Context: an optimization exercise on an open-source flow, tuned for small area. The choices shown serve that exercise and are no tape-out recipe.
At most, simulation tests tie the RTL to the original design; equivalence was not proved.
Not every run is shown, and edits may drop behaviour that the tests do not exercise.
Only the layout flow was run in run 2; the RTL was not checked for function there.
No activity file was given, so power comes from the tool's default toggle rates.

Run 1, sequential cells coloured by netlist name:
Other sequential cells in the stronger grey, the rest of the logic in the fainter grey.
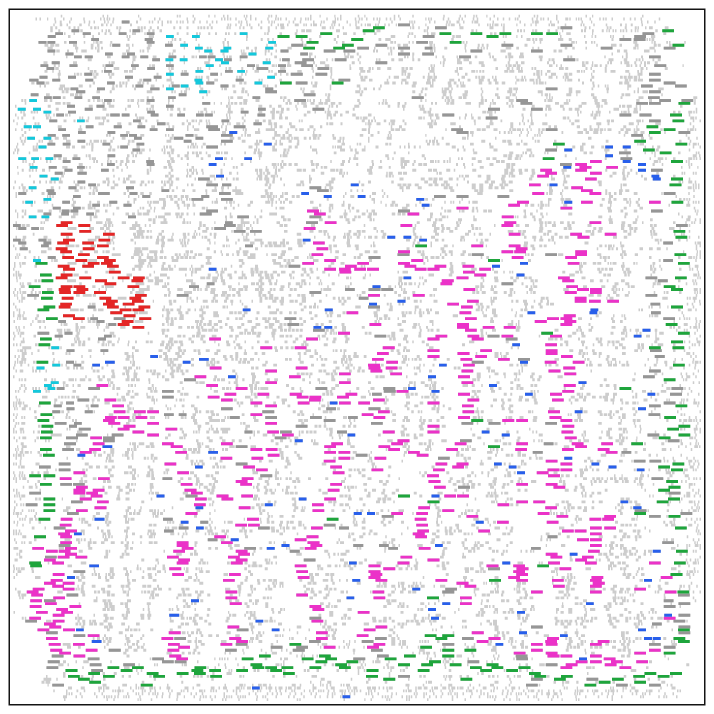
Run 1, IR drop over the die:
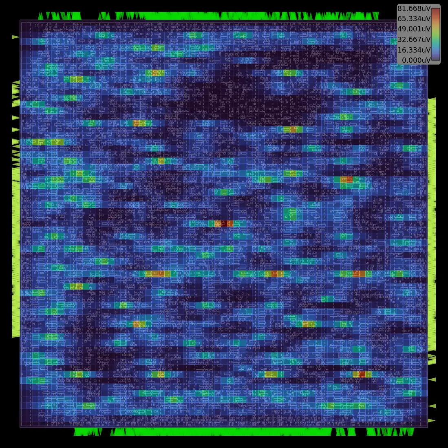
Run 1, M2 wires:
Cells faint in the background.
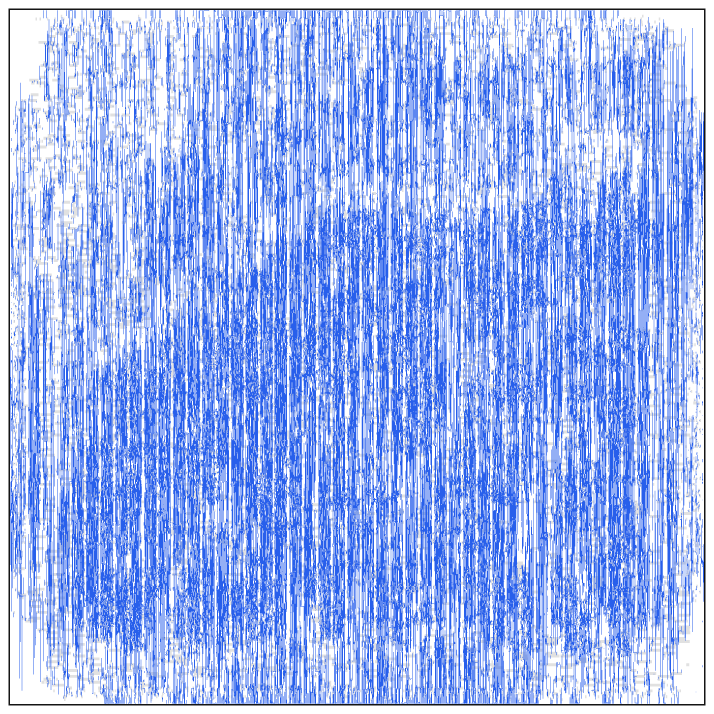
Run 1, placed standard cells:
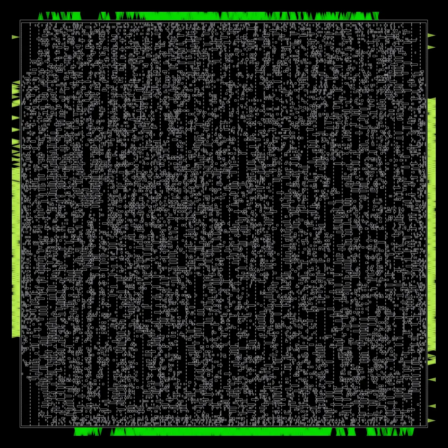
<file path="config.mk">
export PLATFORM = sky130hd
export DESIGN_NAME = qcore_cpu_top
export DESIGN_NICKNAME = qcore_cpu_top
export VERILOG_FILES = /design/flow/design.v
export SDC_FILE = /design/flow/constraint.sdc
export NUM_CORES = 4
export LEC_CHECK = 0
export CAP_MARGIN = 10
export CELL_PAD_IN_SITES_DETAIL_PLACEMENT = 1
export CELL_PAD_IN_SITES_GLOBAL_PLACEMENT = 2
export CORE_MARGIN = 2
export CORE_UTILIZATION = 20
export PLACE_DENSITY = 0.4
export SLEW_MARGIN = 10
</file>
<file path="constraint.sdc">
create_clock -name core_clock -period 12.0 [get_ports {clk_i}]
set_input_delay 2.4000 -clock core_clock [delete_from_list [all_inputs] [get_ports {clk_i}]]
set_output_delay 2.4000 -clock core_clock [all_outputs]
set_load 0.01 [all_outputs]
</file>
<file path="design.v">
package qproc_pkg;
   localparam CFG         = 3'b000;
   localparam BRANCH      = 3'b001;
   localparam INT_CTRL    = 3'b010;
   localparam EXT_CTRL    = 3'b011;
   localparam REG_WR      = 3'b100;
   localparam MEM_WR      = 3'b101;
   localparam PORT_WR     = 3'b110;
   typedef struct packed {
      bit         we    ;
      bit         r_wave_we ;
      bit [6:0]   addr  ;
      bit [1:0]   src  ;
      bit         port_re ;
      } CTRL_REG;
   typedef struct packed {
      reg       cfg_addr_imm  ;
      reg       cfg_dt_imm    ;
      reg       cfg_port_src  ;
      reg       cfg_port_type ;
      reg       cfg_port_time ;
      reg [3:0] cfg_cond      ;
      reg       cfg_alu_src   ;
      reg [3:0] cfg_alu_op    ;
      reg [8:0] usr_ctrl ;
      reg       flag_we ;
      reg       dmem_we ;
      reg       wmem_we ;
      reg       port_we ;
   } CTRL_FLOW;
   typedef struct packed {
      logic [31:0]   p_time ;
      logic          p_type ;  
      logic [5:0]    p_addr ;
      logic [167:0]  p_data ;
   } PORT_DT;
   typedef struct packed {
      logic  [47:0]   qtp_time    ;
      logic  [7 :0]   qtp_version ;
      logic  [7 :0]   qtp_cfg     ;
      logic  [7 :0]   qtp_ctrl    ;
      logic  [7 :0]   qtp_dst     ;
      logic  [15:0]   qtp_len     ;
    } QTP_CTRL;
endpackage
module LIFO # (
   parameter WIDTH = 16 , 
   parameter DEPTH = 8     
) ( 
   input  wire                   clk_i    ,
   input  wire                   rst_ni   ,
   input  wire  [WIDTH - 1:0]    data_i   ,
   input  wire                   push     ,
   input  wire                   pop      ,
   output wire  [WIDTH - 1:0]    data_o   ,
   output wire                   full_o   );
wire [2:0]        ptr_p1, ptr_m1 ;
reg  [2:0]        ptr            ;
reg  [WIDTH-1:0]  stack [DEPTH]  ;
assign ptr_p1 = ptr + 1'b1;
assign ptr_m1 = ptr - 1'b1;
always_ff @(posedge clk_i) begin
   if (!rst_ni)      ptr <= 0;
   else if (push & !full_o) ptr <= ptr_p1;
   else if (pop  & !empty_o) ptr <= ptr_m1;
end
always_ff @(posedge clk_i) begin
   if (!rst_ni)             stack[DEPTH-1] <= '0;
   if (push & !full_o)      stack[ptr] <= data_i ;
end
assign empty_o = !(|ptr)      ;
assign full_o  = !(|(ptr ^ DEPTH));
assign data_o = stack[ptr_m1];
endmodule
module AB_alu (
   input  wire [31:0]  A_i      ,
   input  wire [31:0]  B_i      ,
   input  wire [3:0]   alu_op_i ,
   output wire         Z_o      ,
   output wire         C_o      ,
   output wire         S_o      ,
   output wire [31:0]  alu_result_o );
wire       lg  = alu_op_i[0] ;
wire [2:0] f   = alu_op_i[3:1] ;
wire [3:0] sh  = B_i[3:0] ;
wire is_abs = ~lg & (f == 3'b100) ;
wire inv    = ~lg & (f == 3'b001) | is_abs & B_i[31] ;
wire [31:0] add_a = is_abs ? 32'd0 : A_i ;
wire [31:0] sum   = add_a + (B_i ^ {32{inv}}) + {31'd0, inv} ;
function automatic [31:0] rev32 (input [31:0] x);
   for (int i=0; i<32; i=i+1) rev32[i] = x[31-i];
endfunction
wire        is_sl = lg & (f == 3'b110) ;
wire        fill  = ~lg & A_i[31] ;
wire [31:0] s_in  = is_sl ? rev32(A_i) : A_i ;
wire [63:0] a_sx  = {{32{fill}}, s_in} >> sh ;
wire [31:0] a_sr  = a_sx[31:0] ;
wire [31:0] a_sl  = rev32(a_sr) ;
reg [31:0] result ;
always_comb begin
   if (~lg)
      case (f)
         3'b000, 3'b001, 3'b100 : result = sum ;
         3'b010: result = A_i & B_i ;
         3'b011: result = a_sr      ;
         3'b101: result = {16'd0, A_i[31:16]} ;
         3'b110: result = {16'd0, A_i[15: 0]} ;
         3'b111: result = {A_i[15:0], A_i[31:16]} ;
      endcase
   else
      case (f)
         3'b000: result = ~A_i      ;
         3'b001: result = A_i | B_i ;
         3'b010: result = A_i ^ B_i ;
         3'b011: result = {A_i[15:0], B_i[15:0]} ;
         3'b100: result = 32'd0     ;
         3'b101: result = {31'd0, ^A_i} ;
         3'b110: result = a_sl      ;
         3'b111: result = a_sr      ;
      endcase
end
assign Z_o          = ~|result ;
assign C_o          = 1'b0 ;
assign S_o          = result[31] ;
assign alu_result_o = result ;
endmodule
module LFSR (
   input   wire             clk_i         ,
   input   wire             rst_ni        ,
   input   wire             en_i          ,
   input   wire             load_we_i     ,
   input   wire [31:0]      load_dt_i     ,
   output  wire [31:0]      lfsr_dt_o     );
reg [31:0] reg_lfsr ;
always_ff @(posedge clk_i, negedge rst_ni)
   if (!rst_ni)
      reg_lfsr <= 0; 
   else begin
      if (load_we_i)
         reg_lfsr <= load_dt_i ;
      else if (en_i) begin
         reg_lfsr[31:1] <= reg_lfsr[30:0];
         reg_lfsr[0] <= ~^{reg_lfsr[31], reg_lfsr[21], reg_lfsr[1:0]};
      end
   end
assign lfsr_dt_o = reg_lfsr ;
endmodule
module qcore_reg_bank # (
   parameter LFSR           =  1 ,
   parameter PMEM_AW        =  8 ,
   parameter REG_AW         =  4 
)(
   input   wire                  clk_i          ,
   input   wire                  halt_i         ,
   input   wire                  rst_ni         ,
   input   wire                  clear_i        ,
   input   wire [1:0]            lfsr_cfg_i     ,
   input   wire [31:0]           reg_arith_i    ,
   input   wire [1:0][31:0]      reg_div_i      ,
   input   wire [1:0][31:0]      reg_port_i     ,
   input   wire [1:0][31:0]      tproc_ext_i    ,
   input   wire [31:0]           time_dt_i      ,
   input   wire [167:0]          wave_dt_i      ,
   input   wire [31:0]           status_i       ,
   output  wire [7:0]            reg_cfg_o      ,
   output  wire [7:0]            reg_ctrl_o     ,
   input   wire                  wave_we_i      ,
   input   wire                  we_i           ,
   input   wire [ 6 : 0 ]        w_addr_i       ,
   input   wire [31:0]           w_dt_i         ,
   input   wire [1:0][ 5 : 0 ]   rs_A_addr_i    ,
   input   wire [1:0][ 6 : 0 ]   rs_D_addr_i    ,
   input   wire [3:0]            rs_en_i        ,  
   input   wire [3:0]            hold_i         ,  
   input   wire [3:0]            x1_sel_i       ,  
   input   wire [3:0]            x2_sel_i       ,  
   input   wire [3:0][31:0]      q_i            ,
   input   wire [31:0]           x1_dt_i        ,
   input   wire [31:0]           x2_dt_i        ,
   output  wire [3:0][31:0]      nxt_o          ,
   output  wire [1:0][31:0]      sreg_dt_o      ,       
   output  wire [PMEM_AW-1:0]    out_addr_o     ,
   output  wire [31:0]           out_time_o     ,       
   output  wire [167:0]          out_wreg_o     ,       
   output  wire [31:0]           lfsr_o         );
localparam REG_QTY    = (2 ** (REG_AW) ) ;
wire clr  = clear_i | ~rst_ni ;
wire wen  = we_i & ~halt_i ;
wire [31:0] wd = w_dt_i & {32{~clr}} ;
reg [31:0] dreg [REG_QTY] ;
genvar gk;
generate
   for (gk=0; gk<REG_QTY; gk=gk+1) begin : DREG
      wire ld = clr | ( wen & (w_addr_i[6:5] == 2'b01) & (w_addr_i[REG_AW-1:0] == gk) );
      always_ff @ (posedge clk_i)
         if (ld) dreg[gk] <= wd ;
   end
endgenerate
wire wreg_we   = wen & (w_addr_i[6:5] == 2'b10) ;
wire wave_ld   = wave_we_i & ~halt_i & ~wreg_we ;
wire wave_sel  = wave_ld & ~clr ;
wire [5:0][31:0] wave_in ;
assign wave_in[5] = {16'd0, wave_dt_i[167:152]} ;
assign wave_in[4] = wave_dt_i[151:120] ;
assign wave_in[3] = wave_dt_i[119: 88] ;
assign wave_in[2] = { 8'd0, wave_dt_i[ 87: 64]} ;
assign wave_in[1] = wave_dt_i[ 63: 32] ;
assign wave_in[0] = wave_dt_i[ 31:  0] ;
reg [31:0] wreg [6] ;
generate
   for (gk=0; gk<6; gk=gk+1) begin : WREG
      wire wsel = wreg_we & (w_addr_i[2:0] == gk) ;
      always_ff @ (posedge clk_i)
         if (clr | wsel | wave_ld)
            wreg[gk] <= ({32{wsel}} & wd) | ({32{wave_sel}} & wave_in[gk]) ;
   end
endgenerate
reg [31:0] sreg0, sreg1, sreg2 ;
reg [15:0] sreg3 ;
reg [7:0]  sreg_cfg_dt, sreg_ctrl_dt ;
wire sreg_we = wen & (w_addr_i[6:2] == 5'b00_011) ;
wire cfg_we  = wen & (w_addr_i == 7'b00_00010) ;
always_ff @ (posedge clk_i) begin
   if (clr | sreg_we & (w_addr_i[1:0] == 2'd0)) sreg0 <= wd ;
   if (clr | sreg_we & (w_addr_i[1:0] == 2'd1)) sreg1 <= wd ;
   if (clr | sreg_we & (w_addr_i[1:0] == 2'd2)) sreg2 <= wd ;
   if (clr | sreg_we & (w_addr_i[1:0] == 2'd3)) sreg3 <= wd[15:0] ;
   if (clr | cfg_we) sreg_cfg_dt <= wd[7:0] ;
   if (clr | ~halt_i) sreg_ctrl_dt <= wd[23:16] & {8{cfg_we}} ;
end
wire [31:0] lfsr_reg;
reg lfsr_en;
wire lfsr_sel, lfsr_we, lfsr_step;
generate
   if (LFSR == 1) begin : LFSR_YES
      logic [1:0] lfsr_cfg_cdc, lfsr_cfg_sync;
      always_ff @ (posedge clk_i) begin
         lfsr_cfg_cdc   <= lfsr_cfg_i;
         lfsr_cfg_sync  <= lfsr_cfg_cdc;
      end
      always_comb
         case (lfsr_cfg_sync)
            2'b00 : lfsr_en = 1'b0     ;
            2'b01 : lfsr_en = 1'b1     ;
            2'b10 : lfsr_en = lfsr_sel  ;
            2'b11 : lfsr_en = lfsr_step  ;
         endcase
      assign lfsr_sel   = (rs_D_addr_i[0]  == 7'b0000001) ;
      assign lfsr_we    = we_i & (w_addr_i == 7'b0000001) ;
      assign lfsr_step  = we_i & (w_addr_i == 7'b0000000) ;
      LFSR lfsr (
         .clk_i       ( clk_i ) ,
         .rst_ni      ( rst_ni ) ,
         .en_i        ( lfsr_en ) ,
         .load_we_i   ( lfsr_we ) ,
         .load_dt_i   ( w_dt_i ) ,
         .lfsr_dt_o   ( lfsr_reg ) );
   end else begin : LFSR_NO
      assign lfsr_sel   = 0;
      assign lfsr_we    = 0;
      assign lfsr_step  = 0;
      assign lfsr_reg   = 0;
   end
endgenerate
wire [31:0] sreg_32_dt [16] ;
assign sreg_32_dt[0]  = 0                  ;
assign sreg_32_dt[1]  = lfsr_reg           ;
assign sreg_32_dt[2]  = {24'd0, sreg_cfg_dt} ;
assign sreg_32_dt[3]  = reg_arith_i        ;
assign sreg_32_dt[4]  = reg_div_i[0]       ;
assign sreg_32_dt[5]  = reg_div_i[1]       ;
assign sreg_32_dt[6]  = tproc_ext_i [0]    ; 
assign sreg_32_dt[7]  = tproc_ext_i [1]    ;
assign sreg_32_dt[8]  = reg_port_i [0]     ;
assign sreg_32_dt[9]  = reg_port_i [1]     ;
assign sreg_32_dt[10] = status_i           ;
assign sreg_32_dt[11] = time_dt_i          ;
assign sreg_32_dt[12] = sreg0              ;
assign sreg_32_dt[13] = sreg1              ;
assign sreg_32_dt[14] = sreg2              ;
assign sreg_32_dt[15] = {16'd0, sreg3}     ;
genvar ind;
generate
   for (ind=0; ind<4; ind=ind+1) begin : RP
      wire       is_d = (ind >= 2) ;
      wire [6:0] a    = is_d ? rs_D_addr_i[ind-2] : {1'b0, rs_A_addr_i[ind]} ;
      wire       en   = rs_en_i[ind] ;
      wire [15:0] s_oh, d_oh ;
      wire [5:0]  w_oh ;
      genvar k;
      for (k=0; k<16; k=k+1) begin : OH
         assign s_oh[k] = en & (a[6:5] == 2'b00) & (a[3:0] == k) ;
         assign d_oh[k] = en & (a[6:5] == 2'b01) & (a[3:0] == k) ;
      end
      for (k=0; k<6; k=k+1) begin : OHW
         assign w_oh[k] = en & is_d & (a[6:5] == 2'b10) & (a[2:0] == k) ;
      end
      wire [2:0]  c_oh = {hold_i[ind], x1_sel_i[ind], x2_sel_i[ind]} ;
      qcore_ohmux #(.N(40), .W(8)) m_lo (
         .sel_i ( {c_oh, s_oh[15:1], d_oh, w_oh} ),
         .dt_i  ( {q_i[ind][7:0], x1_dt_i[7:0], x2_dt_i[7:0],
                   sreg_32_dt[15][7:0], sreg_32_dt[14][7:0], sreg_32_dt[13][7:0], sreg_32_dt[12][7:0],
                   sreg_32_dt[11][7:0], sreg_32_dt[10][7:0], sreg_32_dt[ 9][7:0], sreg_32_dt[ 8][7:0],
                   sreg_32_dt[ 7][7:0], sreg_32_dt[ 6][7:0], sreg_32_dt[ 5][7:0], sreg_32_dt[ 4][7:0],
                   sreg_32_dt[ 3][7:0], sreg_32_dt[ 2][7:0], sreg_32_dt[ 1][7:0],
                   dreg[15][7:0], dreg[14][7:0], dreg[13][7:0], dreg[12][7:0],
                   dreg[11][7:0], dreg[10][7:0], dreg[ 9][7:0], dreg[ 8][7:0],
                   dreg[ 7][7:0], dreg[ 6][7:0], dreg[ 5][7:0], dreg[ 4][7:0],
                   dreg[ 3][7:0], dreg[ 2][7:0], dreg[ 1][7:0], dreg[ 0][7:0],
                   wreg[5][7:0], wreg[4][7:0], wreg[3][7:0], wreg[2][7:0], wreg[1][7:0], wreg[0][7:0]} ),
         .dt_o  ( nxt_o[ind][7:0] ) );
      qcore_ohmux #(.N(39), .W(8)) m_mid (
         .sel_i ( {c_oh, s_oh[15:3], s_oh[1], d_oh, w_oh} ),
         .dt_i  ( {q_i[ind][15:8], x1_dt_i[15:8], x2_dt_i[15:8],
                   sreg_32_dt[15][15:8], sreg_32_dt[14][15:8], sreg_32_dt[13][15:8], sreg_32_dt[12][15:8],
                   sreg_32_dt[11][15:8], sreg_32_dt[10][15:8], sreg_32_dt[ 9][15:8], sreg_32_dt[ 8][15:8],
                   sreg_32_dt[ 7][15:8], sreg_32_dt[ 6][15:8], sreg_32_dt[ 5][15:8], sreg_32_dt[ 4][15:8],
                   sreg_32_dt[ 3][15:8], sreg_32_dt[ 1][15:8],
                   dreg[15][15:8], dreg[14][15:8], dreg[13][15:8], dreg[12][15:8],
                   dreg[11][15:8], dreg[10][15:8], dreg[ 9][15:8], dreg[ 8][15:8],
                   dreg[ 7][15:8], dreg[ 6][15:8], dreg[ 5][15:8], dreg[ 4][15:8],
                   dreg[ 3][15:8], dreg[ 2][15:8], dreg[ 1][15:8], dreg[ 0][15:8],
                   wreg[5][15:8], wreg[4][15:8], wreg[3][15:8], wreg[2][15:8], wreg[1][15:8], wreg[0][15:8]} ),
         .dt_o  ( nxt_o[ind][15:8] ) );
      qcore_ohmux #(.N(38), .W(16)) m_hi (
         .sel_i ( {c_oh, s_oh[14:3], s_oh[1], d_oh, w_oh} ),
         .dt_i  ( {q_i[ind][31:16], x1_dt_i[31:16], x2_dt_i[31:16],
                   sreg_32_dt[14][31:16], sreg_32_dt[13][31:16], sreg_32_dt[12][31:16],
                   sreg_32_dt[11][31:16], sreg_32_dt[10][31:16], sreg_32_dt[ 9][31:16], sreg_32_dt[ 8][31:16],
                   sreg_32_dt[ 7][31:16], sreg_32_dt[ 6][31:16], sreg_32_dt[ 5][31:16], sreg_32_dt[ 4][31:16],
                   sreg_32_dt[ 3][31:16], sreg_32_dt[ 1][31:16],
                   dreg[15][31:16], dreg[14][31:16], dreg[13][31:16], dreg[12][31:16],
                   dreg[11][31:16], dreg[10][31:16], dreg[ 9][31:16], dreg[ 8][31:16],
                   dreg[ 7][31:16], dreg[ 6][31:16], dreg[ 5][31:16], dreg[ 4][31:16],
                   dreg[ 3][31:16], dreg[ 2][31:16], dreg[ 1][31:16], dreg[ 0][31:16],
                   wreg[5][31:16], wreg[4][31:16], wreg[3][31:16], wreg[2][31:16], wreg[1][31:16], wreg[0][31:16]} ),
         .dt_o  ( nxt_o[ind][31:16] ) );
   end
endgenerate
assign lfsr_o        = lfsr_reg ;
assign reg_cfg_o     = sreg_cfg_dt ;
assign reg_ctrl_o    = sreg_ctrl_dt ;
assign sreg_dt_o[0]  = sreg0 ;
assign sreg_dt_o[1]  = sreg1 ;
assign out_time_o    = sreg2 ;
assign out_addr_o    = sreg3[PMEM_AW-1:0];
assign out_wreg_o[167:152] = wreg[5][15:0];
assign out_wreg_o[151:120] = wreg[4]  ;
assign out_wreg_o[119: 88] = wreg[3]  ;
assign out_wreg_o[ 87: 64] = wreg[2][23:0] ;
assign out_wreg_o[ 63: 32] = wreg[1]  ;
assign out_wreg_o[ 31:  0] = wreg[0]  ;
endmodule
module qcore_ohmux # (
   parameter N = 2 ,
   parameter W = 1
)(
   input  wire [N-1:0]    sel_i ,
   input  wire [N*W-1:0]  dt_i  ,
   output reg  [W-1:0]    dt_o  );
always_comb begin
   dt_o = '0 ;
   for (int k=0; k<N; k=k+1) dt_o = dt_o | ({W{sel_i[k]}} & dt_i[k*W +: W]) ;
end
endmodule
module qcore_ctrl_hazard (
   input   wire               clk_i             ,
   input   wire               rst_ni            ,
   input   wire               halt_i            ,
   input   wire [1:0][5:0]    rs_A_addr_i       ,
   input   wire [1:0][6:0]    rs_D_addr_i       ,
   input qproc_pkg::CTRL_REG  rd_reg_i          ,
   input qproc_pkg::CTRL_REG  x1_reg_i          ,
   input qproc_pkg::CTRL_REG  x2_reg_i          ,
   input   wire               wr_s_cfg_i        ,  
   input   wire               rd_periph_use     ,
   input   wire               x1_periph_use     ,
   input   wire               x2_periph_use     ,
   input   wire               id_wmem_we        ,
   input   wire               id_type_wp        ,
   input   wire               port_we           ,
   input   wire               id_flag_used      ,
   input   wire               flag_we           ,
   input   wire               id_jmp_i          ,
   output  wire [3:0]         rs_en_o           ,  
   output  wire [3:0]         hold_o            ,
   output  wire [3:0]         x1_sel_o          ,
   output  wire [3:0]         x2_sel_o          ,
   output  wire [3:0][31:0]   q_o               ,
   input   wire [3:0][31:0]   nxt_i             ,
   output  wire [1:0][31:0]   reg_A_dt_o        ,      
   output  wire [1:0][31:0]   reg_D_dt_o        ,      
   output  wire               bubble_id_o       ,       
   output  wire               bubble_rd_o       );
wire port_re    = rd_reg_i.port_re | x1_reg_i.port_re | x2_reg_i.port_re ;
wire wto_r_wave = rd_reg_i.r_wave_we | x1_reg_i.r_wave_we | x2_reg_i.r_wave_we ;
wire wto_wreg   = (rd_reg_i.addr[6:5] == 2'b10) | (x1_reg_i.addr[6:5] == 2'b10) | (x2_reg_i.addr[6:5] == 2'b10) ;
wire wto_qp     = rd_periph_use | x1_periph_use | x2_periph_use ;
wire wto_s_cfg  = (rd_reg_i.addr == 7'b0000010) | (x1_reg_i.addr == 7'b0000010) | (x2_reg_i.addr == 7'b0000010) | wr_s_cfg_i ;
wire wto_s_addr = (rd_reg_i.addr == 7'b00_01111) | (x1_reg_i.addr == 7'b00_01111) | (x2_reg_i.addr == 7'b00_01111) ;
wire wto_s_rand = (rd_reg_i.addr == 7'b00_00001) | (x1_reg_i.addr == 7'b00_00001) | (x2_reg_i.addr == 7'b00_00001) ;
wire x1_fwd_ok  = x1_reg_i.we & (x1_reg_i.src[1] == x1_reg_i.src[0]) ;
wire x1_fwd_st  = x1_reg_i.we & (x1_reg_i.src == 2'b01) ;
wire x2_fwd_ok  = x2_reg_i.we & (x2_reg_i.src != 2'b10) ;
reg [1:0] rfrom_rand_r, rfrom_core_r, rfrom_port_r, rfrom_status_r, rfrom_stime_r;
reg [1:0] d_stall, w_stall, a_stall ;
reg [3:0] sel_x1, sel_x2, sel_rs ;
reg [3:0][6:0] p_addr ;
always_comb begin
   for (int i=0; i<2; i=i+1) begin
      rfrom_rand_r[i]   = (rs_D_addr_i[i] == 7'b00_00001) ;
      rfrom_status_r[i] = (rs_D_addr_i[i] == 7'b00_01010) ;
      rfrom_stime_r[i]  = (rs_D_addr_i[i] == 7'b00_01011) ;
      rfrom_core_r[i]   = (rs_D_addr_i[i][6:1] == 6'b00_0011) ;
      rfrom_port_r[i]   = (rs_D_addr_i[i][6:1] == 6'b00_0100) ;
      w_stall[i]        = (rs_D_addr_i[i][6:5] == 2'b10) & wto_r_wave ;
      p_addr[i]         = {1'b0, rs_A_addr_i[i]} ;
      p_addr[2+i]       = rs_D_addr_i[i] ;
   end
   for (int p=0; p<4; p=p+1) begin
      reg h1, h2;
      h1 = (p_addr[p] == x1_reg_i.addr) ;
      h2 = (p_addr[p] == x2_reg_i.addr) ;
      if (p<2) a_stall[p] = h1 & x1_fwd_st ;
      else     d_stall[p-2] = h1 & x1_fwd_st ;
      sel_x1[p] = h1 & x1_fwd_ok ;
      sel_x2[p] = ~(h1 & x1_reg_i.we) & h2 & x2_fwd_ok ;
      sel_rs[p] = ~sel_x1[p] & ~sel_x2[p] ;
   end
end
wire stall_id_w        = id_wmem_we & (wto_r_wave | wto_wreg) ;
wire stall_id_wp       = id_type_wp & port_we ;
wire stall_rd_core_rdt = (|rfrom_core_r) & (wto_qp | wto_s_cfg) ;
wire stall_rd_port     = (|rfrom_port_r) & port_re ;
wire stall_rd_status   = (|rfrom_status_r) & (wto_qp | wto_s_cfg) ;
wire stall_rd_stime    = (|rfrom_stime_r) & wto_qp ;
wire stall_id_j        = wto_s_addr & id_jmp_i ;
wire stall_id_f        = id_flag_used & (flag_we | wto_s_cfg | wto_qp) ;
wire stall_id_rand     = wto_s_rand | (|rfrom_rand_r) ;
wire       run  = rst_ni & ~halt_i ;
wire       hold = rst_ni &  halt_i ;
assign rs_en_o  = sel_rs & {4{run}} ;
assign x1_sel_o = sel_x1 & {4{run}} ;
assign x2_sel_o = sel_x2 & {4{run}} ;
assign hold_o   = {4{hold}} ;
reg [3:0][31:0] r_q ;
always_ff @ (posedge clk_i) begin
   r_q[3:1]       <= nxt_i[3:1] ;
   r_q[0][31:8]   <= nxt_i[0][31:8] ;
end
always_ff @ (posedge clk_i, negedge rst_ni)
   if (!rst_ni)
      r_q[0][7:0]  <= '0;
   else
      r_q[0][7:0]  <= nxt_i[0][7:0] ;
assign q_o         = r_q ;
assign reg_A_dt_o  = r_q[1:0];
assign reg_D_dt_o  = r_q[3:2];
assign bubble_id_o = stall_id_j | stall_id_f | stall_id_w | stall_id_wp | stall_id_rand;
assign bubble_rd_o = (|a_stall) | (|d_stall) | (|w_stall) | stall_rd_stime | stall_rd_status | stall_rd_port | stall_rd_core_rdt ;
endmodule
module qcore_cpu # (
   parameter LFSR           =  1 ,
   parameter PMEM_AW        =  8 ,
   parameter DMEM_AW        =  8 ,
   parameter WMEM_AW        =  8 ,
   parameter REG_AW         =  4 
)(
   input   wire                  clk_i          ,
   input   wire                  rst_ni         ,
   input   wire                  restart_i      ,
   input   wire                  en_i           ,
   input   wire [1:0]            lfsr_cfg_i          ,  
   output  wire [31:0]           lfsr_o   ,
   output  wire [31:0]           core_do        ,  
   input   wire                  flag_i     ,  
   output wire [7:0]       sreg_cfg_o           ,
   output wire [7:0]       sreg_ctrl_o           ,
   input  wire [31:0]      sreg_arith_i         ,
   input  wire [1:0][31:0]      sreg_div_i        ,
   input  wire [31:0]      sreg_status_i        , 
   input  wire [1:0][31:0]      sreg_core_r_dt_i  ,
   input  wire [1:0][31:0]      sreg_port_dt_i    ,
   input  wire [31:0]      sreg_time_dt_i       , 
   output wire [1:0][31:0]      sreg_core_w_dt_o  ,
   output  wire                  usr_en_o       ,  
   output  wire [7:0]            usr_ctrl_o     ,  
   output  wire [31:0]           usr_dt_a_o     ,  
   output  wire [31:0]           usr_dt_b_o     ,  
   output  wire [31:0]           usr_dt_c_o     ,  
   output  wire [31:0]           usr_dt_d_o     ,  
   output  wire [PMEM_AW-1:0]    pmem_addr_o    ,
   output  wire                  pmem_en_o      ,
   input   wire [71:0]           pmem_dt_i      ,
   output  wire                  dmem_we_o      ,
   output  wire [DMEM_AW-1:0]    dmem_addr_o    ,
   output  wire [31:0]           dmem_w_dt_o    ,
   input   wire [31:0]           dmem_r_dt_i    ,
   output  wire                  wmem_we_o      ,
   output  wire [WMEM_AW-1:0]    wmem_addr_o    ,
   output  wire [167:0]          wmem_w_dt_o    ,
   input   wire [167:0]          wmem_r_dt_i    ,
   output  wire                  port_we_o      ,
   output  wire                  port_re_o      ,
   output qproc_pkg::PORT_DT                port_o               
         );
reg  [10:0]      r_id_imm_addr, r_rd_imm_addr ;
reg  [5:0]      r_rd_rsA1_addr ;
wire [PMEM_AW-1:0]      reg_addr;
reg [31 :0]    r_rd_imm_dt, r_x1_imm_dt;
reg [31 :0]    r_x1_alu_dt      ;
wire [31:0]    x1_alu_dt   ;
wire           x1_alu_fZ, x1_alu_fC, x1_alu_fS   ;
wire [WMEM_AW-1:0]  x1_wave_addr ;
reg  [PMEM_AW-1 : 0] PC_curr, PC_nxt, PC_prev ;
reg [2:0]            cfg_pc_nxt;
wire           id_pc_change;
reg            r_id_pc_change ;
reg  [1:0][5:0]     r_id_rs_A_addr      ;  
reg  [1:0][6:0]     r_id_rs_D_addr      ;  
wire [1:0][31:0]    reg_D_fwd_dt       ; 
wire [1:0][31:0]    reg_A_fwd_dt       ; 
wire [31:0]    reg_time ;
wire halt, flush, stall, bubble_id, bubble_rd;
assign halt    = ~en_i ;
assign flush   = id_pc_change | r_id_pc_change ;
assign stall   = bubble_id | bubble_rd;
assign fetch_en = ~stall & ~halt;
wire [ 15 : 0 ] if_op_code ;
wire [ 55 : 0 ] if_op_data ;
reg  [ 15 : 0 ] r_if_op_code ;
reg  [ 55 : 0 ] r_if_op_data ;
reg r_mem_rst;
assign if_op_code       = pmem_dt_i [ 71 : 56 ] ;
assign if_op_data       = pmem_dt_i [ 55 :  0 ] ;
always_ff @ (posedge clk_i) begin
   if (!rst_ni) begin
      r_mem_rst      <= 1;
      r_if_op_code   <= 0;
      r_if_op_data   <= 0;
   end else if (restart_i) begin
      r_mem_rst      <= 1;
      r_if_op_code   <= 0;
      r_if_op_data   <= 0;
   end else begin 
      r_mem_rst      <= 0;
      if (r_mem_rst) begin
         r_if_op_code <= 0;
         r_if_op_data <= 0;
      end 
      else if (pmem_en_o) begin
         if (flush) begin
            r_if_op_code <= 0;
            r_if_op_data <= 0;
         end else begin 
            r_if_op_code <= if_op_code;
            r_if_op_data <= if_op_data;
         end
      end
   end
end
wire [2:0]  id_HEADER          ;
wire        id_AI    ;
wire [1:0]  id_DF      ;
wire [2:0]  id_COND;
wire id_SO, id_TO;
assign id_HEADER   = r_if_op_code [ 15 : 13 ] ;
assign id_AI       = r_if_op_code [ 12 ]      ;
assign id_DF       = r_if_op_code [ 11 : 10]  ;
assign id_COND     = r_if_op_code [ 9 : 7 ]   ;
assign id_SO       = r_if_op_code [ 6 ]       ;
assign id_TO       = r_if_op_code [ 5 ]       ;
reg id_type_cfg, id_type_br, id_type_int_ctrl, id_type_ext_ctrl;
reg id_type_wr, id_type_wrd, id_type_wrw, id_type_wra ;
reg id_type_wp, id_type_wpd, id_type_wpw ;
reg id_type_wm, id_type_wmd, id_type_wmw;
reg id_cfg_port_src, id_cfg_alu_src, id_cfg_dt_imm          ;
reg [3:0] id_cfg_alu_op ; 
reg [1:0] id_cfg_reg_src ;
reg cfg_dual_regs_en, cfg_flag_en, cfg_dual_port_en, cfg_dual_wmem_en      ;
reg cfg_dual_regs_we, cfg_dual_port_we, cfg_dual_wmem_we                   ;
reg id_flag_we; 
reg id_dmem_we , id_wmem_we ;
reg id_dreg_we , id_r_wave_we ;
reg id_dport_re, id_dport_we, id_wport_we ;
reg id_call, id_ret                                                        ;
reg [8:0] id_usr_ctrl;  
reg id_cond_ok, id_exec_ok, id_branch_cond_ok;
reg alu_fZ_r, alu_fS_r;
reg id_wpd_imm, id_periph_imm;
always_comb begin : DECODER
   id_type_cfg       = ( id_HEADER == qproc_pkg::CFG    ) ;
   id_type_br        = ( id_HEADER == qproc_pkg::BRANCH  ) ;
   id_type_wr        = ( id_HEADER == qproc_pkg::REG_WR  ) ;
   id_type_wm        = ( id_HEADER == qproc_pkg::MEM_WR  ) ;
   id_type_wp        = ( id_HEADER == qproc_pkg::PORT_WR ) ;
   id_type_int_ctrl  = ( id_HEADER == qproc_pkg::INT_CTRL    ) ;
   id_type_ext_ctrl  = ( id_HEADER == qproc_pkg::EXT_CTRL    ) ;
   id_type_wra       = id_type_wr & (~id_SO & ~id_TO)  ;  
   id_type_wrd       = id_type_wr & ~(id_SO & ~id_TO)  ;  
   id_type_wrw       = id_type_wr &  (id_SO & ~id_TO)  ;  
   id_type_wmd       = id_type_wm & ~id_SO             ;  
   id_type_wmw       = id_type_wm &  id_SO             ;  
   id_type_wpd       = id_type_wp & ~id_SO             ;  
   id_type_wpw       = id_type_wp &  id_SO             ;  
   id_cfg_port_src   =  r_if_op_code[8] ;
   id_cfg_dt_imm     =  &id_DF | ( (id_type_wm | id_type_cfg) & id_TO ) | (id_type_wpd & id_cfg_port_src) ;  
   id_cfg_alu_src    = ( id_DF == 2'b10)                   ;  
   id_cfg_alu_op     =   id_type_wra         ? r_if_op_code[3:0] : {1'b0, r_if_op_code[1:0], 1'b0 } ;
   id_cfg_reg_src    =   id_type_wrd         ? r_if_op_code[6:5] : {2{r_if_op_code [2]}}     ;  
   cfg_dual_regs_en  = ( id_type_wrw | id_type_wm | id_type_wp | id_type_br | id_type_cfg )  ;  
   cfg_flag_en       = cfg_dual_regs_en | id_type_wr                                         ;  
   cfg_dual_port_en  = id_type_wrw | id_type_wmw                                             ;  
   cfg_dual_wmem_en  = id_type_wrw | id_type_wpw                                             ;  
   cfg_dual_regs_we  = cfg_dual_regs_en   & r_if_op_code[3]                                  ;  
   cfg_dual_port_we  = cfg_dual_port_en   & r_if_op_code[7]                                  ;  
   cfg_dual_wmem_we  = cfg_dual_wmem_en   & r_if_op_code[9]                                  ;  
   id_flag_we        = id_exec_ok & cfg_flag_en   & r_if_op_code[4]                          ;  
   id_dreg_we        = id_exec_ok         & ( id_type_wrd   | cfg_dual_regs_we )             ;  
   id_r_wave_we      = id_type_wrw                                                           ;  
   id_dmem_we        = id_exec_ok         & ( id_type_wmd )                                  ;  
   id_wmem_we        = id_type_wmw  | cfg_dual_wmem_we   & r_if_op_code[9]                   ;  
   id_dport_we       = id_type_wpd        & r_if_op_code[7]                                  ;  
   id_dport_re       = id_type_wpd        & ~r_if_op_code[7]                                 ;  
   id_wport_we       = id_type_wpw | cfg_dual_port_we                                        ;  
   id_call           = id_branch_cond_ok  & id_SO & ~id_TO                                   ;  
   id_ret            = id_type_br         & id_SO &  id_TO                                   ;  
   id_usr_ctrl       = id_type_int_ctrl ? {id_exec_ok, 1'b0, r_if_op_code[6:0]} : id_type_ext_ctrl ? {id_exec_ok,1'b1,r_if_op_code[6:0]} : 9'b000000000  ;
end
reg [ 31 : 0 ]  id_imm_dt   ;
reg [15:0] id_imm_addr     ;
reg [1:0][5 :0] id_rs_A_addr ;
reg [1:0][6 :0] id_rs_D_addr ;
reg [6 :0] id_rd_addr      ;
wire [PMEM_AW-1:0] pc_stack;
always_comb
   unique case (id_DF)
      2'b00 : id_imm_dt = id_imm_addr  ;  
      2'b01 : id_imm_dt = { {16{r_if_op_data[22]}} , r_if_op_data [22:7]}  ;  
      2'b10 : id_imm_dt = { { 8{r_if_op_data[30]}} , r_if_op_data [30:7]}  ;  
      2'b11 : id_imm_dt = r_if_op_data [38:7]                  ;  
   endcase
assign id_use_RD0 = id_DF != 2'b11;
assign id_use_RD1 = id_DF == 2'b01;
assign id_type_wr_dmem = id_type_wr & (~id_SO & id_TO);  
always_comb begin
   id_imm_addr     = r_if_op_data [ 55 : 45 ] ;
   id_rs_A_addr[0] = r_if_op_data [ 50 : 45 ] ;
   id_rs_A_addr[1] = r_if_op_data [ 44 : 39 ] ;
   id_rs_D_addr[0] = id_use_RD0 ? r_if_op_data [ 37 : 31 ] : 0 ;
   id_rs_D_addr[1] = id_use_RD1 ? r_if_op_data [ 29 : 23 ] : 0 ;
   id_rd_addr      = r_if_op_data [  6 :  0 ] ;
end
assign id_reg.we        = id_dreg_we      ;
assign id_reg.r_wave_we = id_r_wave_we    ;
assign id_reg.addr      = id_rd_addr      ;
assign id_reg.src       = id_cfg_reg_src  ;
assign id_reg.port_re   = id_dport_re     ;
assign id_ctrl.cfg_addr_imm  = id_AI            ;
assign id_ctrl.cfg_dt_imm    = id_cfg_dt_imm    ;
assign id_ctrl.cfg_port_src  = id_cfg_port_src  ;
assign id_ctrl.cfg_port_type = id_type_wpd      ;
assign id_ctrl.cfg_port_time = id_type_wp & id_TO ;
assign id_ctrl.cfg_cond      = id_COND          ;
assign id_ctrl.cfg_alu_src   = id_cfg_alu_src   ;
assign id_ctrl.cfg_alu_op    = id_cfg_alu_op    ;
assign id_ctrl.usr_ctrl      = id_usr_ctrl      ;
assign id_ctrl.flag_we       = id_flag_we       ;
assign id_ctrl.dmem_we       = id_dmem_we       ;
assign id_ctrl.wmem_we       = id_wmem_we       ;
assign id_ctrl.port_we       = id_wport_we | id_dport_we ;
reg id_cond_used, id_flag_used ;
always_comb begin
   unique case ( id_COND )
      3'b000: id_cond_ok =  1           ;  
      3'b001: id_cond_ok =  alu_fZ_r    ;  
      3'b010: id_cond_ok =  alu_fS_r    ;  
      3'b011: id_cond_ok = ~alu_fZ_r    ;  
      3'b100: id_cond_ok = ~alu_fS_r    ;  
      3'b101: id_cond_ok =  flag_i      ;  
      3'b110: id_cond_ok = ~flag_i      ;  
      3'b111: id_cond_ok =  0           ;  
   endcase
   id_cond_used      = id_type_cfg | id_type_wra | id_type_wrd | id_type_wmd | id_type_br | id_type_int_ctrl | id_type_ext_ctrl ;  
   id_flag_used      = id_cond_used & |id_COND                                        ;  
   id_exec_ok        = id_cond_ok | ~id_cond_used                                     ;  
   id_branch_cond_ok = id_type_br & id_exec_ok                                        ;  
end
always_comb begin 
   cfg_pc_nxt  =  2'b00;                              
   if ( id_ret )              cfg_pc_nxt  = 2'b11;    
   else if (id_branch_cond_ok)        
      if (id_AI)              cfg_pc_nxt  = 2'b01 ;   
      else                    cfg_pc_nxt  = 2'b10;    
end
wire  id_jmp_reg_used;
assign id_jmp_reg_used = (cfg_pc_nxt  == 2'b10) ;
assign id_pc_change = |cfg_pc_nxt;
always_comb begin
   PC_nxt = PC_curr + 1   ;
   unique case (cfg_pc_nxt )
      2'b00: PC_nxt   = PC_curr + 1   ;
      2'b01: PC_nxt   = id_imm_addr   ;
      2'b10: PC_nxt   = reg_addr      ;
      2'b11: PC_nxt   = pc_stack      ;
      default:;
   endcase
end
always @(posedge clk_i) begin
   if (!rst_ni) begin
      PC_curr     <= 0;
      PC_prev     <= 0;
   end else begin
      if (restart_i) begin
         PC_curr     <= 0;
         PC_prev     <= 0;
      end else if (fetch_en) begin
         PC_curr <= PC_nxt;
         PC_prev <= PC_curr;
      end
   end
end
wire [31:0] x1_rsD0_dt, x1_rsD1_dt ;
wire [31:0] x1_rsA1_dt, x1_rsA0_dt ;
wire [1:0][31:0] rs_A_dt  ;
wire [1:0][31:0] rs_D_dt  ;
assign x1_rsA0_dt = x1_ctrl.cfg_addr_imm ? r_rd_imm_addr :  reg_A_fwd_dt[0] ;
assign x1_rsA1_dt = reg_A_fwd_dt[1] ;
assign x1_rsD0_dt = reg_D_fwd_dt[0] ;
assign x1_rsD1_dt = reg_D_fwd_dt[1] ;
reg  [31:0] x1_alu_in_A, x1_alu_in_B ;
assign x1_alu_in_A     = x1_rsD0_dt; 
assign x1_alu_in_B     = x1_ctrl.cfg_alu_src  ?  r_rd_imm_dt : x1_rsD1_dt    ;
wire [DMEM_AW-1:0]  x1_mem_addr   ;
wire [31:0]          x1_mem_w_dt ;
assign x1_mem_addr  = x1_rsA0_dt + x1_rsA1_dt ;
assign x1_mem_w_dt  = x1_ctrl.cfg_dt_imm   ?  r_rd_imm_dt : x1_alu_dt ; 
assign x1_wave_addr   = x1_rsA0_dt[WMEM_AW-1:0] ;
wire [5:0] x1_port_w_addr;
assign x1_port_w_addr   =  r_rd_rsA1_addr[5:0] ;
reg  [167:0]  reg_wave_dt  ;
reg  [31:0]  x2_reg_w_dt     ;
always_comb begin
   case (x2_reg.src)
      2'b00: x2_reg_w_dt = r_x1_alu_dt ;
      2'b01: x2_reg_w_dt = dmem_r_dt_i ;
      2'b10: x2_reg_w_dt = r_x1_alu_dt ;
      2'b11: x2_reg_w_dt = r_x1_imm_dt ;
   endcase
end
wire [167:0] x2_wave_w_dt;
assign x2_wave_w_dt = x2_ctrl.cfg_port_src ? reg_wave_dt : wmem_r_dt_i ;
wire [167:0] x2_port_w_dt  ;
reg [5:0] r_x1_port_w_addr;
reg [31:0] r_x1_port_dt;
assign x2_port_w_dt  = x2_ctrl.cfg_port_type ? r_x1_port_dt : x2_wave_w_dt ;
qproc_pkg::CTRL_REG    id_reg, rd_reg, x1_reg, x2_reg  ;
wire [31:0] x1_fwd_dt ;
wire [3:0]  rp_rs_en, rp_hold, rp_x1_sel, rp_x2_sel ;
wire [3:0][31:0] rp_q, rp_nxt ;
assign x1_fwd_dt = x1_reg.src[1] ? r_rd_imm_dt : x1_alu_dt ;
reg r_wr_s_cfg ;
qproc_pkg::CTRL_FLOW   id_ctrl, rd_ctrl, x1_ctrl, x2_ctrl   ;
qcore_ctrl_hazard ctrl_hzrd (
   .clk_i            ( clk_i           ) ,
   .rst_ni           ( rst_ni          ) ,
   .halt_i           ( halt            ) ,
   .rs_A_addr_i      ( r_id_rs_A_addr  ) ,
   .rs_D_addr_i      ( r_id_rs_D_addr  ) ,
   .rd_reg_i         ( rd_reg          ) ,
   .x1_reg_i         ( x1_reg          ) ,
   .x2_reg_i         ( x2_reg          ) ,
   .wr_s_cfg_i       ( r_wr_s_cfg      ) ,
   .rd_periph_use    ( rd_ctrl.usr_ctrl[8]     ) ,
   .x1_periph_use    ( x1_ctrl.usr_ctrl[8]     ) ,
   .x2_periph_use    ( x2_ctrl.usr_ctrl[8]     ) ,
   .id_type_wp       ( id_type_wp              ),
   .port_we          ( rd_ctrl.port_we | x1_ctrl.port_we ),
   .id_wmem_we       ( id_wmem_we       ) ,
   .id_flag_used     ( id_flag_used     ) ,
   .flag_we          ( rd_ctrl.flag_we | x1_ctrl.flag_we ) ,
   .id_jmp_i         ( id_jmp_reg_used  ) ,
   .rs_en_o          ( rp_rs_en         ) ,
   .hold_o           ( rp_hold          ) ,
   .x1_sel_o         ( rp_x1_sel        ) ,
   .x2_sel_o         ( rp_x2_sel        ) ,
   .q_o              ( rp_q             ) ,
   .nxt_i            ( rp_nxt           ) ,
   .reg_A_dt_o       ( reg_A_fwd_dt     ) ,
   .reg_D_dt_o       ( reg_D_fwd_dt     ) ,
   .bubble_id_o      ( bubble_id        ) ,
   .bubble_rd_o      ( bubble_rd        ) );
qcore_reg_bank # (
   .LFSR            (LFSR) ,
   .PMEM_AW         (PMEM_AW) ,
   .REG_AW          (REG_AW)
) reg_bank (
   .clk_i            ( clk_i          ) ,
   .halt_i           ( halt           ) ,
   .rst_ni           ( rst_ni         ) ,
   .clear_i          ( restart_i      ) ,
   .lfsr_cfg_i       ( lfsr_cfg_i     ) ,
   .reg_arith_i      ( sreg_arith_i   ) ,
   .reg_div_i        ( sreg_div_i     ) ,
   .reg_port_i       ( sreg_port_dt_i ) ,
   .tproc_ext_i      ( sreg_core_r_dt_i       ) ,
   .status_i         ( sreg_status_i       ) ,
   .reg_cfg_o        ( sreg_cfg_o       ) ,
   .reg_ctrl_o       ( sreg_ctrl_o       ) ,
   .time_dt_i        ( sreg_time_dt_i      ) ,
   .wave_we_i        ( x2_reg.r_wave_we ) ,
   .we_i             ( x2_reg.we      ) ,
   .w_addr_i         ( x2_reg.addr    ) ,
   .w_dt_i           ( x2_reg_w_dt    ) ,
   .wave_dt_i        ( x2_wave_w_dt      ) ,
   .rs_A_addr_i      ( r_id_rs_A_addr   ) ,
   .rs_D_addr_i      ( r_id_rs_D_addr   ) ,
   .rs_en_i          ( rp_rs_en         ) ,
   .hold_i           ( rp_hold          ) ,
   .x1_sel_i         ( rp_x1_sel        ) ,
   .x2_sel_i         ( rp_x2_sel        ) ,
   .q_i              ( rp_q             ) ,
   .x1_dt_i          ( x1_fwd_dt        ) ,
   .x2_dt_i          ( x2_reg_w_dt      ) ,
   .nxt_o            ( rp_nxt           ) ,
   .sreg_dt_o        ( sreg_core_w_dt_o       ) ,
   .out_addr_o       ( reg_addr       ) ,
   .out_time_o       ( reg_time       ) ,
   .out_wreg_o       ( reg_wave_dt      ) ,
   .lfsr_o           ( lfsr_o         ) );
AB_alu alu (
   .A_i          ( x1_alu_in_A      ) ,
   .B_i          ( x1_alu_in_B      ) ,
   .alu_op_i     ( x1_ctrl.cfg_alu_op   ) ,
   .Z_o          ( x1_alu_fZ        ) ,
   .C_o          ( x1_alu_fC        ) ,
   .S_o          ( x1_alu_fS        ) ,
   .alu_result_o ( x1_alu_dt        ) );
wire pc_stack_full;
LIFO  # (
   .WIDTH  ( PMEM_AW   )  , 
   .DEPTH  ( 8          )  
) pc_stack_inst  ( 
   .clk_i   ( clk_i    ) ,
   .rst_ni  ( rst_ni   ) ,
   .data_i  ( PC_prev  ) ,
   .push    ( id_call & fetch_en  ) ,
   .pop     ( id_ret & fetch_en  ) ,
   .data_o  ( pc_stack ) ,
   .full_o  ( pc_stack_full ) );
assign id_stage_keep = !fetch_en ;
assign rd_stage_keep = bubble_rd ;
assign rd_stage_zero = bubble_id & !bubble_rd ;
assign x1_stage_zero = bubble_rd ;
reg  [1:0]  r_id_df ;
reg  [31:0] r_id_raw ;         
reg  [5:0]  r_id_rsA1 ;
reg  [31:0] r_id_imm_dt ;
always_comb begin
   case (r_id_df)
      2'b00 : r_id_imm_dt = {21'd0, r_id_imm_addr} ;
      2'b01 : r_id_imm_dt = {{16{r_id_raw[15]}}, r_id_raw[15:0]} ;
      2'b10 : r_id_imm_dt = {{ 8{r_id_raw[23]}}, r_id_raw[23:0]} ;
      2'b11 : r_id_imm_dt = r_id_raw ;
   endcase
   r_id_rs_A_addr[0] = r_id_imm_addr[5:0] ;
   r_id_rs_A_addr[1] = r_id_rsA1 ;
   r_id_rs_D_addr[0] = (r_id_df != 2'b11) ? r_id_raw[30:24] : 7'd0 ;
   r_id_rs_D_addr[1] = (r_id_df == 2'b01) ? r_id_raw[22:16] : 7'd0 ;
end
wire pipe_clr = ~rst_ni | restart_i ;
always_ff @ (posedge clk_i) begin
   if (pipe_clr) begin
      r_id_pc_change       <= 0  ;
      rd_ctrl              <= '0 ;
      x1_ctrl              <= '0 ;
      x2_ctrl              <= '0 ;
      rd_reg               <= '0 ;
      x1_reg               <= '0 ;
      x2_reg               <= '0 ;
      r_wr_s_cfg           <= 0  ;
      r_id_imm_addr        <= 0  ;
      r_id_rsA1            <= 0  ;
      r_id_df              <= 0  ;
      r_id_raw             <= 0  ;
      r_rd_rsA1_addr       <= 0  ;
      r_x1_port_w_addr     <= 0  ;
      r_x1_alu_dt[7:0]     <= 0  ;
      alu_fZ_r             <= 0  ;
      alu_fS_r             <= 0  ;
   end else if (~halt) begin
      if ( rd_stage_zero ) begin
         rd_ctrl           <= '0;
         rd_reg            <= '0;
         r_id_pc_change    <= 1'b0;
         r_id_imm_addr     <= '0;
         r_id_rsA1         <= '0;
         r_id_df           <= '0;
         r_id_raw          <= '0;
      end else if ( ~rd_stage_keep ) begin
         rd_ctrl           <= id_ctrl ;
         rd_reg            <= id_reg ;
         r_id_pc_change    <= id_pc_change ;
         r_id_imm_addr     <= id_imm_addr[10:0] ;
         r_id_rsA1         <= r_if_op_data[44:39] ;
         r_id_df           <= id_DF ;
         r_id_raw          <= r_if_op_data[38:7] ;
      end
      if ( x1_stage_zero ) begin
         x1_ctrl           <= '0;
         x1_reg            <= '0;
         r_rd_rsA1_addr    <= '0;
      end else begin
         x1_ctrl           <= rd_ctrl ;
         x1_reg            <= rd_reg ;
         r_rd_rsA1_addr    <= r_id_rs_A_addr[1] ;
      end
      x2_ctrl              <= x1_ctrl ;
      x2_reg               <= x1_reg ;
      r_x1_port_w_addr     <= x1_port_w_addr ;
      r_x1_alu_dt[7:0]     <= x1_alu_dt[7:0] ;
      if (x1_ctrl.flag_we) begin 
         alu_fZ_r          <= x1_alu_fZ ;
         alu_fS_r          <= x1_alu_fS ;
      end
      r_wr_s_cfg           <= (x2_reg.addr == 7'b00_00010) ;
   end
end
always_ff @ (posedge clk_i) begin
   if (~halt) begin
      r_rd_imm_dt          <= r_id_imm_dt ;
      r_rd_imm_addr        <= r_id_imm_addr ;
      r_x1_imm_dt          <= r_rd_imm_dt ;
      r_x1_alu_dt[31:8]    <= x1_alu_dt[31:8] ;
      r_x1_port_dt         <= x1_rsA0_dt ;
   end
end
assign pmem_en_o        = fetch_en | r_mem_rst;
assign pmem_addr_o      = PC_curr         ;  
assign dmem_we_o        = halt ? 0 : x1_ctrl.dmem_we;
assign dmem_addr_o      = x1_mem_addr        ;
assign dmem_w_dt_o      = x1_mem_w_dt        ;
assign wmem_we_o        = halt ? 0 : x1_ctrl.wmem_we;
assign wmem_addr_o      = x1_wave_addr      ;
assign wmem_w_dt_o      = reg_wave_dt      ;
assign usr_en_o        = halt ? 0 : x1_ctrl.usr_ctrl[8] ;
assign usr_ctrl_o      = halt ? 0 : x1_ctrl.usr_ctrl[7:0] ;
assign usr_dt_a_o      = x1_rsD0_dt ; 
assign usr_dt_b_o      = x1_ctrl.cfg_dt_imm ? r_rd_imm_dt : x1_rsD1_dt ;
assign usr_dt_c_o      = x1_rsA0_dt ; 
assign usr_dt_d_o      = x1_rsA1_dt;
assign port_we_o        = halt ? 0 : x2_ctrl.port_we ;
assign port_re_o        = halt ? 0 : x2_reg.port_re ;
assign port_o.p_time    = x2_ctrl.cfg_port_time ? r_x1_imm_dt : reg_time;
assign port_o.p_type    = x2_ctrl.cfg_port_type ;
assign port_o.p_addr    = r_x1_port_w_addr     ;
assign port_o.p_data    = x2_port_w_dt       ;
assign core_do [31:24] = {restart_i, stall, flush, id_flag_we, alu_fZ_r, alu_fS_r, x2_ctrl.port_we, x2_reg.port_re};
assign core_do [23:16] = {id_type_ext_ctrl, id_type_int_ctrl, id_type_cfg, id_type_br, id_type_wr, id_type_wm, id_type_wp, pc_stack_full } ;
assign core_do [15:8]  = r_x1_alu_dt[7:0]  ;
assign core_do [7:0]   = port_o.p_time[7:0] ;
endmodule
module qcore_cpu_top (
   input  wire           clk_i             ,
   input  wire           rst_ni            ,
   input  wire           restart_i         ,
   input  wire           en_i              ,
   input  wire [1:0]     lfsr_cfg_i        ,
   output wire [31:0]    lfsr_o            ,
   output wire [31:0]    core_do           ,
   input  wire           flag_i            ,
   output wire [7:0]     sreg_cfg_o        ,
   output wire [7:0]     sreg_ctrl_o       ,
   input  wire [31:0]    sreg_arith_i      ,
   input  wire [31:0]    sreg_div0_i       ,
   input  wire [31:0]    sreg_div1_i       ,
   input  wire [31:0]    sreg_status_i     ,
   input  wire [31:0]    sreg_core_r_dt0_i ,
   input  wire [31:0]    sreg_core_r_dt1_i ,
   input  wire [31:0]    sreg_port_dt0_i   ,
   input  wire [31:0]    sreg_port_dt1_i   ,
   input  wire [31:0]    sreg_time_dt_i    ,
   output wire [31:0]    sreg_core_w_dt0_o ,
   output wire [31:0]    sreg_core_w_dt1_o ,
   output wire           usr_en_o          ,
   output wire [7:0]     usr_ctrl_o        ,
   output wire [31:0]    usr_dt_a_o        ,
   output wire [31:0]    usr_dt_b_o        ,
   output wire [31:0]    usr_dt_c_o        ,
   output wire [31:0]    usr_dt_d_o        ,
   output wire [7:0]     pmem_addr_o       ,
   output wire           pmem_en_o         ,
   input  wire [71:0]    pmem_dt_i         ,
   output wire           dmem_we_o         ,
   output wire [7:0]     dmem_addr_o       ,
   output wire [31:0]    dmem_w_dt_o       ,
   input  wire [31:0]    dmem_r_dt_i       ,
   output wire           wmem_we_o         ,
   output wire [7:0]     wmem_addr_o       ,
   output wire [167:0]   wmem_w_dt_o       ,
   input  wire [167:0]   wmem_r_dt_i       ,
   output wire           port_we_o         ,
   output wire           port_re_o         ,
   output wire [31:0]    port_time_o       ,
   output wire           port_type_o       ,
   output wire [5:0]     port_addr_o       ,
   output wire [167:0]   port_data_o       );
wire [1:0][31:0] sreg_div      ;
wire [1:0][31:0] sreg_core_r   ;
wire [1:0][31:0] sreg_port     ;
wire [1:0][31:0] sreg_core_w   ;
qproc_pkg::PORT_DT     port          ;
assign sreg_div[0]    = sreg_div0_i       ;
assign sreg_div[1]    = sreg_div1_i       ;
assign sreg_core_r[0] = sreg_core_r_dt0_i ;
assign sreg_core_r[1] = sreg_core_r_dt1_i ;
assign sreg_port[0]   = sreg_port_dt0_i   ;
assign sreg_port[1]   = sreg_port_dt1_i   ;
assign sreg_core_w_dt0_o = sreg_core_w[0] ;
assign sreg_core_w_dt1_o = sreg_core_w[1] ;
assign port_time_o    = port.p_time       ;
assign port_type_o    = port.p_type       ;
assign port_addr_o    = port.p_addr       ;
assign port_data_o    = port.p_data       ;
qcore_cpu # (
   .LFSR      ( 1 ) ,
   .PMEM_AW   ( 8 ) ,
   .DMEM_AW   ( 8 ) ,
   .WMEM_AW   ( 8 ) ,
   .REG_AW    ( 4 )
) core (
   .clk_i            ( clk_i            ) ,
   .rst_ni           ( rst_ni           ) ,
   .restart_i        ( restart_i        ) ,
   .en_i             ( en_i             ) ,
   .lfsr_cfg_i       ( lfsr_cfg_i       ) ,
   .lfsr_o           ( lfsr_o           ) ,
   .core_do          ( core_do          ) ,
   .flag_i           ( flag_i           ) ,
   .sreg_cfg_o       ( sreg_cfg_o       ) ,
   .sreg_ctrl_o      ( sreg_ctrl_o      ) ,
   .sreg_arith_i     ( sreg_arith_i     ) ,
   .sreg_div_i       ( sreg_div         ) ,
   .sreg_status_i    ( sreg_status_i    ) ,
   .sreg_core_r_dt_i ( sreg_core_r      ) ,
   .sreg_port_dt_i   ( sreg_port        ) ,
   .sreg_time_dt_i   ( sreg_time_dt_i   ) ,
   .sreg_core_w_dt_o ( sreg_core_w      ) ,
   .usr_en_o         ( usr_en_o         ) ,
   .usr_ctrl_o       ( usr_ctrl_o       ) ,
   .usr_dt_a_o       ( usr_dt_a_o       ) ,
   .usr_dt_b_o       ( usr_dt_b_o       ) ,
   .usr_dt_c_o       ( usr_dt_c_o       ) ,
   .usr_dt_d_o       ( usr_dt_d_o       ) ,
   .pmem_addr_o      ( pmem_addr_o      ) ,
   .pmem_en_o        ( pmem_en_o        ) ,
   .pmem_dt_i        ( pmem_dt_i        ) ,
   .dmem_we_o        ( dmem_we_o        ) ,
   .dmem_addr_o      ( dmem_addr_o      ) ,
   .dmem_w_dt_o      ( dmem_w_dt_o      ) ,
   .dmem_r_dt_i      ( dmem_r_dt_i      ) ,
   .wmem_we_o        ( wmem_we_o        ) ,
   .wmem_addr_o      ( wmem_addr_o      ) ,
   .wmem_w_dt_o      ( wmem_w_dt_o      ) ,
   .wmem_r_dt_i      ( wmem_r_dt_i      ) ,
   .port_we_o        ( port_we_o        ) ,
   .port_re_o        ( port_re_o        ) ,
   .port_o           ( port             ) );
endmodule
</file>
<file path="flow/run.sh">
#!/bin/bash
# Layout flow: the standard ORFS flow (standard.sh) with
#  - the same synthesis script, but yosys's abc mapping script (flow/abc_area.script)
#    in place of ORFS's abc_speed script (registers are mapped before abc, so
#    they stay the standard synthesis's),
#  - port buffers of the smallest buffer cell,
#  - clock tree synthesis without dummy loads, with clkbuf_8 and small clusters.
# Each tool's output goes to the ORFS logs and to make.log in this folder.
set -euo pipefail
W=$PWD
{
   head -1 synth_recipe.tcl
   cat <<TCL
# Use yosys's abc mapping script in place of the flow's abc script.
proc abc {args} {
   set out {}
   set skip 0
   foreach a \$args {
      if {\$skip} { set skip 0; continue }
      if {\$a eq "-script" || \$a eq "-constr"} { set skip 1; continue }
      lappend out \$a
   }
   yosys abc -script $W/flow/abc_area.script {*}\$out
}
TCL
   tail -n +2 synth_recipe.tcl
} > $W/synth_abc.tcl

bash standard.sh \
   SYNTH_SCRIPT=$W/synth_abc.tcl \
   "BUFFER_PORTS_ARGS=-buffer_cell sky130_fd_sc_hd__buf_1" \
   "CTS_ARGS=-sink_clustering_enable -repair_clock_nets -dont_use_dummy_load -buf_list sky130_fd_sc_hd__clkbuf_8 -sink_clustering_size 12 -sink_clustering_max_diameter 80" \
   finish > $W/make.log 2>&1
</file>
<file path="flow/abc_area.script">
strash
&get -n
&fraig -x
&put
scorr
dc2
strash
&get -n
&dch -f
&nf -p -F 8 -C 32 -R 1000 {D}
&put
</file>
<file path="standard.sh">
#!/bin/bash
# synth_recipe.tcl (not shown) runs the flow's synth.tcl, then flattens the netlist and writes it again
# the make line also repeats each setting of config.mk as NAME=value (left out here)
make -C /OpenROAD-flow-scripts/flow DESIGN_CONFIG=/design/flow/config.mk WORK_HOME=/design/flow/orfs CLKGATE_MAP_FILE= SYNTH_SCRIPT=/design/flow/synth_recipe.tcl "${@:-finish}"
</file>
==> flow_summary.ini, run 1 <==
[sta]
relSlewSlack_pct = 4.36
hold_violations = 0
tightest_slew_ns = 1.43
fmax_mhz = 87.4
finalMaxSlewViolations = 0
fin_ws_ns = 0.557
setup_viol = 0
skew_ns = 0.190

[worst_setup_path]
r2r_setup_slack_ns = 3.55
critPathKind = reg -> out
cpMostUsedCell = o21ai_0
cp_num_buf_inv = 4
cp-endpoint = dmem_w_dt_o[30]
timing.reg2reg.worst_path_depth = 37
cp.arrival_ns = 9.04
worstReg2RegEnd = core.ctrl_hzrd.r_q[127]
critPathLaunch = core.ctrl_hzrd.r_q[127]
critPathMaxStageDelay_ns = 0.41
cp.depth = 36
r2r-start = core.ctrl_hzrd.r_q[127]
worstSetupStartpointType = flip-flop

[pwr]
combPwrFrac_pct = 8.5
seqPwrFrac_pct = 57.3
clkPwrFrac_pct = 34.2
ir_worst_vdd_mv = 0.0723
pg_clk_w = 0.00353
pg_comb_w = 0.000875
internal-power_w = 0.00697

[synthesis]
synth_edf_count = 1027
yosysTopAreaCellShare_pct = 37.1
ys_seq_area_share_pct = 47.4
synthCells = 7854
synth-simple-area-share_pct = 12.6
synth_warnings = 26
synth-compound-area-share_pct = 27.3
ys_dominant_reg_cell = edfxtp_1
synth_nets = 8529
synth_xor_area_share_pct = 1.28
synth_top_family_by_area = compound AO/OA/AOI/OAI gates
synthMuxAreaShare_pct = 5.39
async_flop_share_pct = 2.77
yosysTopAreaCell = edfxtp_1
ys_top_cells_by_area = edfxtp_1, a222oi_1, dfxtp_1
netlist_area_um2 = 83200

[floorplanning]
core-area_um2 = 414000
row_count = 236
die_h_um = 649
fp.dieW_um = 649
dieArea_um2 = 421000
pin_count = 1284

[finish]
syn2layout_area_growth_pct = 21.8
final_common_cell = buf_1
clk_share_pct = 2.40
drive_gt1_share_pct = 10.8
largestClassByArea = multi-input gates
seq_cells = 1445
buf_share_pct = 9.28
n_clock_buffer = 177
largest_reg_flops = 512
multiInputGateArea_um2 = 41700
multi_input_area_share_pct = 41.2
antennaDiodeCount = 264

[global_routing]
grt_pass1_vias = 100000
grt_pass1_wl_mm = 1260
grt_usage_pct = 46.6
grt_max_degree = 90

[status]
outcome = complete, no violations

[route]
ant_nets = 0
dr.pass1.iters = 14
wirelength_mm = 1030
via_per_inst = 7.23
wl_per_cell_um = 67.4
remaining_drc_errors = 0

[cts]
cts_made_buffers = 177
clock_sinks = 1445
clockBufferDepth = 4
ctsHtreeMaxLevel = 4
cts.repair.resized = 0
cts_tree = done

[placement]
place_ws_ns = 1.48
gp_congestion = 0.993
io_buffers = 1282
dpl.hpwl_mm = 687

[worst_hold_path]
holdPathStages = 0
hold_class = reg -> reg
min_to = core.reg_bank.LFSR_YES.lfsr_cfg_sync[1]
min_from = core.reg_bank.LFSR_YES.lfsr_cfg_cdc[1]
## Picture notes: 'sequential cells coloured by netlist name'
Key: `core.r_if_op_data` = cyan [sequential cells 56]; `core.reg_bank.wreg` = green [sequential cells 192, where all over the die]; `core.pc_stack_inst.stack` = red [sequential cells 64, where left middle]; `core.ctrl_hzrd.r_q` = blue [sequential cells 128, where all over the die]; `core.reg_bank.dreg` = magenta [sequential cells 512]
Another 493 sequential cells are not coloured.
fin util: 24.5%
flip-flop and latch area: 39,400 um^2
sequential power: 0.00590 W
Seq area share: 38.9%

## Picture notes: 'IR drop over the die'
switching power: 0.00332 W
PD cells: 102 nW/um^2

## Picture notes: 'M2 wires'
The longest straight run is 303 um. The layer holds 40% of the routed length. The wires run mostly vertical.
vias: 110,000
grt met2 use: 65.0%

## Picture notes: 'placed standard cells'
final std cells w/o fill: 15,300
Tap Count: 5,474

-- run 1: Yosys cell counts (39+ instances only) --
master        n
a22oi_1     603
xnor2_1      98
buf_4       376
a32o_1       51
nor3_1      206
o21ai_0     347
dfrtp_1      40
dfxtp_1     378
a21oi_1     296
mux2_1       51
o221ai_1     46
nor4_1       87
edfxtp_1   1027
nor2b_1      50
a222oi_1    889
a22o_1       87
o22ai_1     205
o2111ai_1    39
nor2_1      575
a221oi_1    147
mux2i_1     355
nand4_1     289
ha_1        106
nand3_1     202
clkinv_1    228
nand2_1     716
-- run 1: worst register-to-register path, delay by kind of cell, from the launching register on --
kind	cells	cell delay, ns
flip-flops	1	0.31
buffers and inverters	3	0.79
AO/OA/AOI/OAI	17	4.10
multiplexers	1	0.32
XOR/XNOR	1	0.17
adder cells (fa/ha/maj)	1	0.31
AND/OR/NAND/NOR	14	2.25
-- run 1: layer usage --
layer / up-vias / part of all wire [%] / global-route usage (%)
met5: - / 0.11 / 0.600
met4: 63 / 10 / 39.2
met3: 3894 / 12 / 18.7
met2: 12300 / 40 / 65.0
met1: 57200 / 38 / 55.7
li1: 36900 / - / -
Run 1, routed clock nets over the placement:
Bar = 200 um.
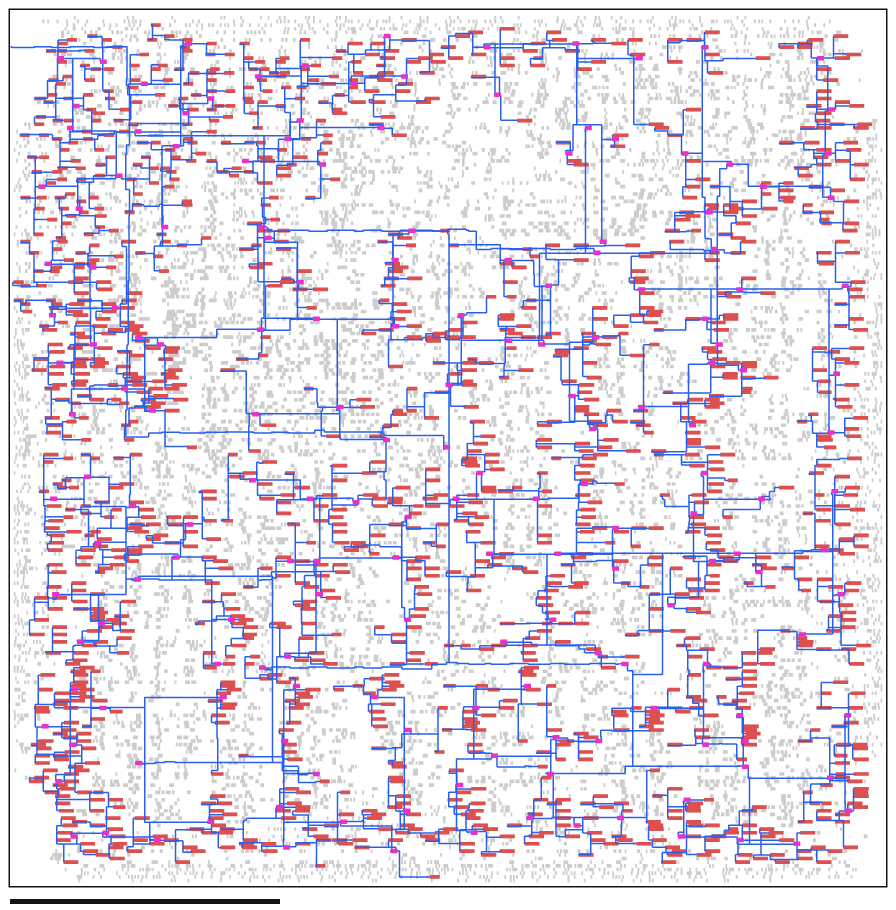

## Run 2: large edit since run 1, in outline
design.v: 1069 -> 1149 lines; modules unchanged: 2
  LIFO: edited, 29 -> 29 lines
  AB_alu: edited, 52 -> 58 lines
  qcore_reg_bank: edited, 206 -> 184 lines
  qcore_ctrl_hazard: edited, 96 -> 196 lines
  qcore_cpu: edited, 501 -> 509 lines
  removed: qcore_ohmux
==> module qcore_ctrl_hazard as of run 2 <==
module qcore_ctrl_hazard (
   input   wire               clk_i             ,
   input   wire               rst_ni            ,
   input   wire               halt_i            ,
   input   wire [1:0][5:0]         rs_A_addr_i    ,
   input   wire [1:0][31:0]        rs_A_dt_i      ,
   input   wire [1:0][6:0]         rs_D_addr_i    ,
   input   wire [1:0][31:0]        rs_D_dt_i      ,
   input qproc_pkg::CTRL_REG             id_reg_i          ,
   input qproc_pkg::CTRL_REG             rd_reg_i          ,
   input qproc_pkg::CTRL_REG             x1_reg_i          ,
   input qproc_pkg::CTRL_REG             x2_reg_i          ,
   input qproc_pkg::CTRL_REG             wr_reg_i          ,
   input   wire               rd_periph_use     ,
   input   wire               x1_periph_use     ,
   input   wire               x2_periph_use     ,
   input wire                 id_wmem_we        ,
   input wire                 id_type_wp        ,
   input wire                 port_we           ,
   input wire                 id_flag_used      ,
   input wire                 flag_we           ,
   input wire                 id_jmp_i          ,
   input   wire [31:0]        x1_alu_dt_i       ,
   input   wire [31:0]        x2_alu_dt_i       ,
   input   wire [31:0]        x2_dmem_dt_i      ,
   input   wire [31:0]        rd_imm_dt_i       ,
   input   wire [31:0]        x1_imm_dt_i       ,
   input   wire [31:0]        x2_imm_dt_i       ,
   output  wire [1:0][31:0]        reg_A_dt_o     ,      
   output  wire [1:0][31:0]        reg_D_dt_o     ,      
   output  wire               bubble_id_o       ,       
   output  wire               bubble_rd_o       );
reg         stall_id_w   ;  
reg         stall_id_wp  ;  
reg         stall_id_f   ;  
reg         stall_id_j   ;  
reg         stall_id_rand     ;  
reg         stall_rd_core_rdt ;  
reg         stall_rd_port     ;  
reg         stall_rd_status   ;  
reg         stall_rd_stime    ;  
reg [ 1:0]  w_stall_D_rd      ;  
reg [ 1:0]  d_stall_D_rd      ;  
reg [ 1:0]  stall_A_rd        ;  
reg [ 1:0]  fwd_D_X1, fwd_D_X2 ;
reg [1:0][31:0]  reg_D_nxt  ;
reg [ 1:0]  fwd_A_X1, fwd_A_X2 ;
reg [1:0][31:0]  reg_A_nxt  ;
reg [1:0] rfrom_rand_r, rfrom_core_r, rfrom_port_r, rfrom_status_r, rfrom_stime_r;  
assign rfrom_rand       = |rfrom_rand_r    ;  
assign rfrom_core_rdt   = |rfrom_core_r    ;  
assign rfrom_port       = |rfrom_port_r    ;  
assign rfrom_status     = |rfrom_status_r  ;  
assign rfrom_stime      = |rfrom_stime_r   ;  
assign port_re          = rd_reg_i.port_re | x1_reg_i.port_re | x2_reg_i.port_re ;  
assign wto_r_wave = rd_reg_i.r_wave_we | x1_reg_i.r_wave_we | x2_reg_i.r_wave_we ;
assign wto_wreg   = rd_reg_i.addr[6:5] == 2'b10 | x1_reg_i.addr[6:5] == 2'b10 | x2_reg_i.addr[6:5] == 2'b10;
assign wto_qp  = rd_periph_use | x1_periph_use | x2_periph_use;
assign wto_s_cfg = (rd_reg_i.addr == 7'b0000010) | (x1_reg_i.addr == 7'b0000010) | (x2_reg_i.addr == 7'b0000010) | (wr_reg_i.addr == 7'b0000010) ;
assign wto_s_addr = (rd_reg_i.addr == 7'b00_01111) | (x1_reg_i.addr == 7'b00_01111) | (x2_reg_i.addr == 7'b00_01111) ;
assign wto_s_rand = (rd_reg_i.addr == 7'b00_00001) | (x1_reg_i.addr == 7'b00_00001) | (x2_reg_i.addr == 7'b00_00001) ;
genvar ind_D;
generate
   for (ind_D=0; ind_D <2 ; ind_D=ind_D+1) begin
      always_comb begin
         rfrom_rand_r[ind_D]   = (rs_D_addr_i[ind_D][6:0] == 7'b00_00001) ;  
         rfrom_status_r[ind_D] = (rs_D_addr_i[ind_D][6:0] == 7'b00_01010) ;  
         rfrom_stime_r[ind_D]  = (rs_D_addr_i[ind_D][6:0] == 7'b00_01011) ;  
         rfrom_core_r[ind_D]   = (rs_D_addr_i[ind_D][6:1] == 6'b00_0011) ;  
         rfrom_port_r[ind_D]   = (rs_D_addr_i[ind_D][6:1] == 6'b00_0100) ;  
      end
      always_comb begin
         reg_D_nxt[ind_D] = rs_D_dt_i[ind_D];
         d_stall_D_rd[ind_D] = 1'b0;
         fwd_D_X1[ind_D] = ( (rs_D_addr_i[ind_D] ==  x1_reg_i.addr ) & x1_reg_i.we );  
         fwd_D_X2[ind_D] = ( (rs_D_addr_i[ind_D] ==  x2_reg_i.addr ) & x2_reg_i.we );  
         if ( fwd_D_X1[ind_D] )      
            unique case (x1_reg_i.src)
               2'b00 : reg_D_nxt[ind_D]    = x1_alu_dt_i  ;  
               2'b01 : d_stall_D_rd[ind_D] = 1'b1       ;  
               2'b11 : reg_D_nxt[ind_D]    = x1_imm_dt_i  ;  
               default:; 
            endcase
         else if ( fwd_D_X2[ind_D] )      
            unique case (x2_reg_i.src)
               2'b00 : reg_D_nxt[ind_D] = x2_alu_dt_i  ;  
               2'b01 : reg_D_nxt[ind_D] = x2_dmem_dt_i ;  
               2'b11 : reg_D_nxt[ind_D] = x2_imm_dt_i  ;  
               default:; 
            endcase
      end  
      always_comb begin
         w_stall_D_rd[ind_D]   = rs_D_addr_i[ind_D][6:5] == 2'b10 & (wto_r_wave) ;  
      end
   end  
endgenerate
genvar ind_A;
generate
   for (ind_A=0; ind_A <2 ; ind_A=ind_A+1) begin
      always_comb begin
         reg_A_nxt[ind_A] = rs_A_dt_i[ind_A];
         stall_A_rd[ind_A] = 1'b0;
         fwd_A_X1[ind_A] = ( ( {1'b0,rs_A_addr_i[ind_A]} ==  x1_reg_i.addr ) & x1_reg_i.we );  
         fwd_A_X2[ind_A] = ( ( {1'b0,rs_A_addr_i[ind_A]} ==  x2_reg_i.addr ) & x2_reg_i.we );  
         if ( fwd_A_X1[ind_A] )      
            unique case (x1_reg_i.src)
               2'b00 : reg_A_nxt[ind_A]  = x1_alu_dt_i   ;  
               2'b01 : stall_A_rd[ind_A] = 1'b1          ;  
               2'b11 : reg_A_nxt[ind_A]  = x1_imm_dt_i   ;  
               default:;
            endcase
         else if ( fwd_A_X2[ind_A] )      
            unique case (x2_reg_i.src)
               2'b00 : reg_A_nxt[ind_A] = x2_alu_dt_i  ;  
               2'b01 : reg_A_nxt[ind_A] = x2_dmem_dt_i ;  
               2'b11 : reg_A_nxt[ind_A] = x2_imm_dt_i  ;  
               default:; 
            endcase
      end  
   end  
endgenerate
always_comb begin
   stall_id_w    = 1'b0    ;
   if ( id_wmem_we )
      if ( wto_r_wave | wto_wreg )
         stall_id_w    = 1'b1    ; 
end
always_comb begin
   stall_id_wp   = 1'b0    ;
   if ( id_type_wp )
      if ( port_we )
         stall_id_wp    = 1'b1    ; 
end
always_comb begin
   stall_rd_core_rdt    = 1'b0    ;
   if (rfrom_core_rdt)
      if ( wto_qp | wto_s_cfg) 
         stall_rd_core_rdt    = 1'b1    ;
end
always_comb begin
   stall_rd_port    = 1'b0    ;
   if ( rfrom_port )
      if ( port_re )
         stall_rd_port    = 1'b1    ;
end
always_comb begin
   stall_rd_status    = 1'b0    ;
   if (rfrom_status ) 
      if ( wto_qp | wto_s_cfg) 
         stall_rd_status    = 1'b1    ;
end
always_comb begin
   stall_rd_stime    = 1'b0    ;
   if ( rfrom_stime ) 
      if ( wto_qp ) 
         stall_rd_stime    = 1'b1    ;
end
always_comb begin
   stall_id_j    = 1'b0    ;
   if (wto_s_addr )
      if (id_jmp_i )
         stall_id_j    = 1'b1    ; 
end
always_comb begin
   stall_id_f    = 1'b0    ;
   if (id_flag_used) begin  
      if ( flag_we )              
         stall_id_f    = 1'b1    ;
      else if ( wto_s_cfg )         
         stall_id_f    = 1'b1    ;
      else if ( wto_qp )            
         stall_id_f    = 1'b1    ;
   end
end
always_comb begin
   stall_id_rand    = 1'b0    ;
   if (wto_s_rand | rfrom_rand )
         stall_id_rand    = 1'b1    ; 
end
reg  [1:0][31:0]    reg_A      ;
reg  [1:0][31:0]    reg_D      ;
always_ff @ (posedge clk_i, negedge rst_ni)
   if (!rst_ni) begin
      for (int k=0; k<2; k=k+1) reg_A[k] <= '0;
      for (int k=0; k<2; k=k+1) reg_D[k] <= '0;
   end else begin
      if (~halt_i) begin 
         reg_A          <= reg_A_nxt ;
         reg_D          <= reg_D_nxt ;
      end
   end
assign reg_A_dt_o    = reg_A;
assign reg_D_dt_o    = reg_D;
assign bubble_id_o   = stall_id_j | stall_id_f | stall_id_w | stall_id_wp | stall_id_rand;
assign bubble_rd_o   = |stall_A_rd | |d_stall_D_rd | |w_stall_D_rd  | stall_rd_stime | stall_rd_status | stall_rd_port | stall_rd_core_rdt ;
endmodule
==> module LIFO as of run 2 <==
module LIFO # (
   parameter WIDTH = 16 , 
   parameter DEPTH = 8     
) ( 
   input  wire                   clk_i    ,
   input  wire                   rst_ni   ,
   input  wire  [WIDTH - 1:0]    data_i   ,
   input  wire                   push     ,
   input  wire                   pop      ,
   output wire  [WIDTH - 1:0]    data_o   ,
   output wire                   full_o   );
wire [2:0]        ptr_p1, ptr_m1 ;
reg  [2:0]        ptr            ;
reg  [WIDTH-1:0]  stack [DEPTH]  ;
assign ptr_p1 = ptr + 1'b1;
assign ptr_m1 = ptr - 1'b1;
always_ff @(posedge clk_i) begin
   if (!rst_ni)      ptr <= 0;
   else if (push & !full_o) ptr <= ptr_p1;
   else if (pop  & !empty_o) ptr <= ptr_m1;
end
always_ff @(posedge clk_i) begin
   if (!rst_ni)   for (int k=0; k<DEPTH; k=k+1) stack[k] <= '0;
   if(push & !full_o)       stack[ptr] <= data_i ;
end
assign empty_o = !(|ptr)      ;
assign full_o  = !(|(ptr ^ DEPTH));
assign data_o = stack[ptr_m1];
endmodule
==> module AB_alu as of run 2 <==
module AB_alu (
   input  wire signed [31:0]  A_i      ,
   input  wire signed [31:0]  B_i      ,
   input  wire [3:0]          alu_op_i ,
   output wire                Z_o      ,
   output wire                C_o      ,
   output wire                S_o      ,
   output wire signed [31:0]  alu_result_o );
reg [32:0]  result;
wire zero_flag, carry_flag, sign_flag;
wire[3:0] shift ;
assign shift = B_i[3:0];
wire [31:0] neg_B, a_plus_b, a_minus_b, abs_b;
wire [31:0] msh_a, lsh_a, swap_a;  
wire [31:0] a_cat_b, a_sl_b, a_lsr_b, a_asr_b ;
assign neg_B      = -B_i ;
assign a_plus_b   = A_i + B_i;
assign a_minus_b  = A_i + neg_B;
assign abs_b      = B_i[31] ? neg_B : B_i;
assign msh_a      = {16'b00000000_00000000, A_i[31:16]} ;
assign lsh_a      = {16'b00000000_00000000, A_i[15: 0]} ;
assign swap_a     = {A_i[15:0], A_i[31:16]} ;
assign a_cat_b    = {A_i[15:0], B_i[15:0]};
assign a_sl_b     = A_i <<  shift ;
assign a_lsr_b    = A_i >>  shift ;
assign a_asr_b    = A_i >>> shift ;
always_comb begin
   if (~alu_op_i[0])
      case ( alu_op_i[3:1] )
         3'b000: result = a_plus_b  ;
         3'b001: result = a_minus_b ;
         3'b010: result = A_i & B_i ;
         3'b011: result = a_asr_b   ;
         3'b100: result = abs_b     ;
         3'b101: result = msh_a     ;
         3'b110: result = lsh_a     ;
         3'b111: result = swap_a    ;
      endcase
   else
      case ( alu_op_i[3:1] )
         3'b000: result = ~A_i      ;
         3'b001: result = A_i | B_i ;
         3'b010: result = A_i ^ B_i ;
         3'b011: result = a_cat_b   ;
         3'b100: result = 0         ;
         3'b101: result = {31'b0, ^A_i} ;
         3'b110: result =  a_sl_b   ;
         3'b111: result =  a_lsr_b  ;
      endcase
end
assign zero_flag  = (result == 0) ;
assign carry_flag = result[32];
assign sign_flag  = result[31];
assign alu_result_o  = result[31:0] ;
assign Z_o           = zero_flag    ;
assign C_o           = carry_flag   ;
assign S_o           = sign_flag    ;
endmodule
==> run.sh (new file) <==
#!/bin/bash
# synth_recipe.tcl (not shown) runs the flow's synth.tcl, then flattens the netlist and writes it again
# the make line also repeats each setting of config.mk as NAME=value (left out here)
make -C /OpenROAD-flow-scripts/flow DESIGN_CONFIG=/design/flow/config.mk WORK_HOME=/design/flow/orfs CLKGATE_MAP_FILE= SYNTH_SCRIPT=/design/flow/synth_recipe.tcl finish
--- a/config.mk
+++ b/config.mk
@@ -6,9 +6,9 @@
 export NUM_CORES = 4
 export LEC_CHECK = 0
-export CAP_MARGIN = 10
+export CAP_MARGIN = 35
 export CELL_PAD_IN_SITES_DETAIL_PLACEMENT = 1
 export CELL_PAD_IN_SITES_GLOBAL_PLACEMENT = 2
 export CORE_MARGIN = 2
-export CORE_UTILIZATION = 20
+export CORE_UTILIZATION = 25
 export PLACE_DENSITY = 0.4
-export SLEW_MARGIN = 10
+export SLEW_MARGIN = 35
removed: flow/run.sh
removed: flow/abc_area.script
removed: standard.sh
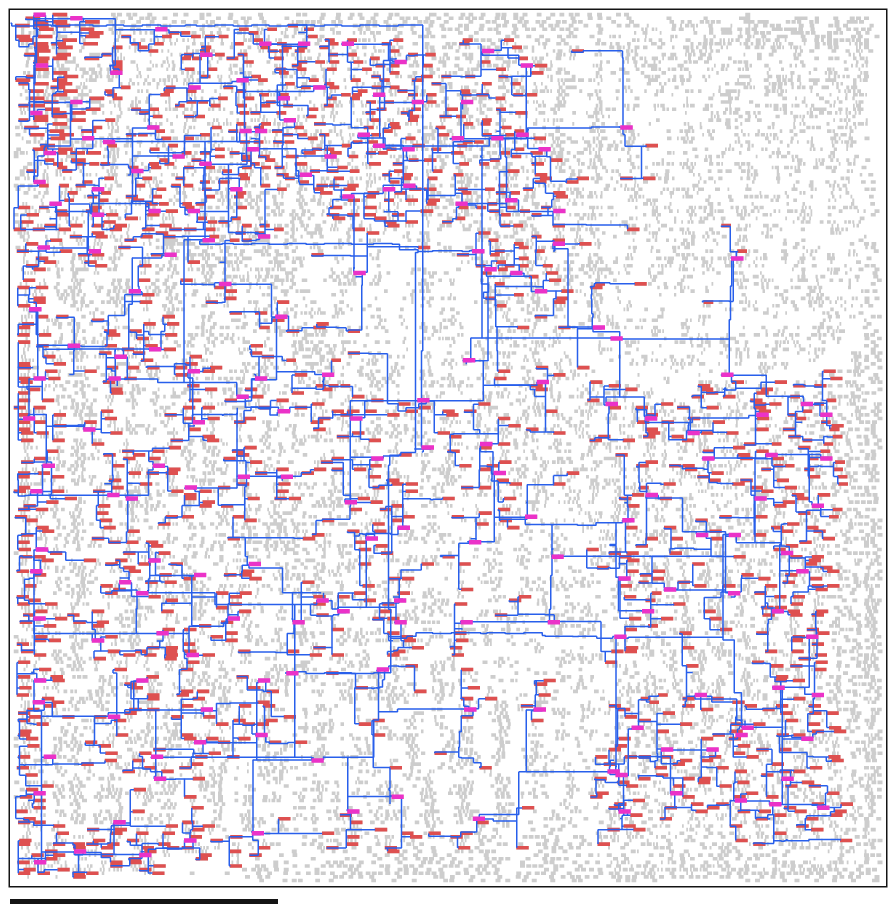
Run 2: routed clock nets over the placement
Bar = 200 um.
Key: clock-net drivers = magenta [count 195]; flip-flops = red [count 1,463]; clock wires = blue [length 28.9 mm]
Position of the flops: all over the die. There are 196 routed clock nets.
clk pwr: 0.00644 W
Worst-Skew Late Latency: 1.03 ns
clock skew: 0.122 ns

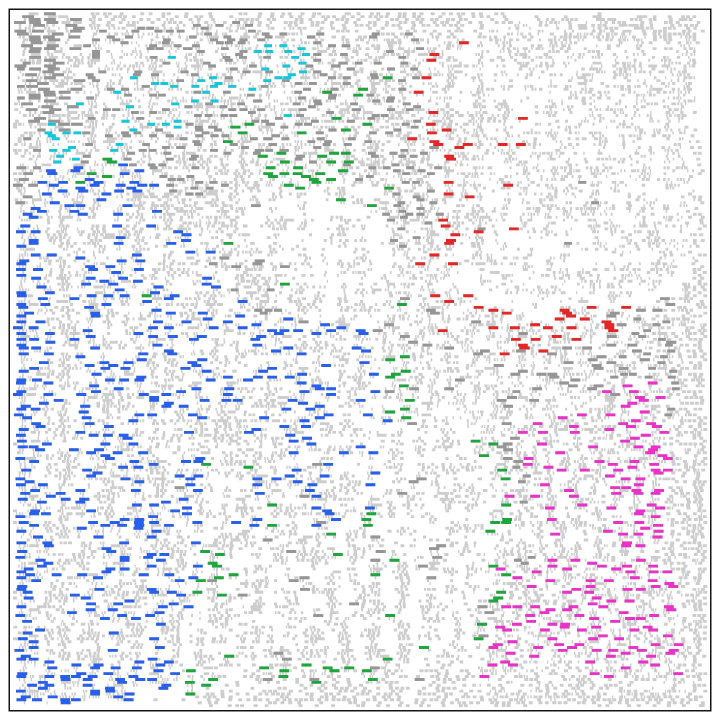
Run 2: sequential cells coloured by netlist name
Other sequential cells in the stronger grey, the rest of the logic in the fainter grey.
Key: `core.r_if_op_data` = cyan [sequential cells 56]; `core.reg_bank.dreg_32_dt` = blue [sequential cells 512]; `core.reg_bank.wreg_32_dt` = magenta [sequential cells 192, where bottom right]; `core.reg_bank.sreg_dt` = green [sequential cells 112]; `core.ctrl_hzrd.reg_D` = red [sequential cells 64]
fin util: 31.6%
sequential power: 0.00546 W
Seq area share: 26.1%
flip-flop and latch area: 35,000 um^2

==> flow_summary.ini, run 2 <==
[worst_setup_path]
r2r_setup_slack_ns = 4.45
crit_path_end_kind = output pin
cp_num_buf_inv = 4
cp_slowest_cell = or4b_1
timing.reg2reg.worst_path_depth = 20
cp_max_fo = 52
critPathMaxStageDelay_ns = 0.85
cp.arrival_ns = 8.27
worstPathCellList = buf_4 -> mux2i_1 -> o21ai_0 -> buf_4 -> or4b_1 -> xnor2_1 -> ha_1 -> nand2_1 -> o21ai_0 -> nand2b_1 -> o22ai_1 -> nor2_1 -> nand3_1 -> a31oi_1 -> mux2_2 -> nor2_1 -> buf_4 -> o21ai_0 -> clkdlybuf4s50_1
r2r-start = core.x1_ctrl[17]
worstReg2RegEnd = core.ctrl_hzrd.reg_D[63]
cp.required_ns = 9.60
critPathKind = reg -> out
worstSetupStartpointType = flip-flop
cp_top_family = simple AND/OR/NAND/NOR gates

[placement]
gp_congestion = 1.03
place_ws_ns = 2.38
place_inst = 19600
io_buffers = 1282
place_area_um2 = 126000
dpl.hpwl_mm = 782

[cts]
hold_buffers = 0
cts_setup_buffers = 0
cts_tree = done
cts.repair.resized = 0
cts.clk_slew.worst_paths_ns = 0.07
root_buffer = clkbuf_16
ctsHtreeMaxLevel = 4
clock_sinks = 1463
cts_made_buffers = 195
clockBufferDepth = 4

[sta]
min_period_ns = 10.67
fin_ws_ns = 1.33
tns_ns = 0
relSlewSlack_pct = 19.9
finalMaxSlewViolations = 0
rsz0062_at_grt = no
tightest_slew_ns = 1.20
hold_violations = 0
min_period_over_period_pct = 88.9
setup_viol = 0
fmax_mhz = 93.7
holdWs_ns = 0.329

[global_routing]
grt_max_degree = 151
grt_pass1_vias = 129000
grt-ovfl-total = 0
antenna_found_initial = 206
grt_pass1_wl_mm = 1380
grt_usage_pct = 48.4

[floorplanning]
pin_count = 1284
core-area_um2 = 423000
fp.dieW_um = 655
start_util_pct = 25.1
dieArea_um2 = 429000
die_h_um = 655

[pwr]
clkPwrFrac_pct = 44.7
switching_share_pct = 33.9
leakage_nw = 48.1
power.group.top = clock
combPwrFrac_pct = 17.3
seqPwrFrac_pct = 37.9
ir_worst_vdd_mv = 0.142
pg_comb_w = 0.00249

[synthesis]
netlist_area_um2 = 106000
ys_seq_area_share_pct = 32.9
yosysMostFrequentCell = nor2_1
synthAdderAreaFrac_pct = 1.49
synth-compound-area-share_pct = 31.1
avgSynthCellArea_um2 = 7.81
synth_warnings = 32
ys_dominant_reg_cell = dfrtp_1
synth-simple-area-share_pct = 17.5
yosysTopAreaCell = dfrtp_1
ys_types = 100
synth_nets = 14200
synthCells = 13600
yosysTopAreaCellShare_pct = 23.4
async_flop_share_pct = 67.8
synth_xor_area_share_pct = 1.41
synth_edf_count = 64
ys_top_cells_by_count = nor2_1, a21oi_1, clkbuf_1, a22oi_1, nand2_1
synthMuxAreaShare_pct = 9.02
synth_top_family_by_area = compound AO/OA/AOI/OAI gates
ys_top_cells_by_area = dfrtp_1, a22oi_1, nor2_1
synth-seq-cells = 1463

[finish]
fin_nets = 14800
design_area_um2 = 134000
layout_common_cells = nor2_1, a21oi_1, clkdlybuf4s50_1
largest_reg_flops = 512
syn2layout_area_growth_pct = 26.2
drive_gt1_share_pct = 10.9
final_common_cell = nor2_1

[route]
via_per_inst = 6.82
ant_nets = 0
remaining_drc_errors = 0
wirelength_mm = 1090
vias = 137000
drtIter0Drc = 22900
wl_per_cell_um = 54.0
dr.pass1.iters = 13

[worst_hold_path]
min_from = core.reg_bank.LFSR_YES.lfsr_cfg_cdc[1]
holdPathStages = 0
hold_class = reg -> reg
min_to = core.reg_bank.LFSR_YES.lfsr_cfg_sync[1]

[flow_run]
cap_violations = 0

[status]
outcome = complete, no violations
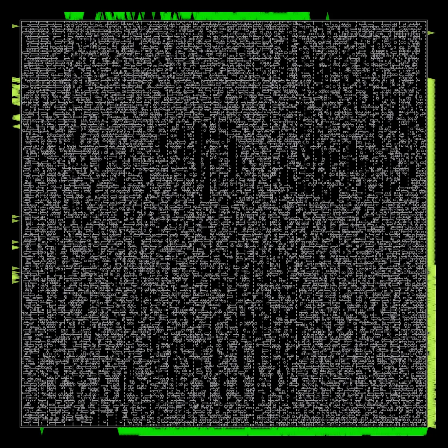
Run 2: placed standard cells
final std cells w/o fill: 20,100
Layout fillers: 49,500
row count: 239
Tap Count: 5,663

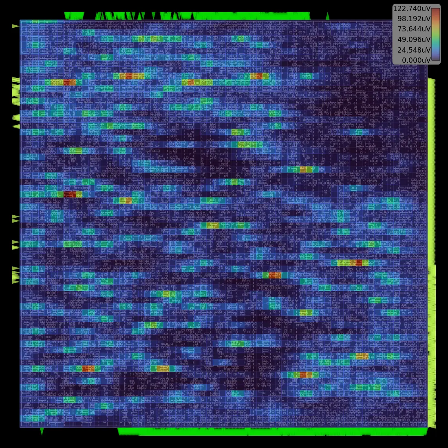
Run 2: IR drop over the die
switching power: 0.00488 W
Final Power: 0.0144 W
PD cells: 108 nW/um^2
Internal Pwr Total: 0.00951 W

## run 2: area by class of cell
class                      count  area [um^2]  area share [%]
clock inverter                88         1130           0.846
multi-input combinational  10400        66100            49.4
timing repair buffer        1897        18000            13.4
tap                         5663         7090            5.30
clock buffer                 268         5530            4.14
inverter                     161          622           0.465
antenna                      120          300           0.225
sequential                  1463        35000            26.1
## run 2: routing by layer
layer	GRT usage [%]	vias to the layer above	routed length [um]
met3	17.8	3549	126000
li1	-	51700	-
met2	69.8	11000	446000
met4	40.3	80	109000
met5	0.215	-	804
met1	57.1	70800	403000
## run 2: worst max path at each step
| stage | start | to | slack [ns] | cells past startpoint |
|---|---|---|---|---|
| 2_1_floorplan | core.x1_ctrl[17] | dmem_w_dt_o[29] | 4.46 | 23 |
| 3_3_place_gp | core.x1_ctrl[17] | dmem_w_dt_o[31] | 2.24 | 19 |
| 3_5_place_dp | core.x1_ctrl[17] | dmem_w_dt_o[31] | 2.38 | 19 |
| 4_1_cts | core.x1_ctrl[17] | dmem_w_dt_o[31] | 1.40 | 19 |
| 5_1_grt | core.x1_ctrl[17] | dmem_w_dt_o[31] | 1.16 | 19 |
| 6_report | core.x1_ctrl[17] | dmem_w_dt_o[31] | 1.33 | 19 |

==> re-timing with driven ports <==
How much do the figures lean on ideal ports? The routed layouts below were timed once more, with nothing changed but the port constraints. Step 1, drivers: a clkbuf_16 drives clk_i and a buf_2 each remaining input, both assumed. Step 2 times the ports against the registers' clock, not the clock port: input delays grow and output delays shrink by t, the midpoint of the rising clock arrivals with the driver on. a / b / c = ideal / step 1 / step 2; a / b = the first two.
run | t, ns | slack for setup (ns) | latest minus earliest clock arrival (ns) | worst register clock-pin slew, ns
run 1 | 1.264 | 0.557 / 0.453 / 1.717 | 0.190 / 0.190 | 0.10 / 0.10
run 2 | 1.099 | 1.333 / 1.200 / 2.300 | 0.123 / 0.123 | 0.07 / 0.07
After both steps every run listed still meets setup and hold.
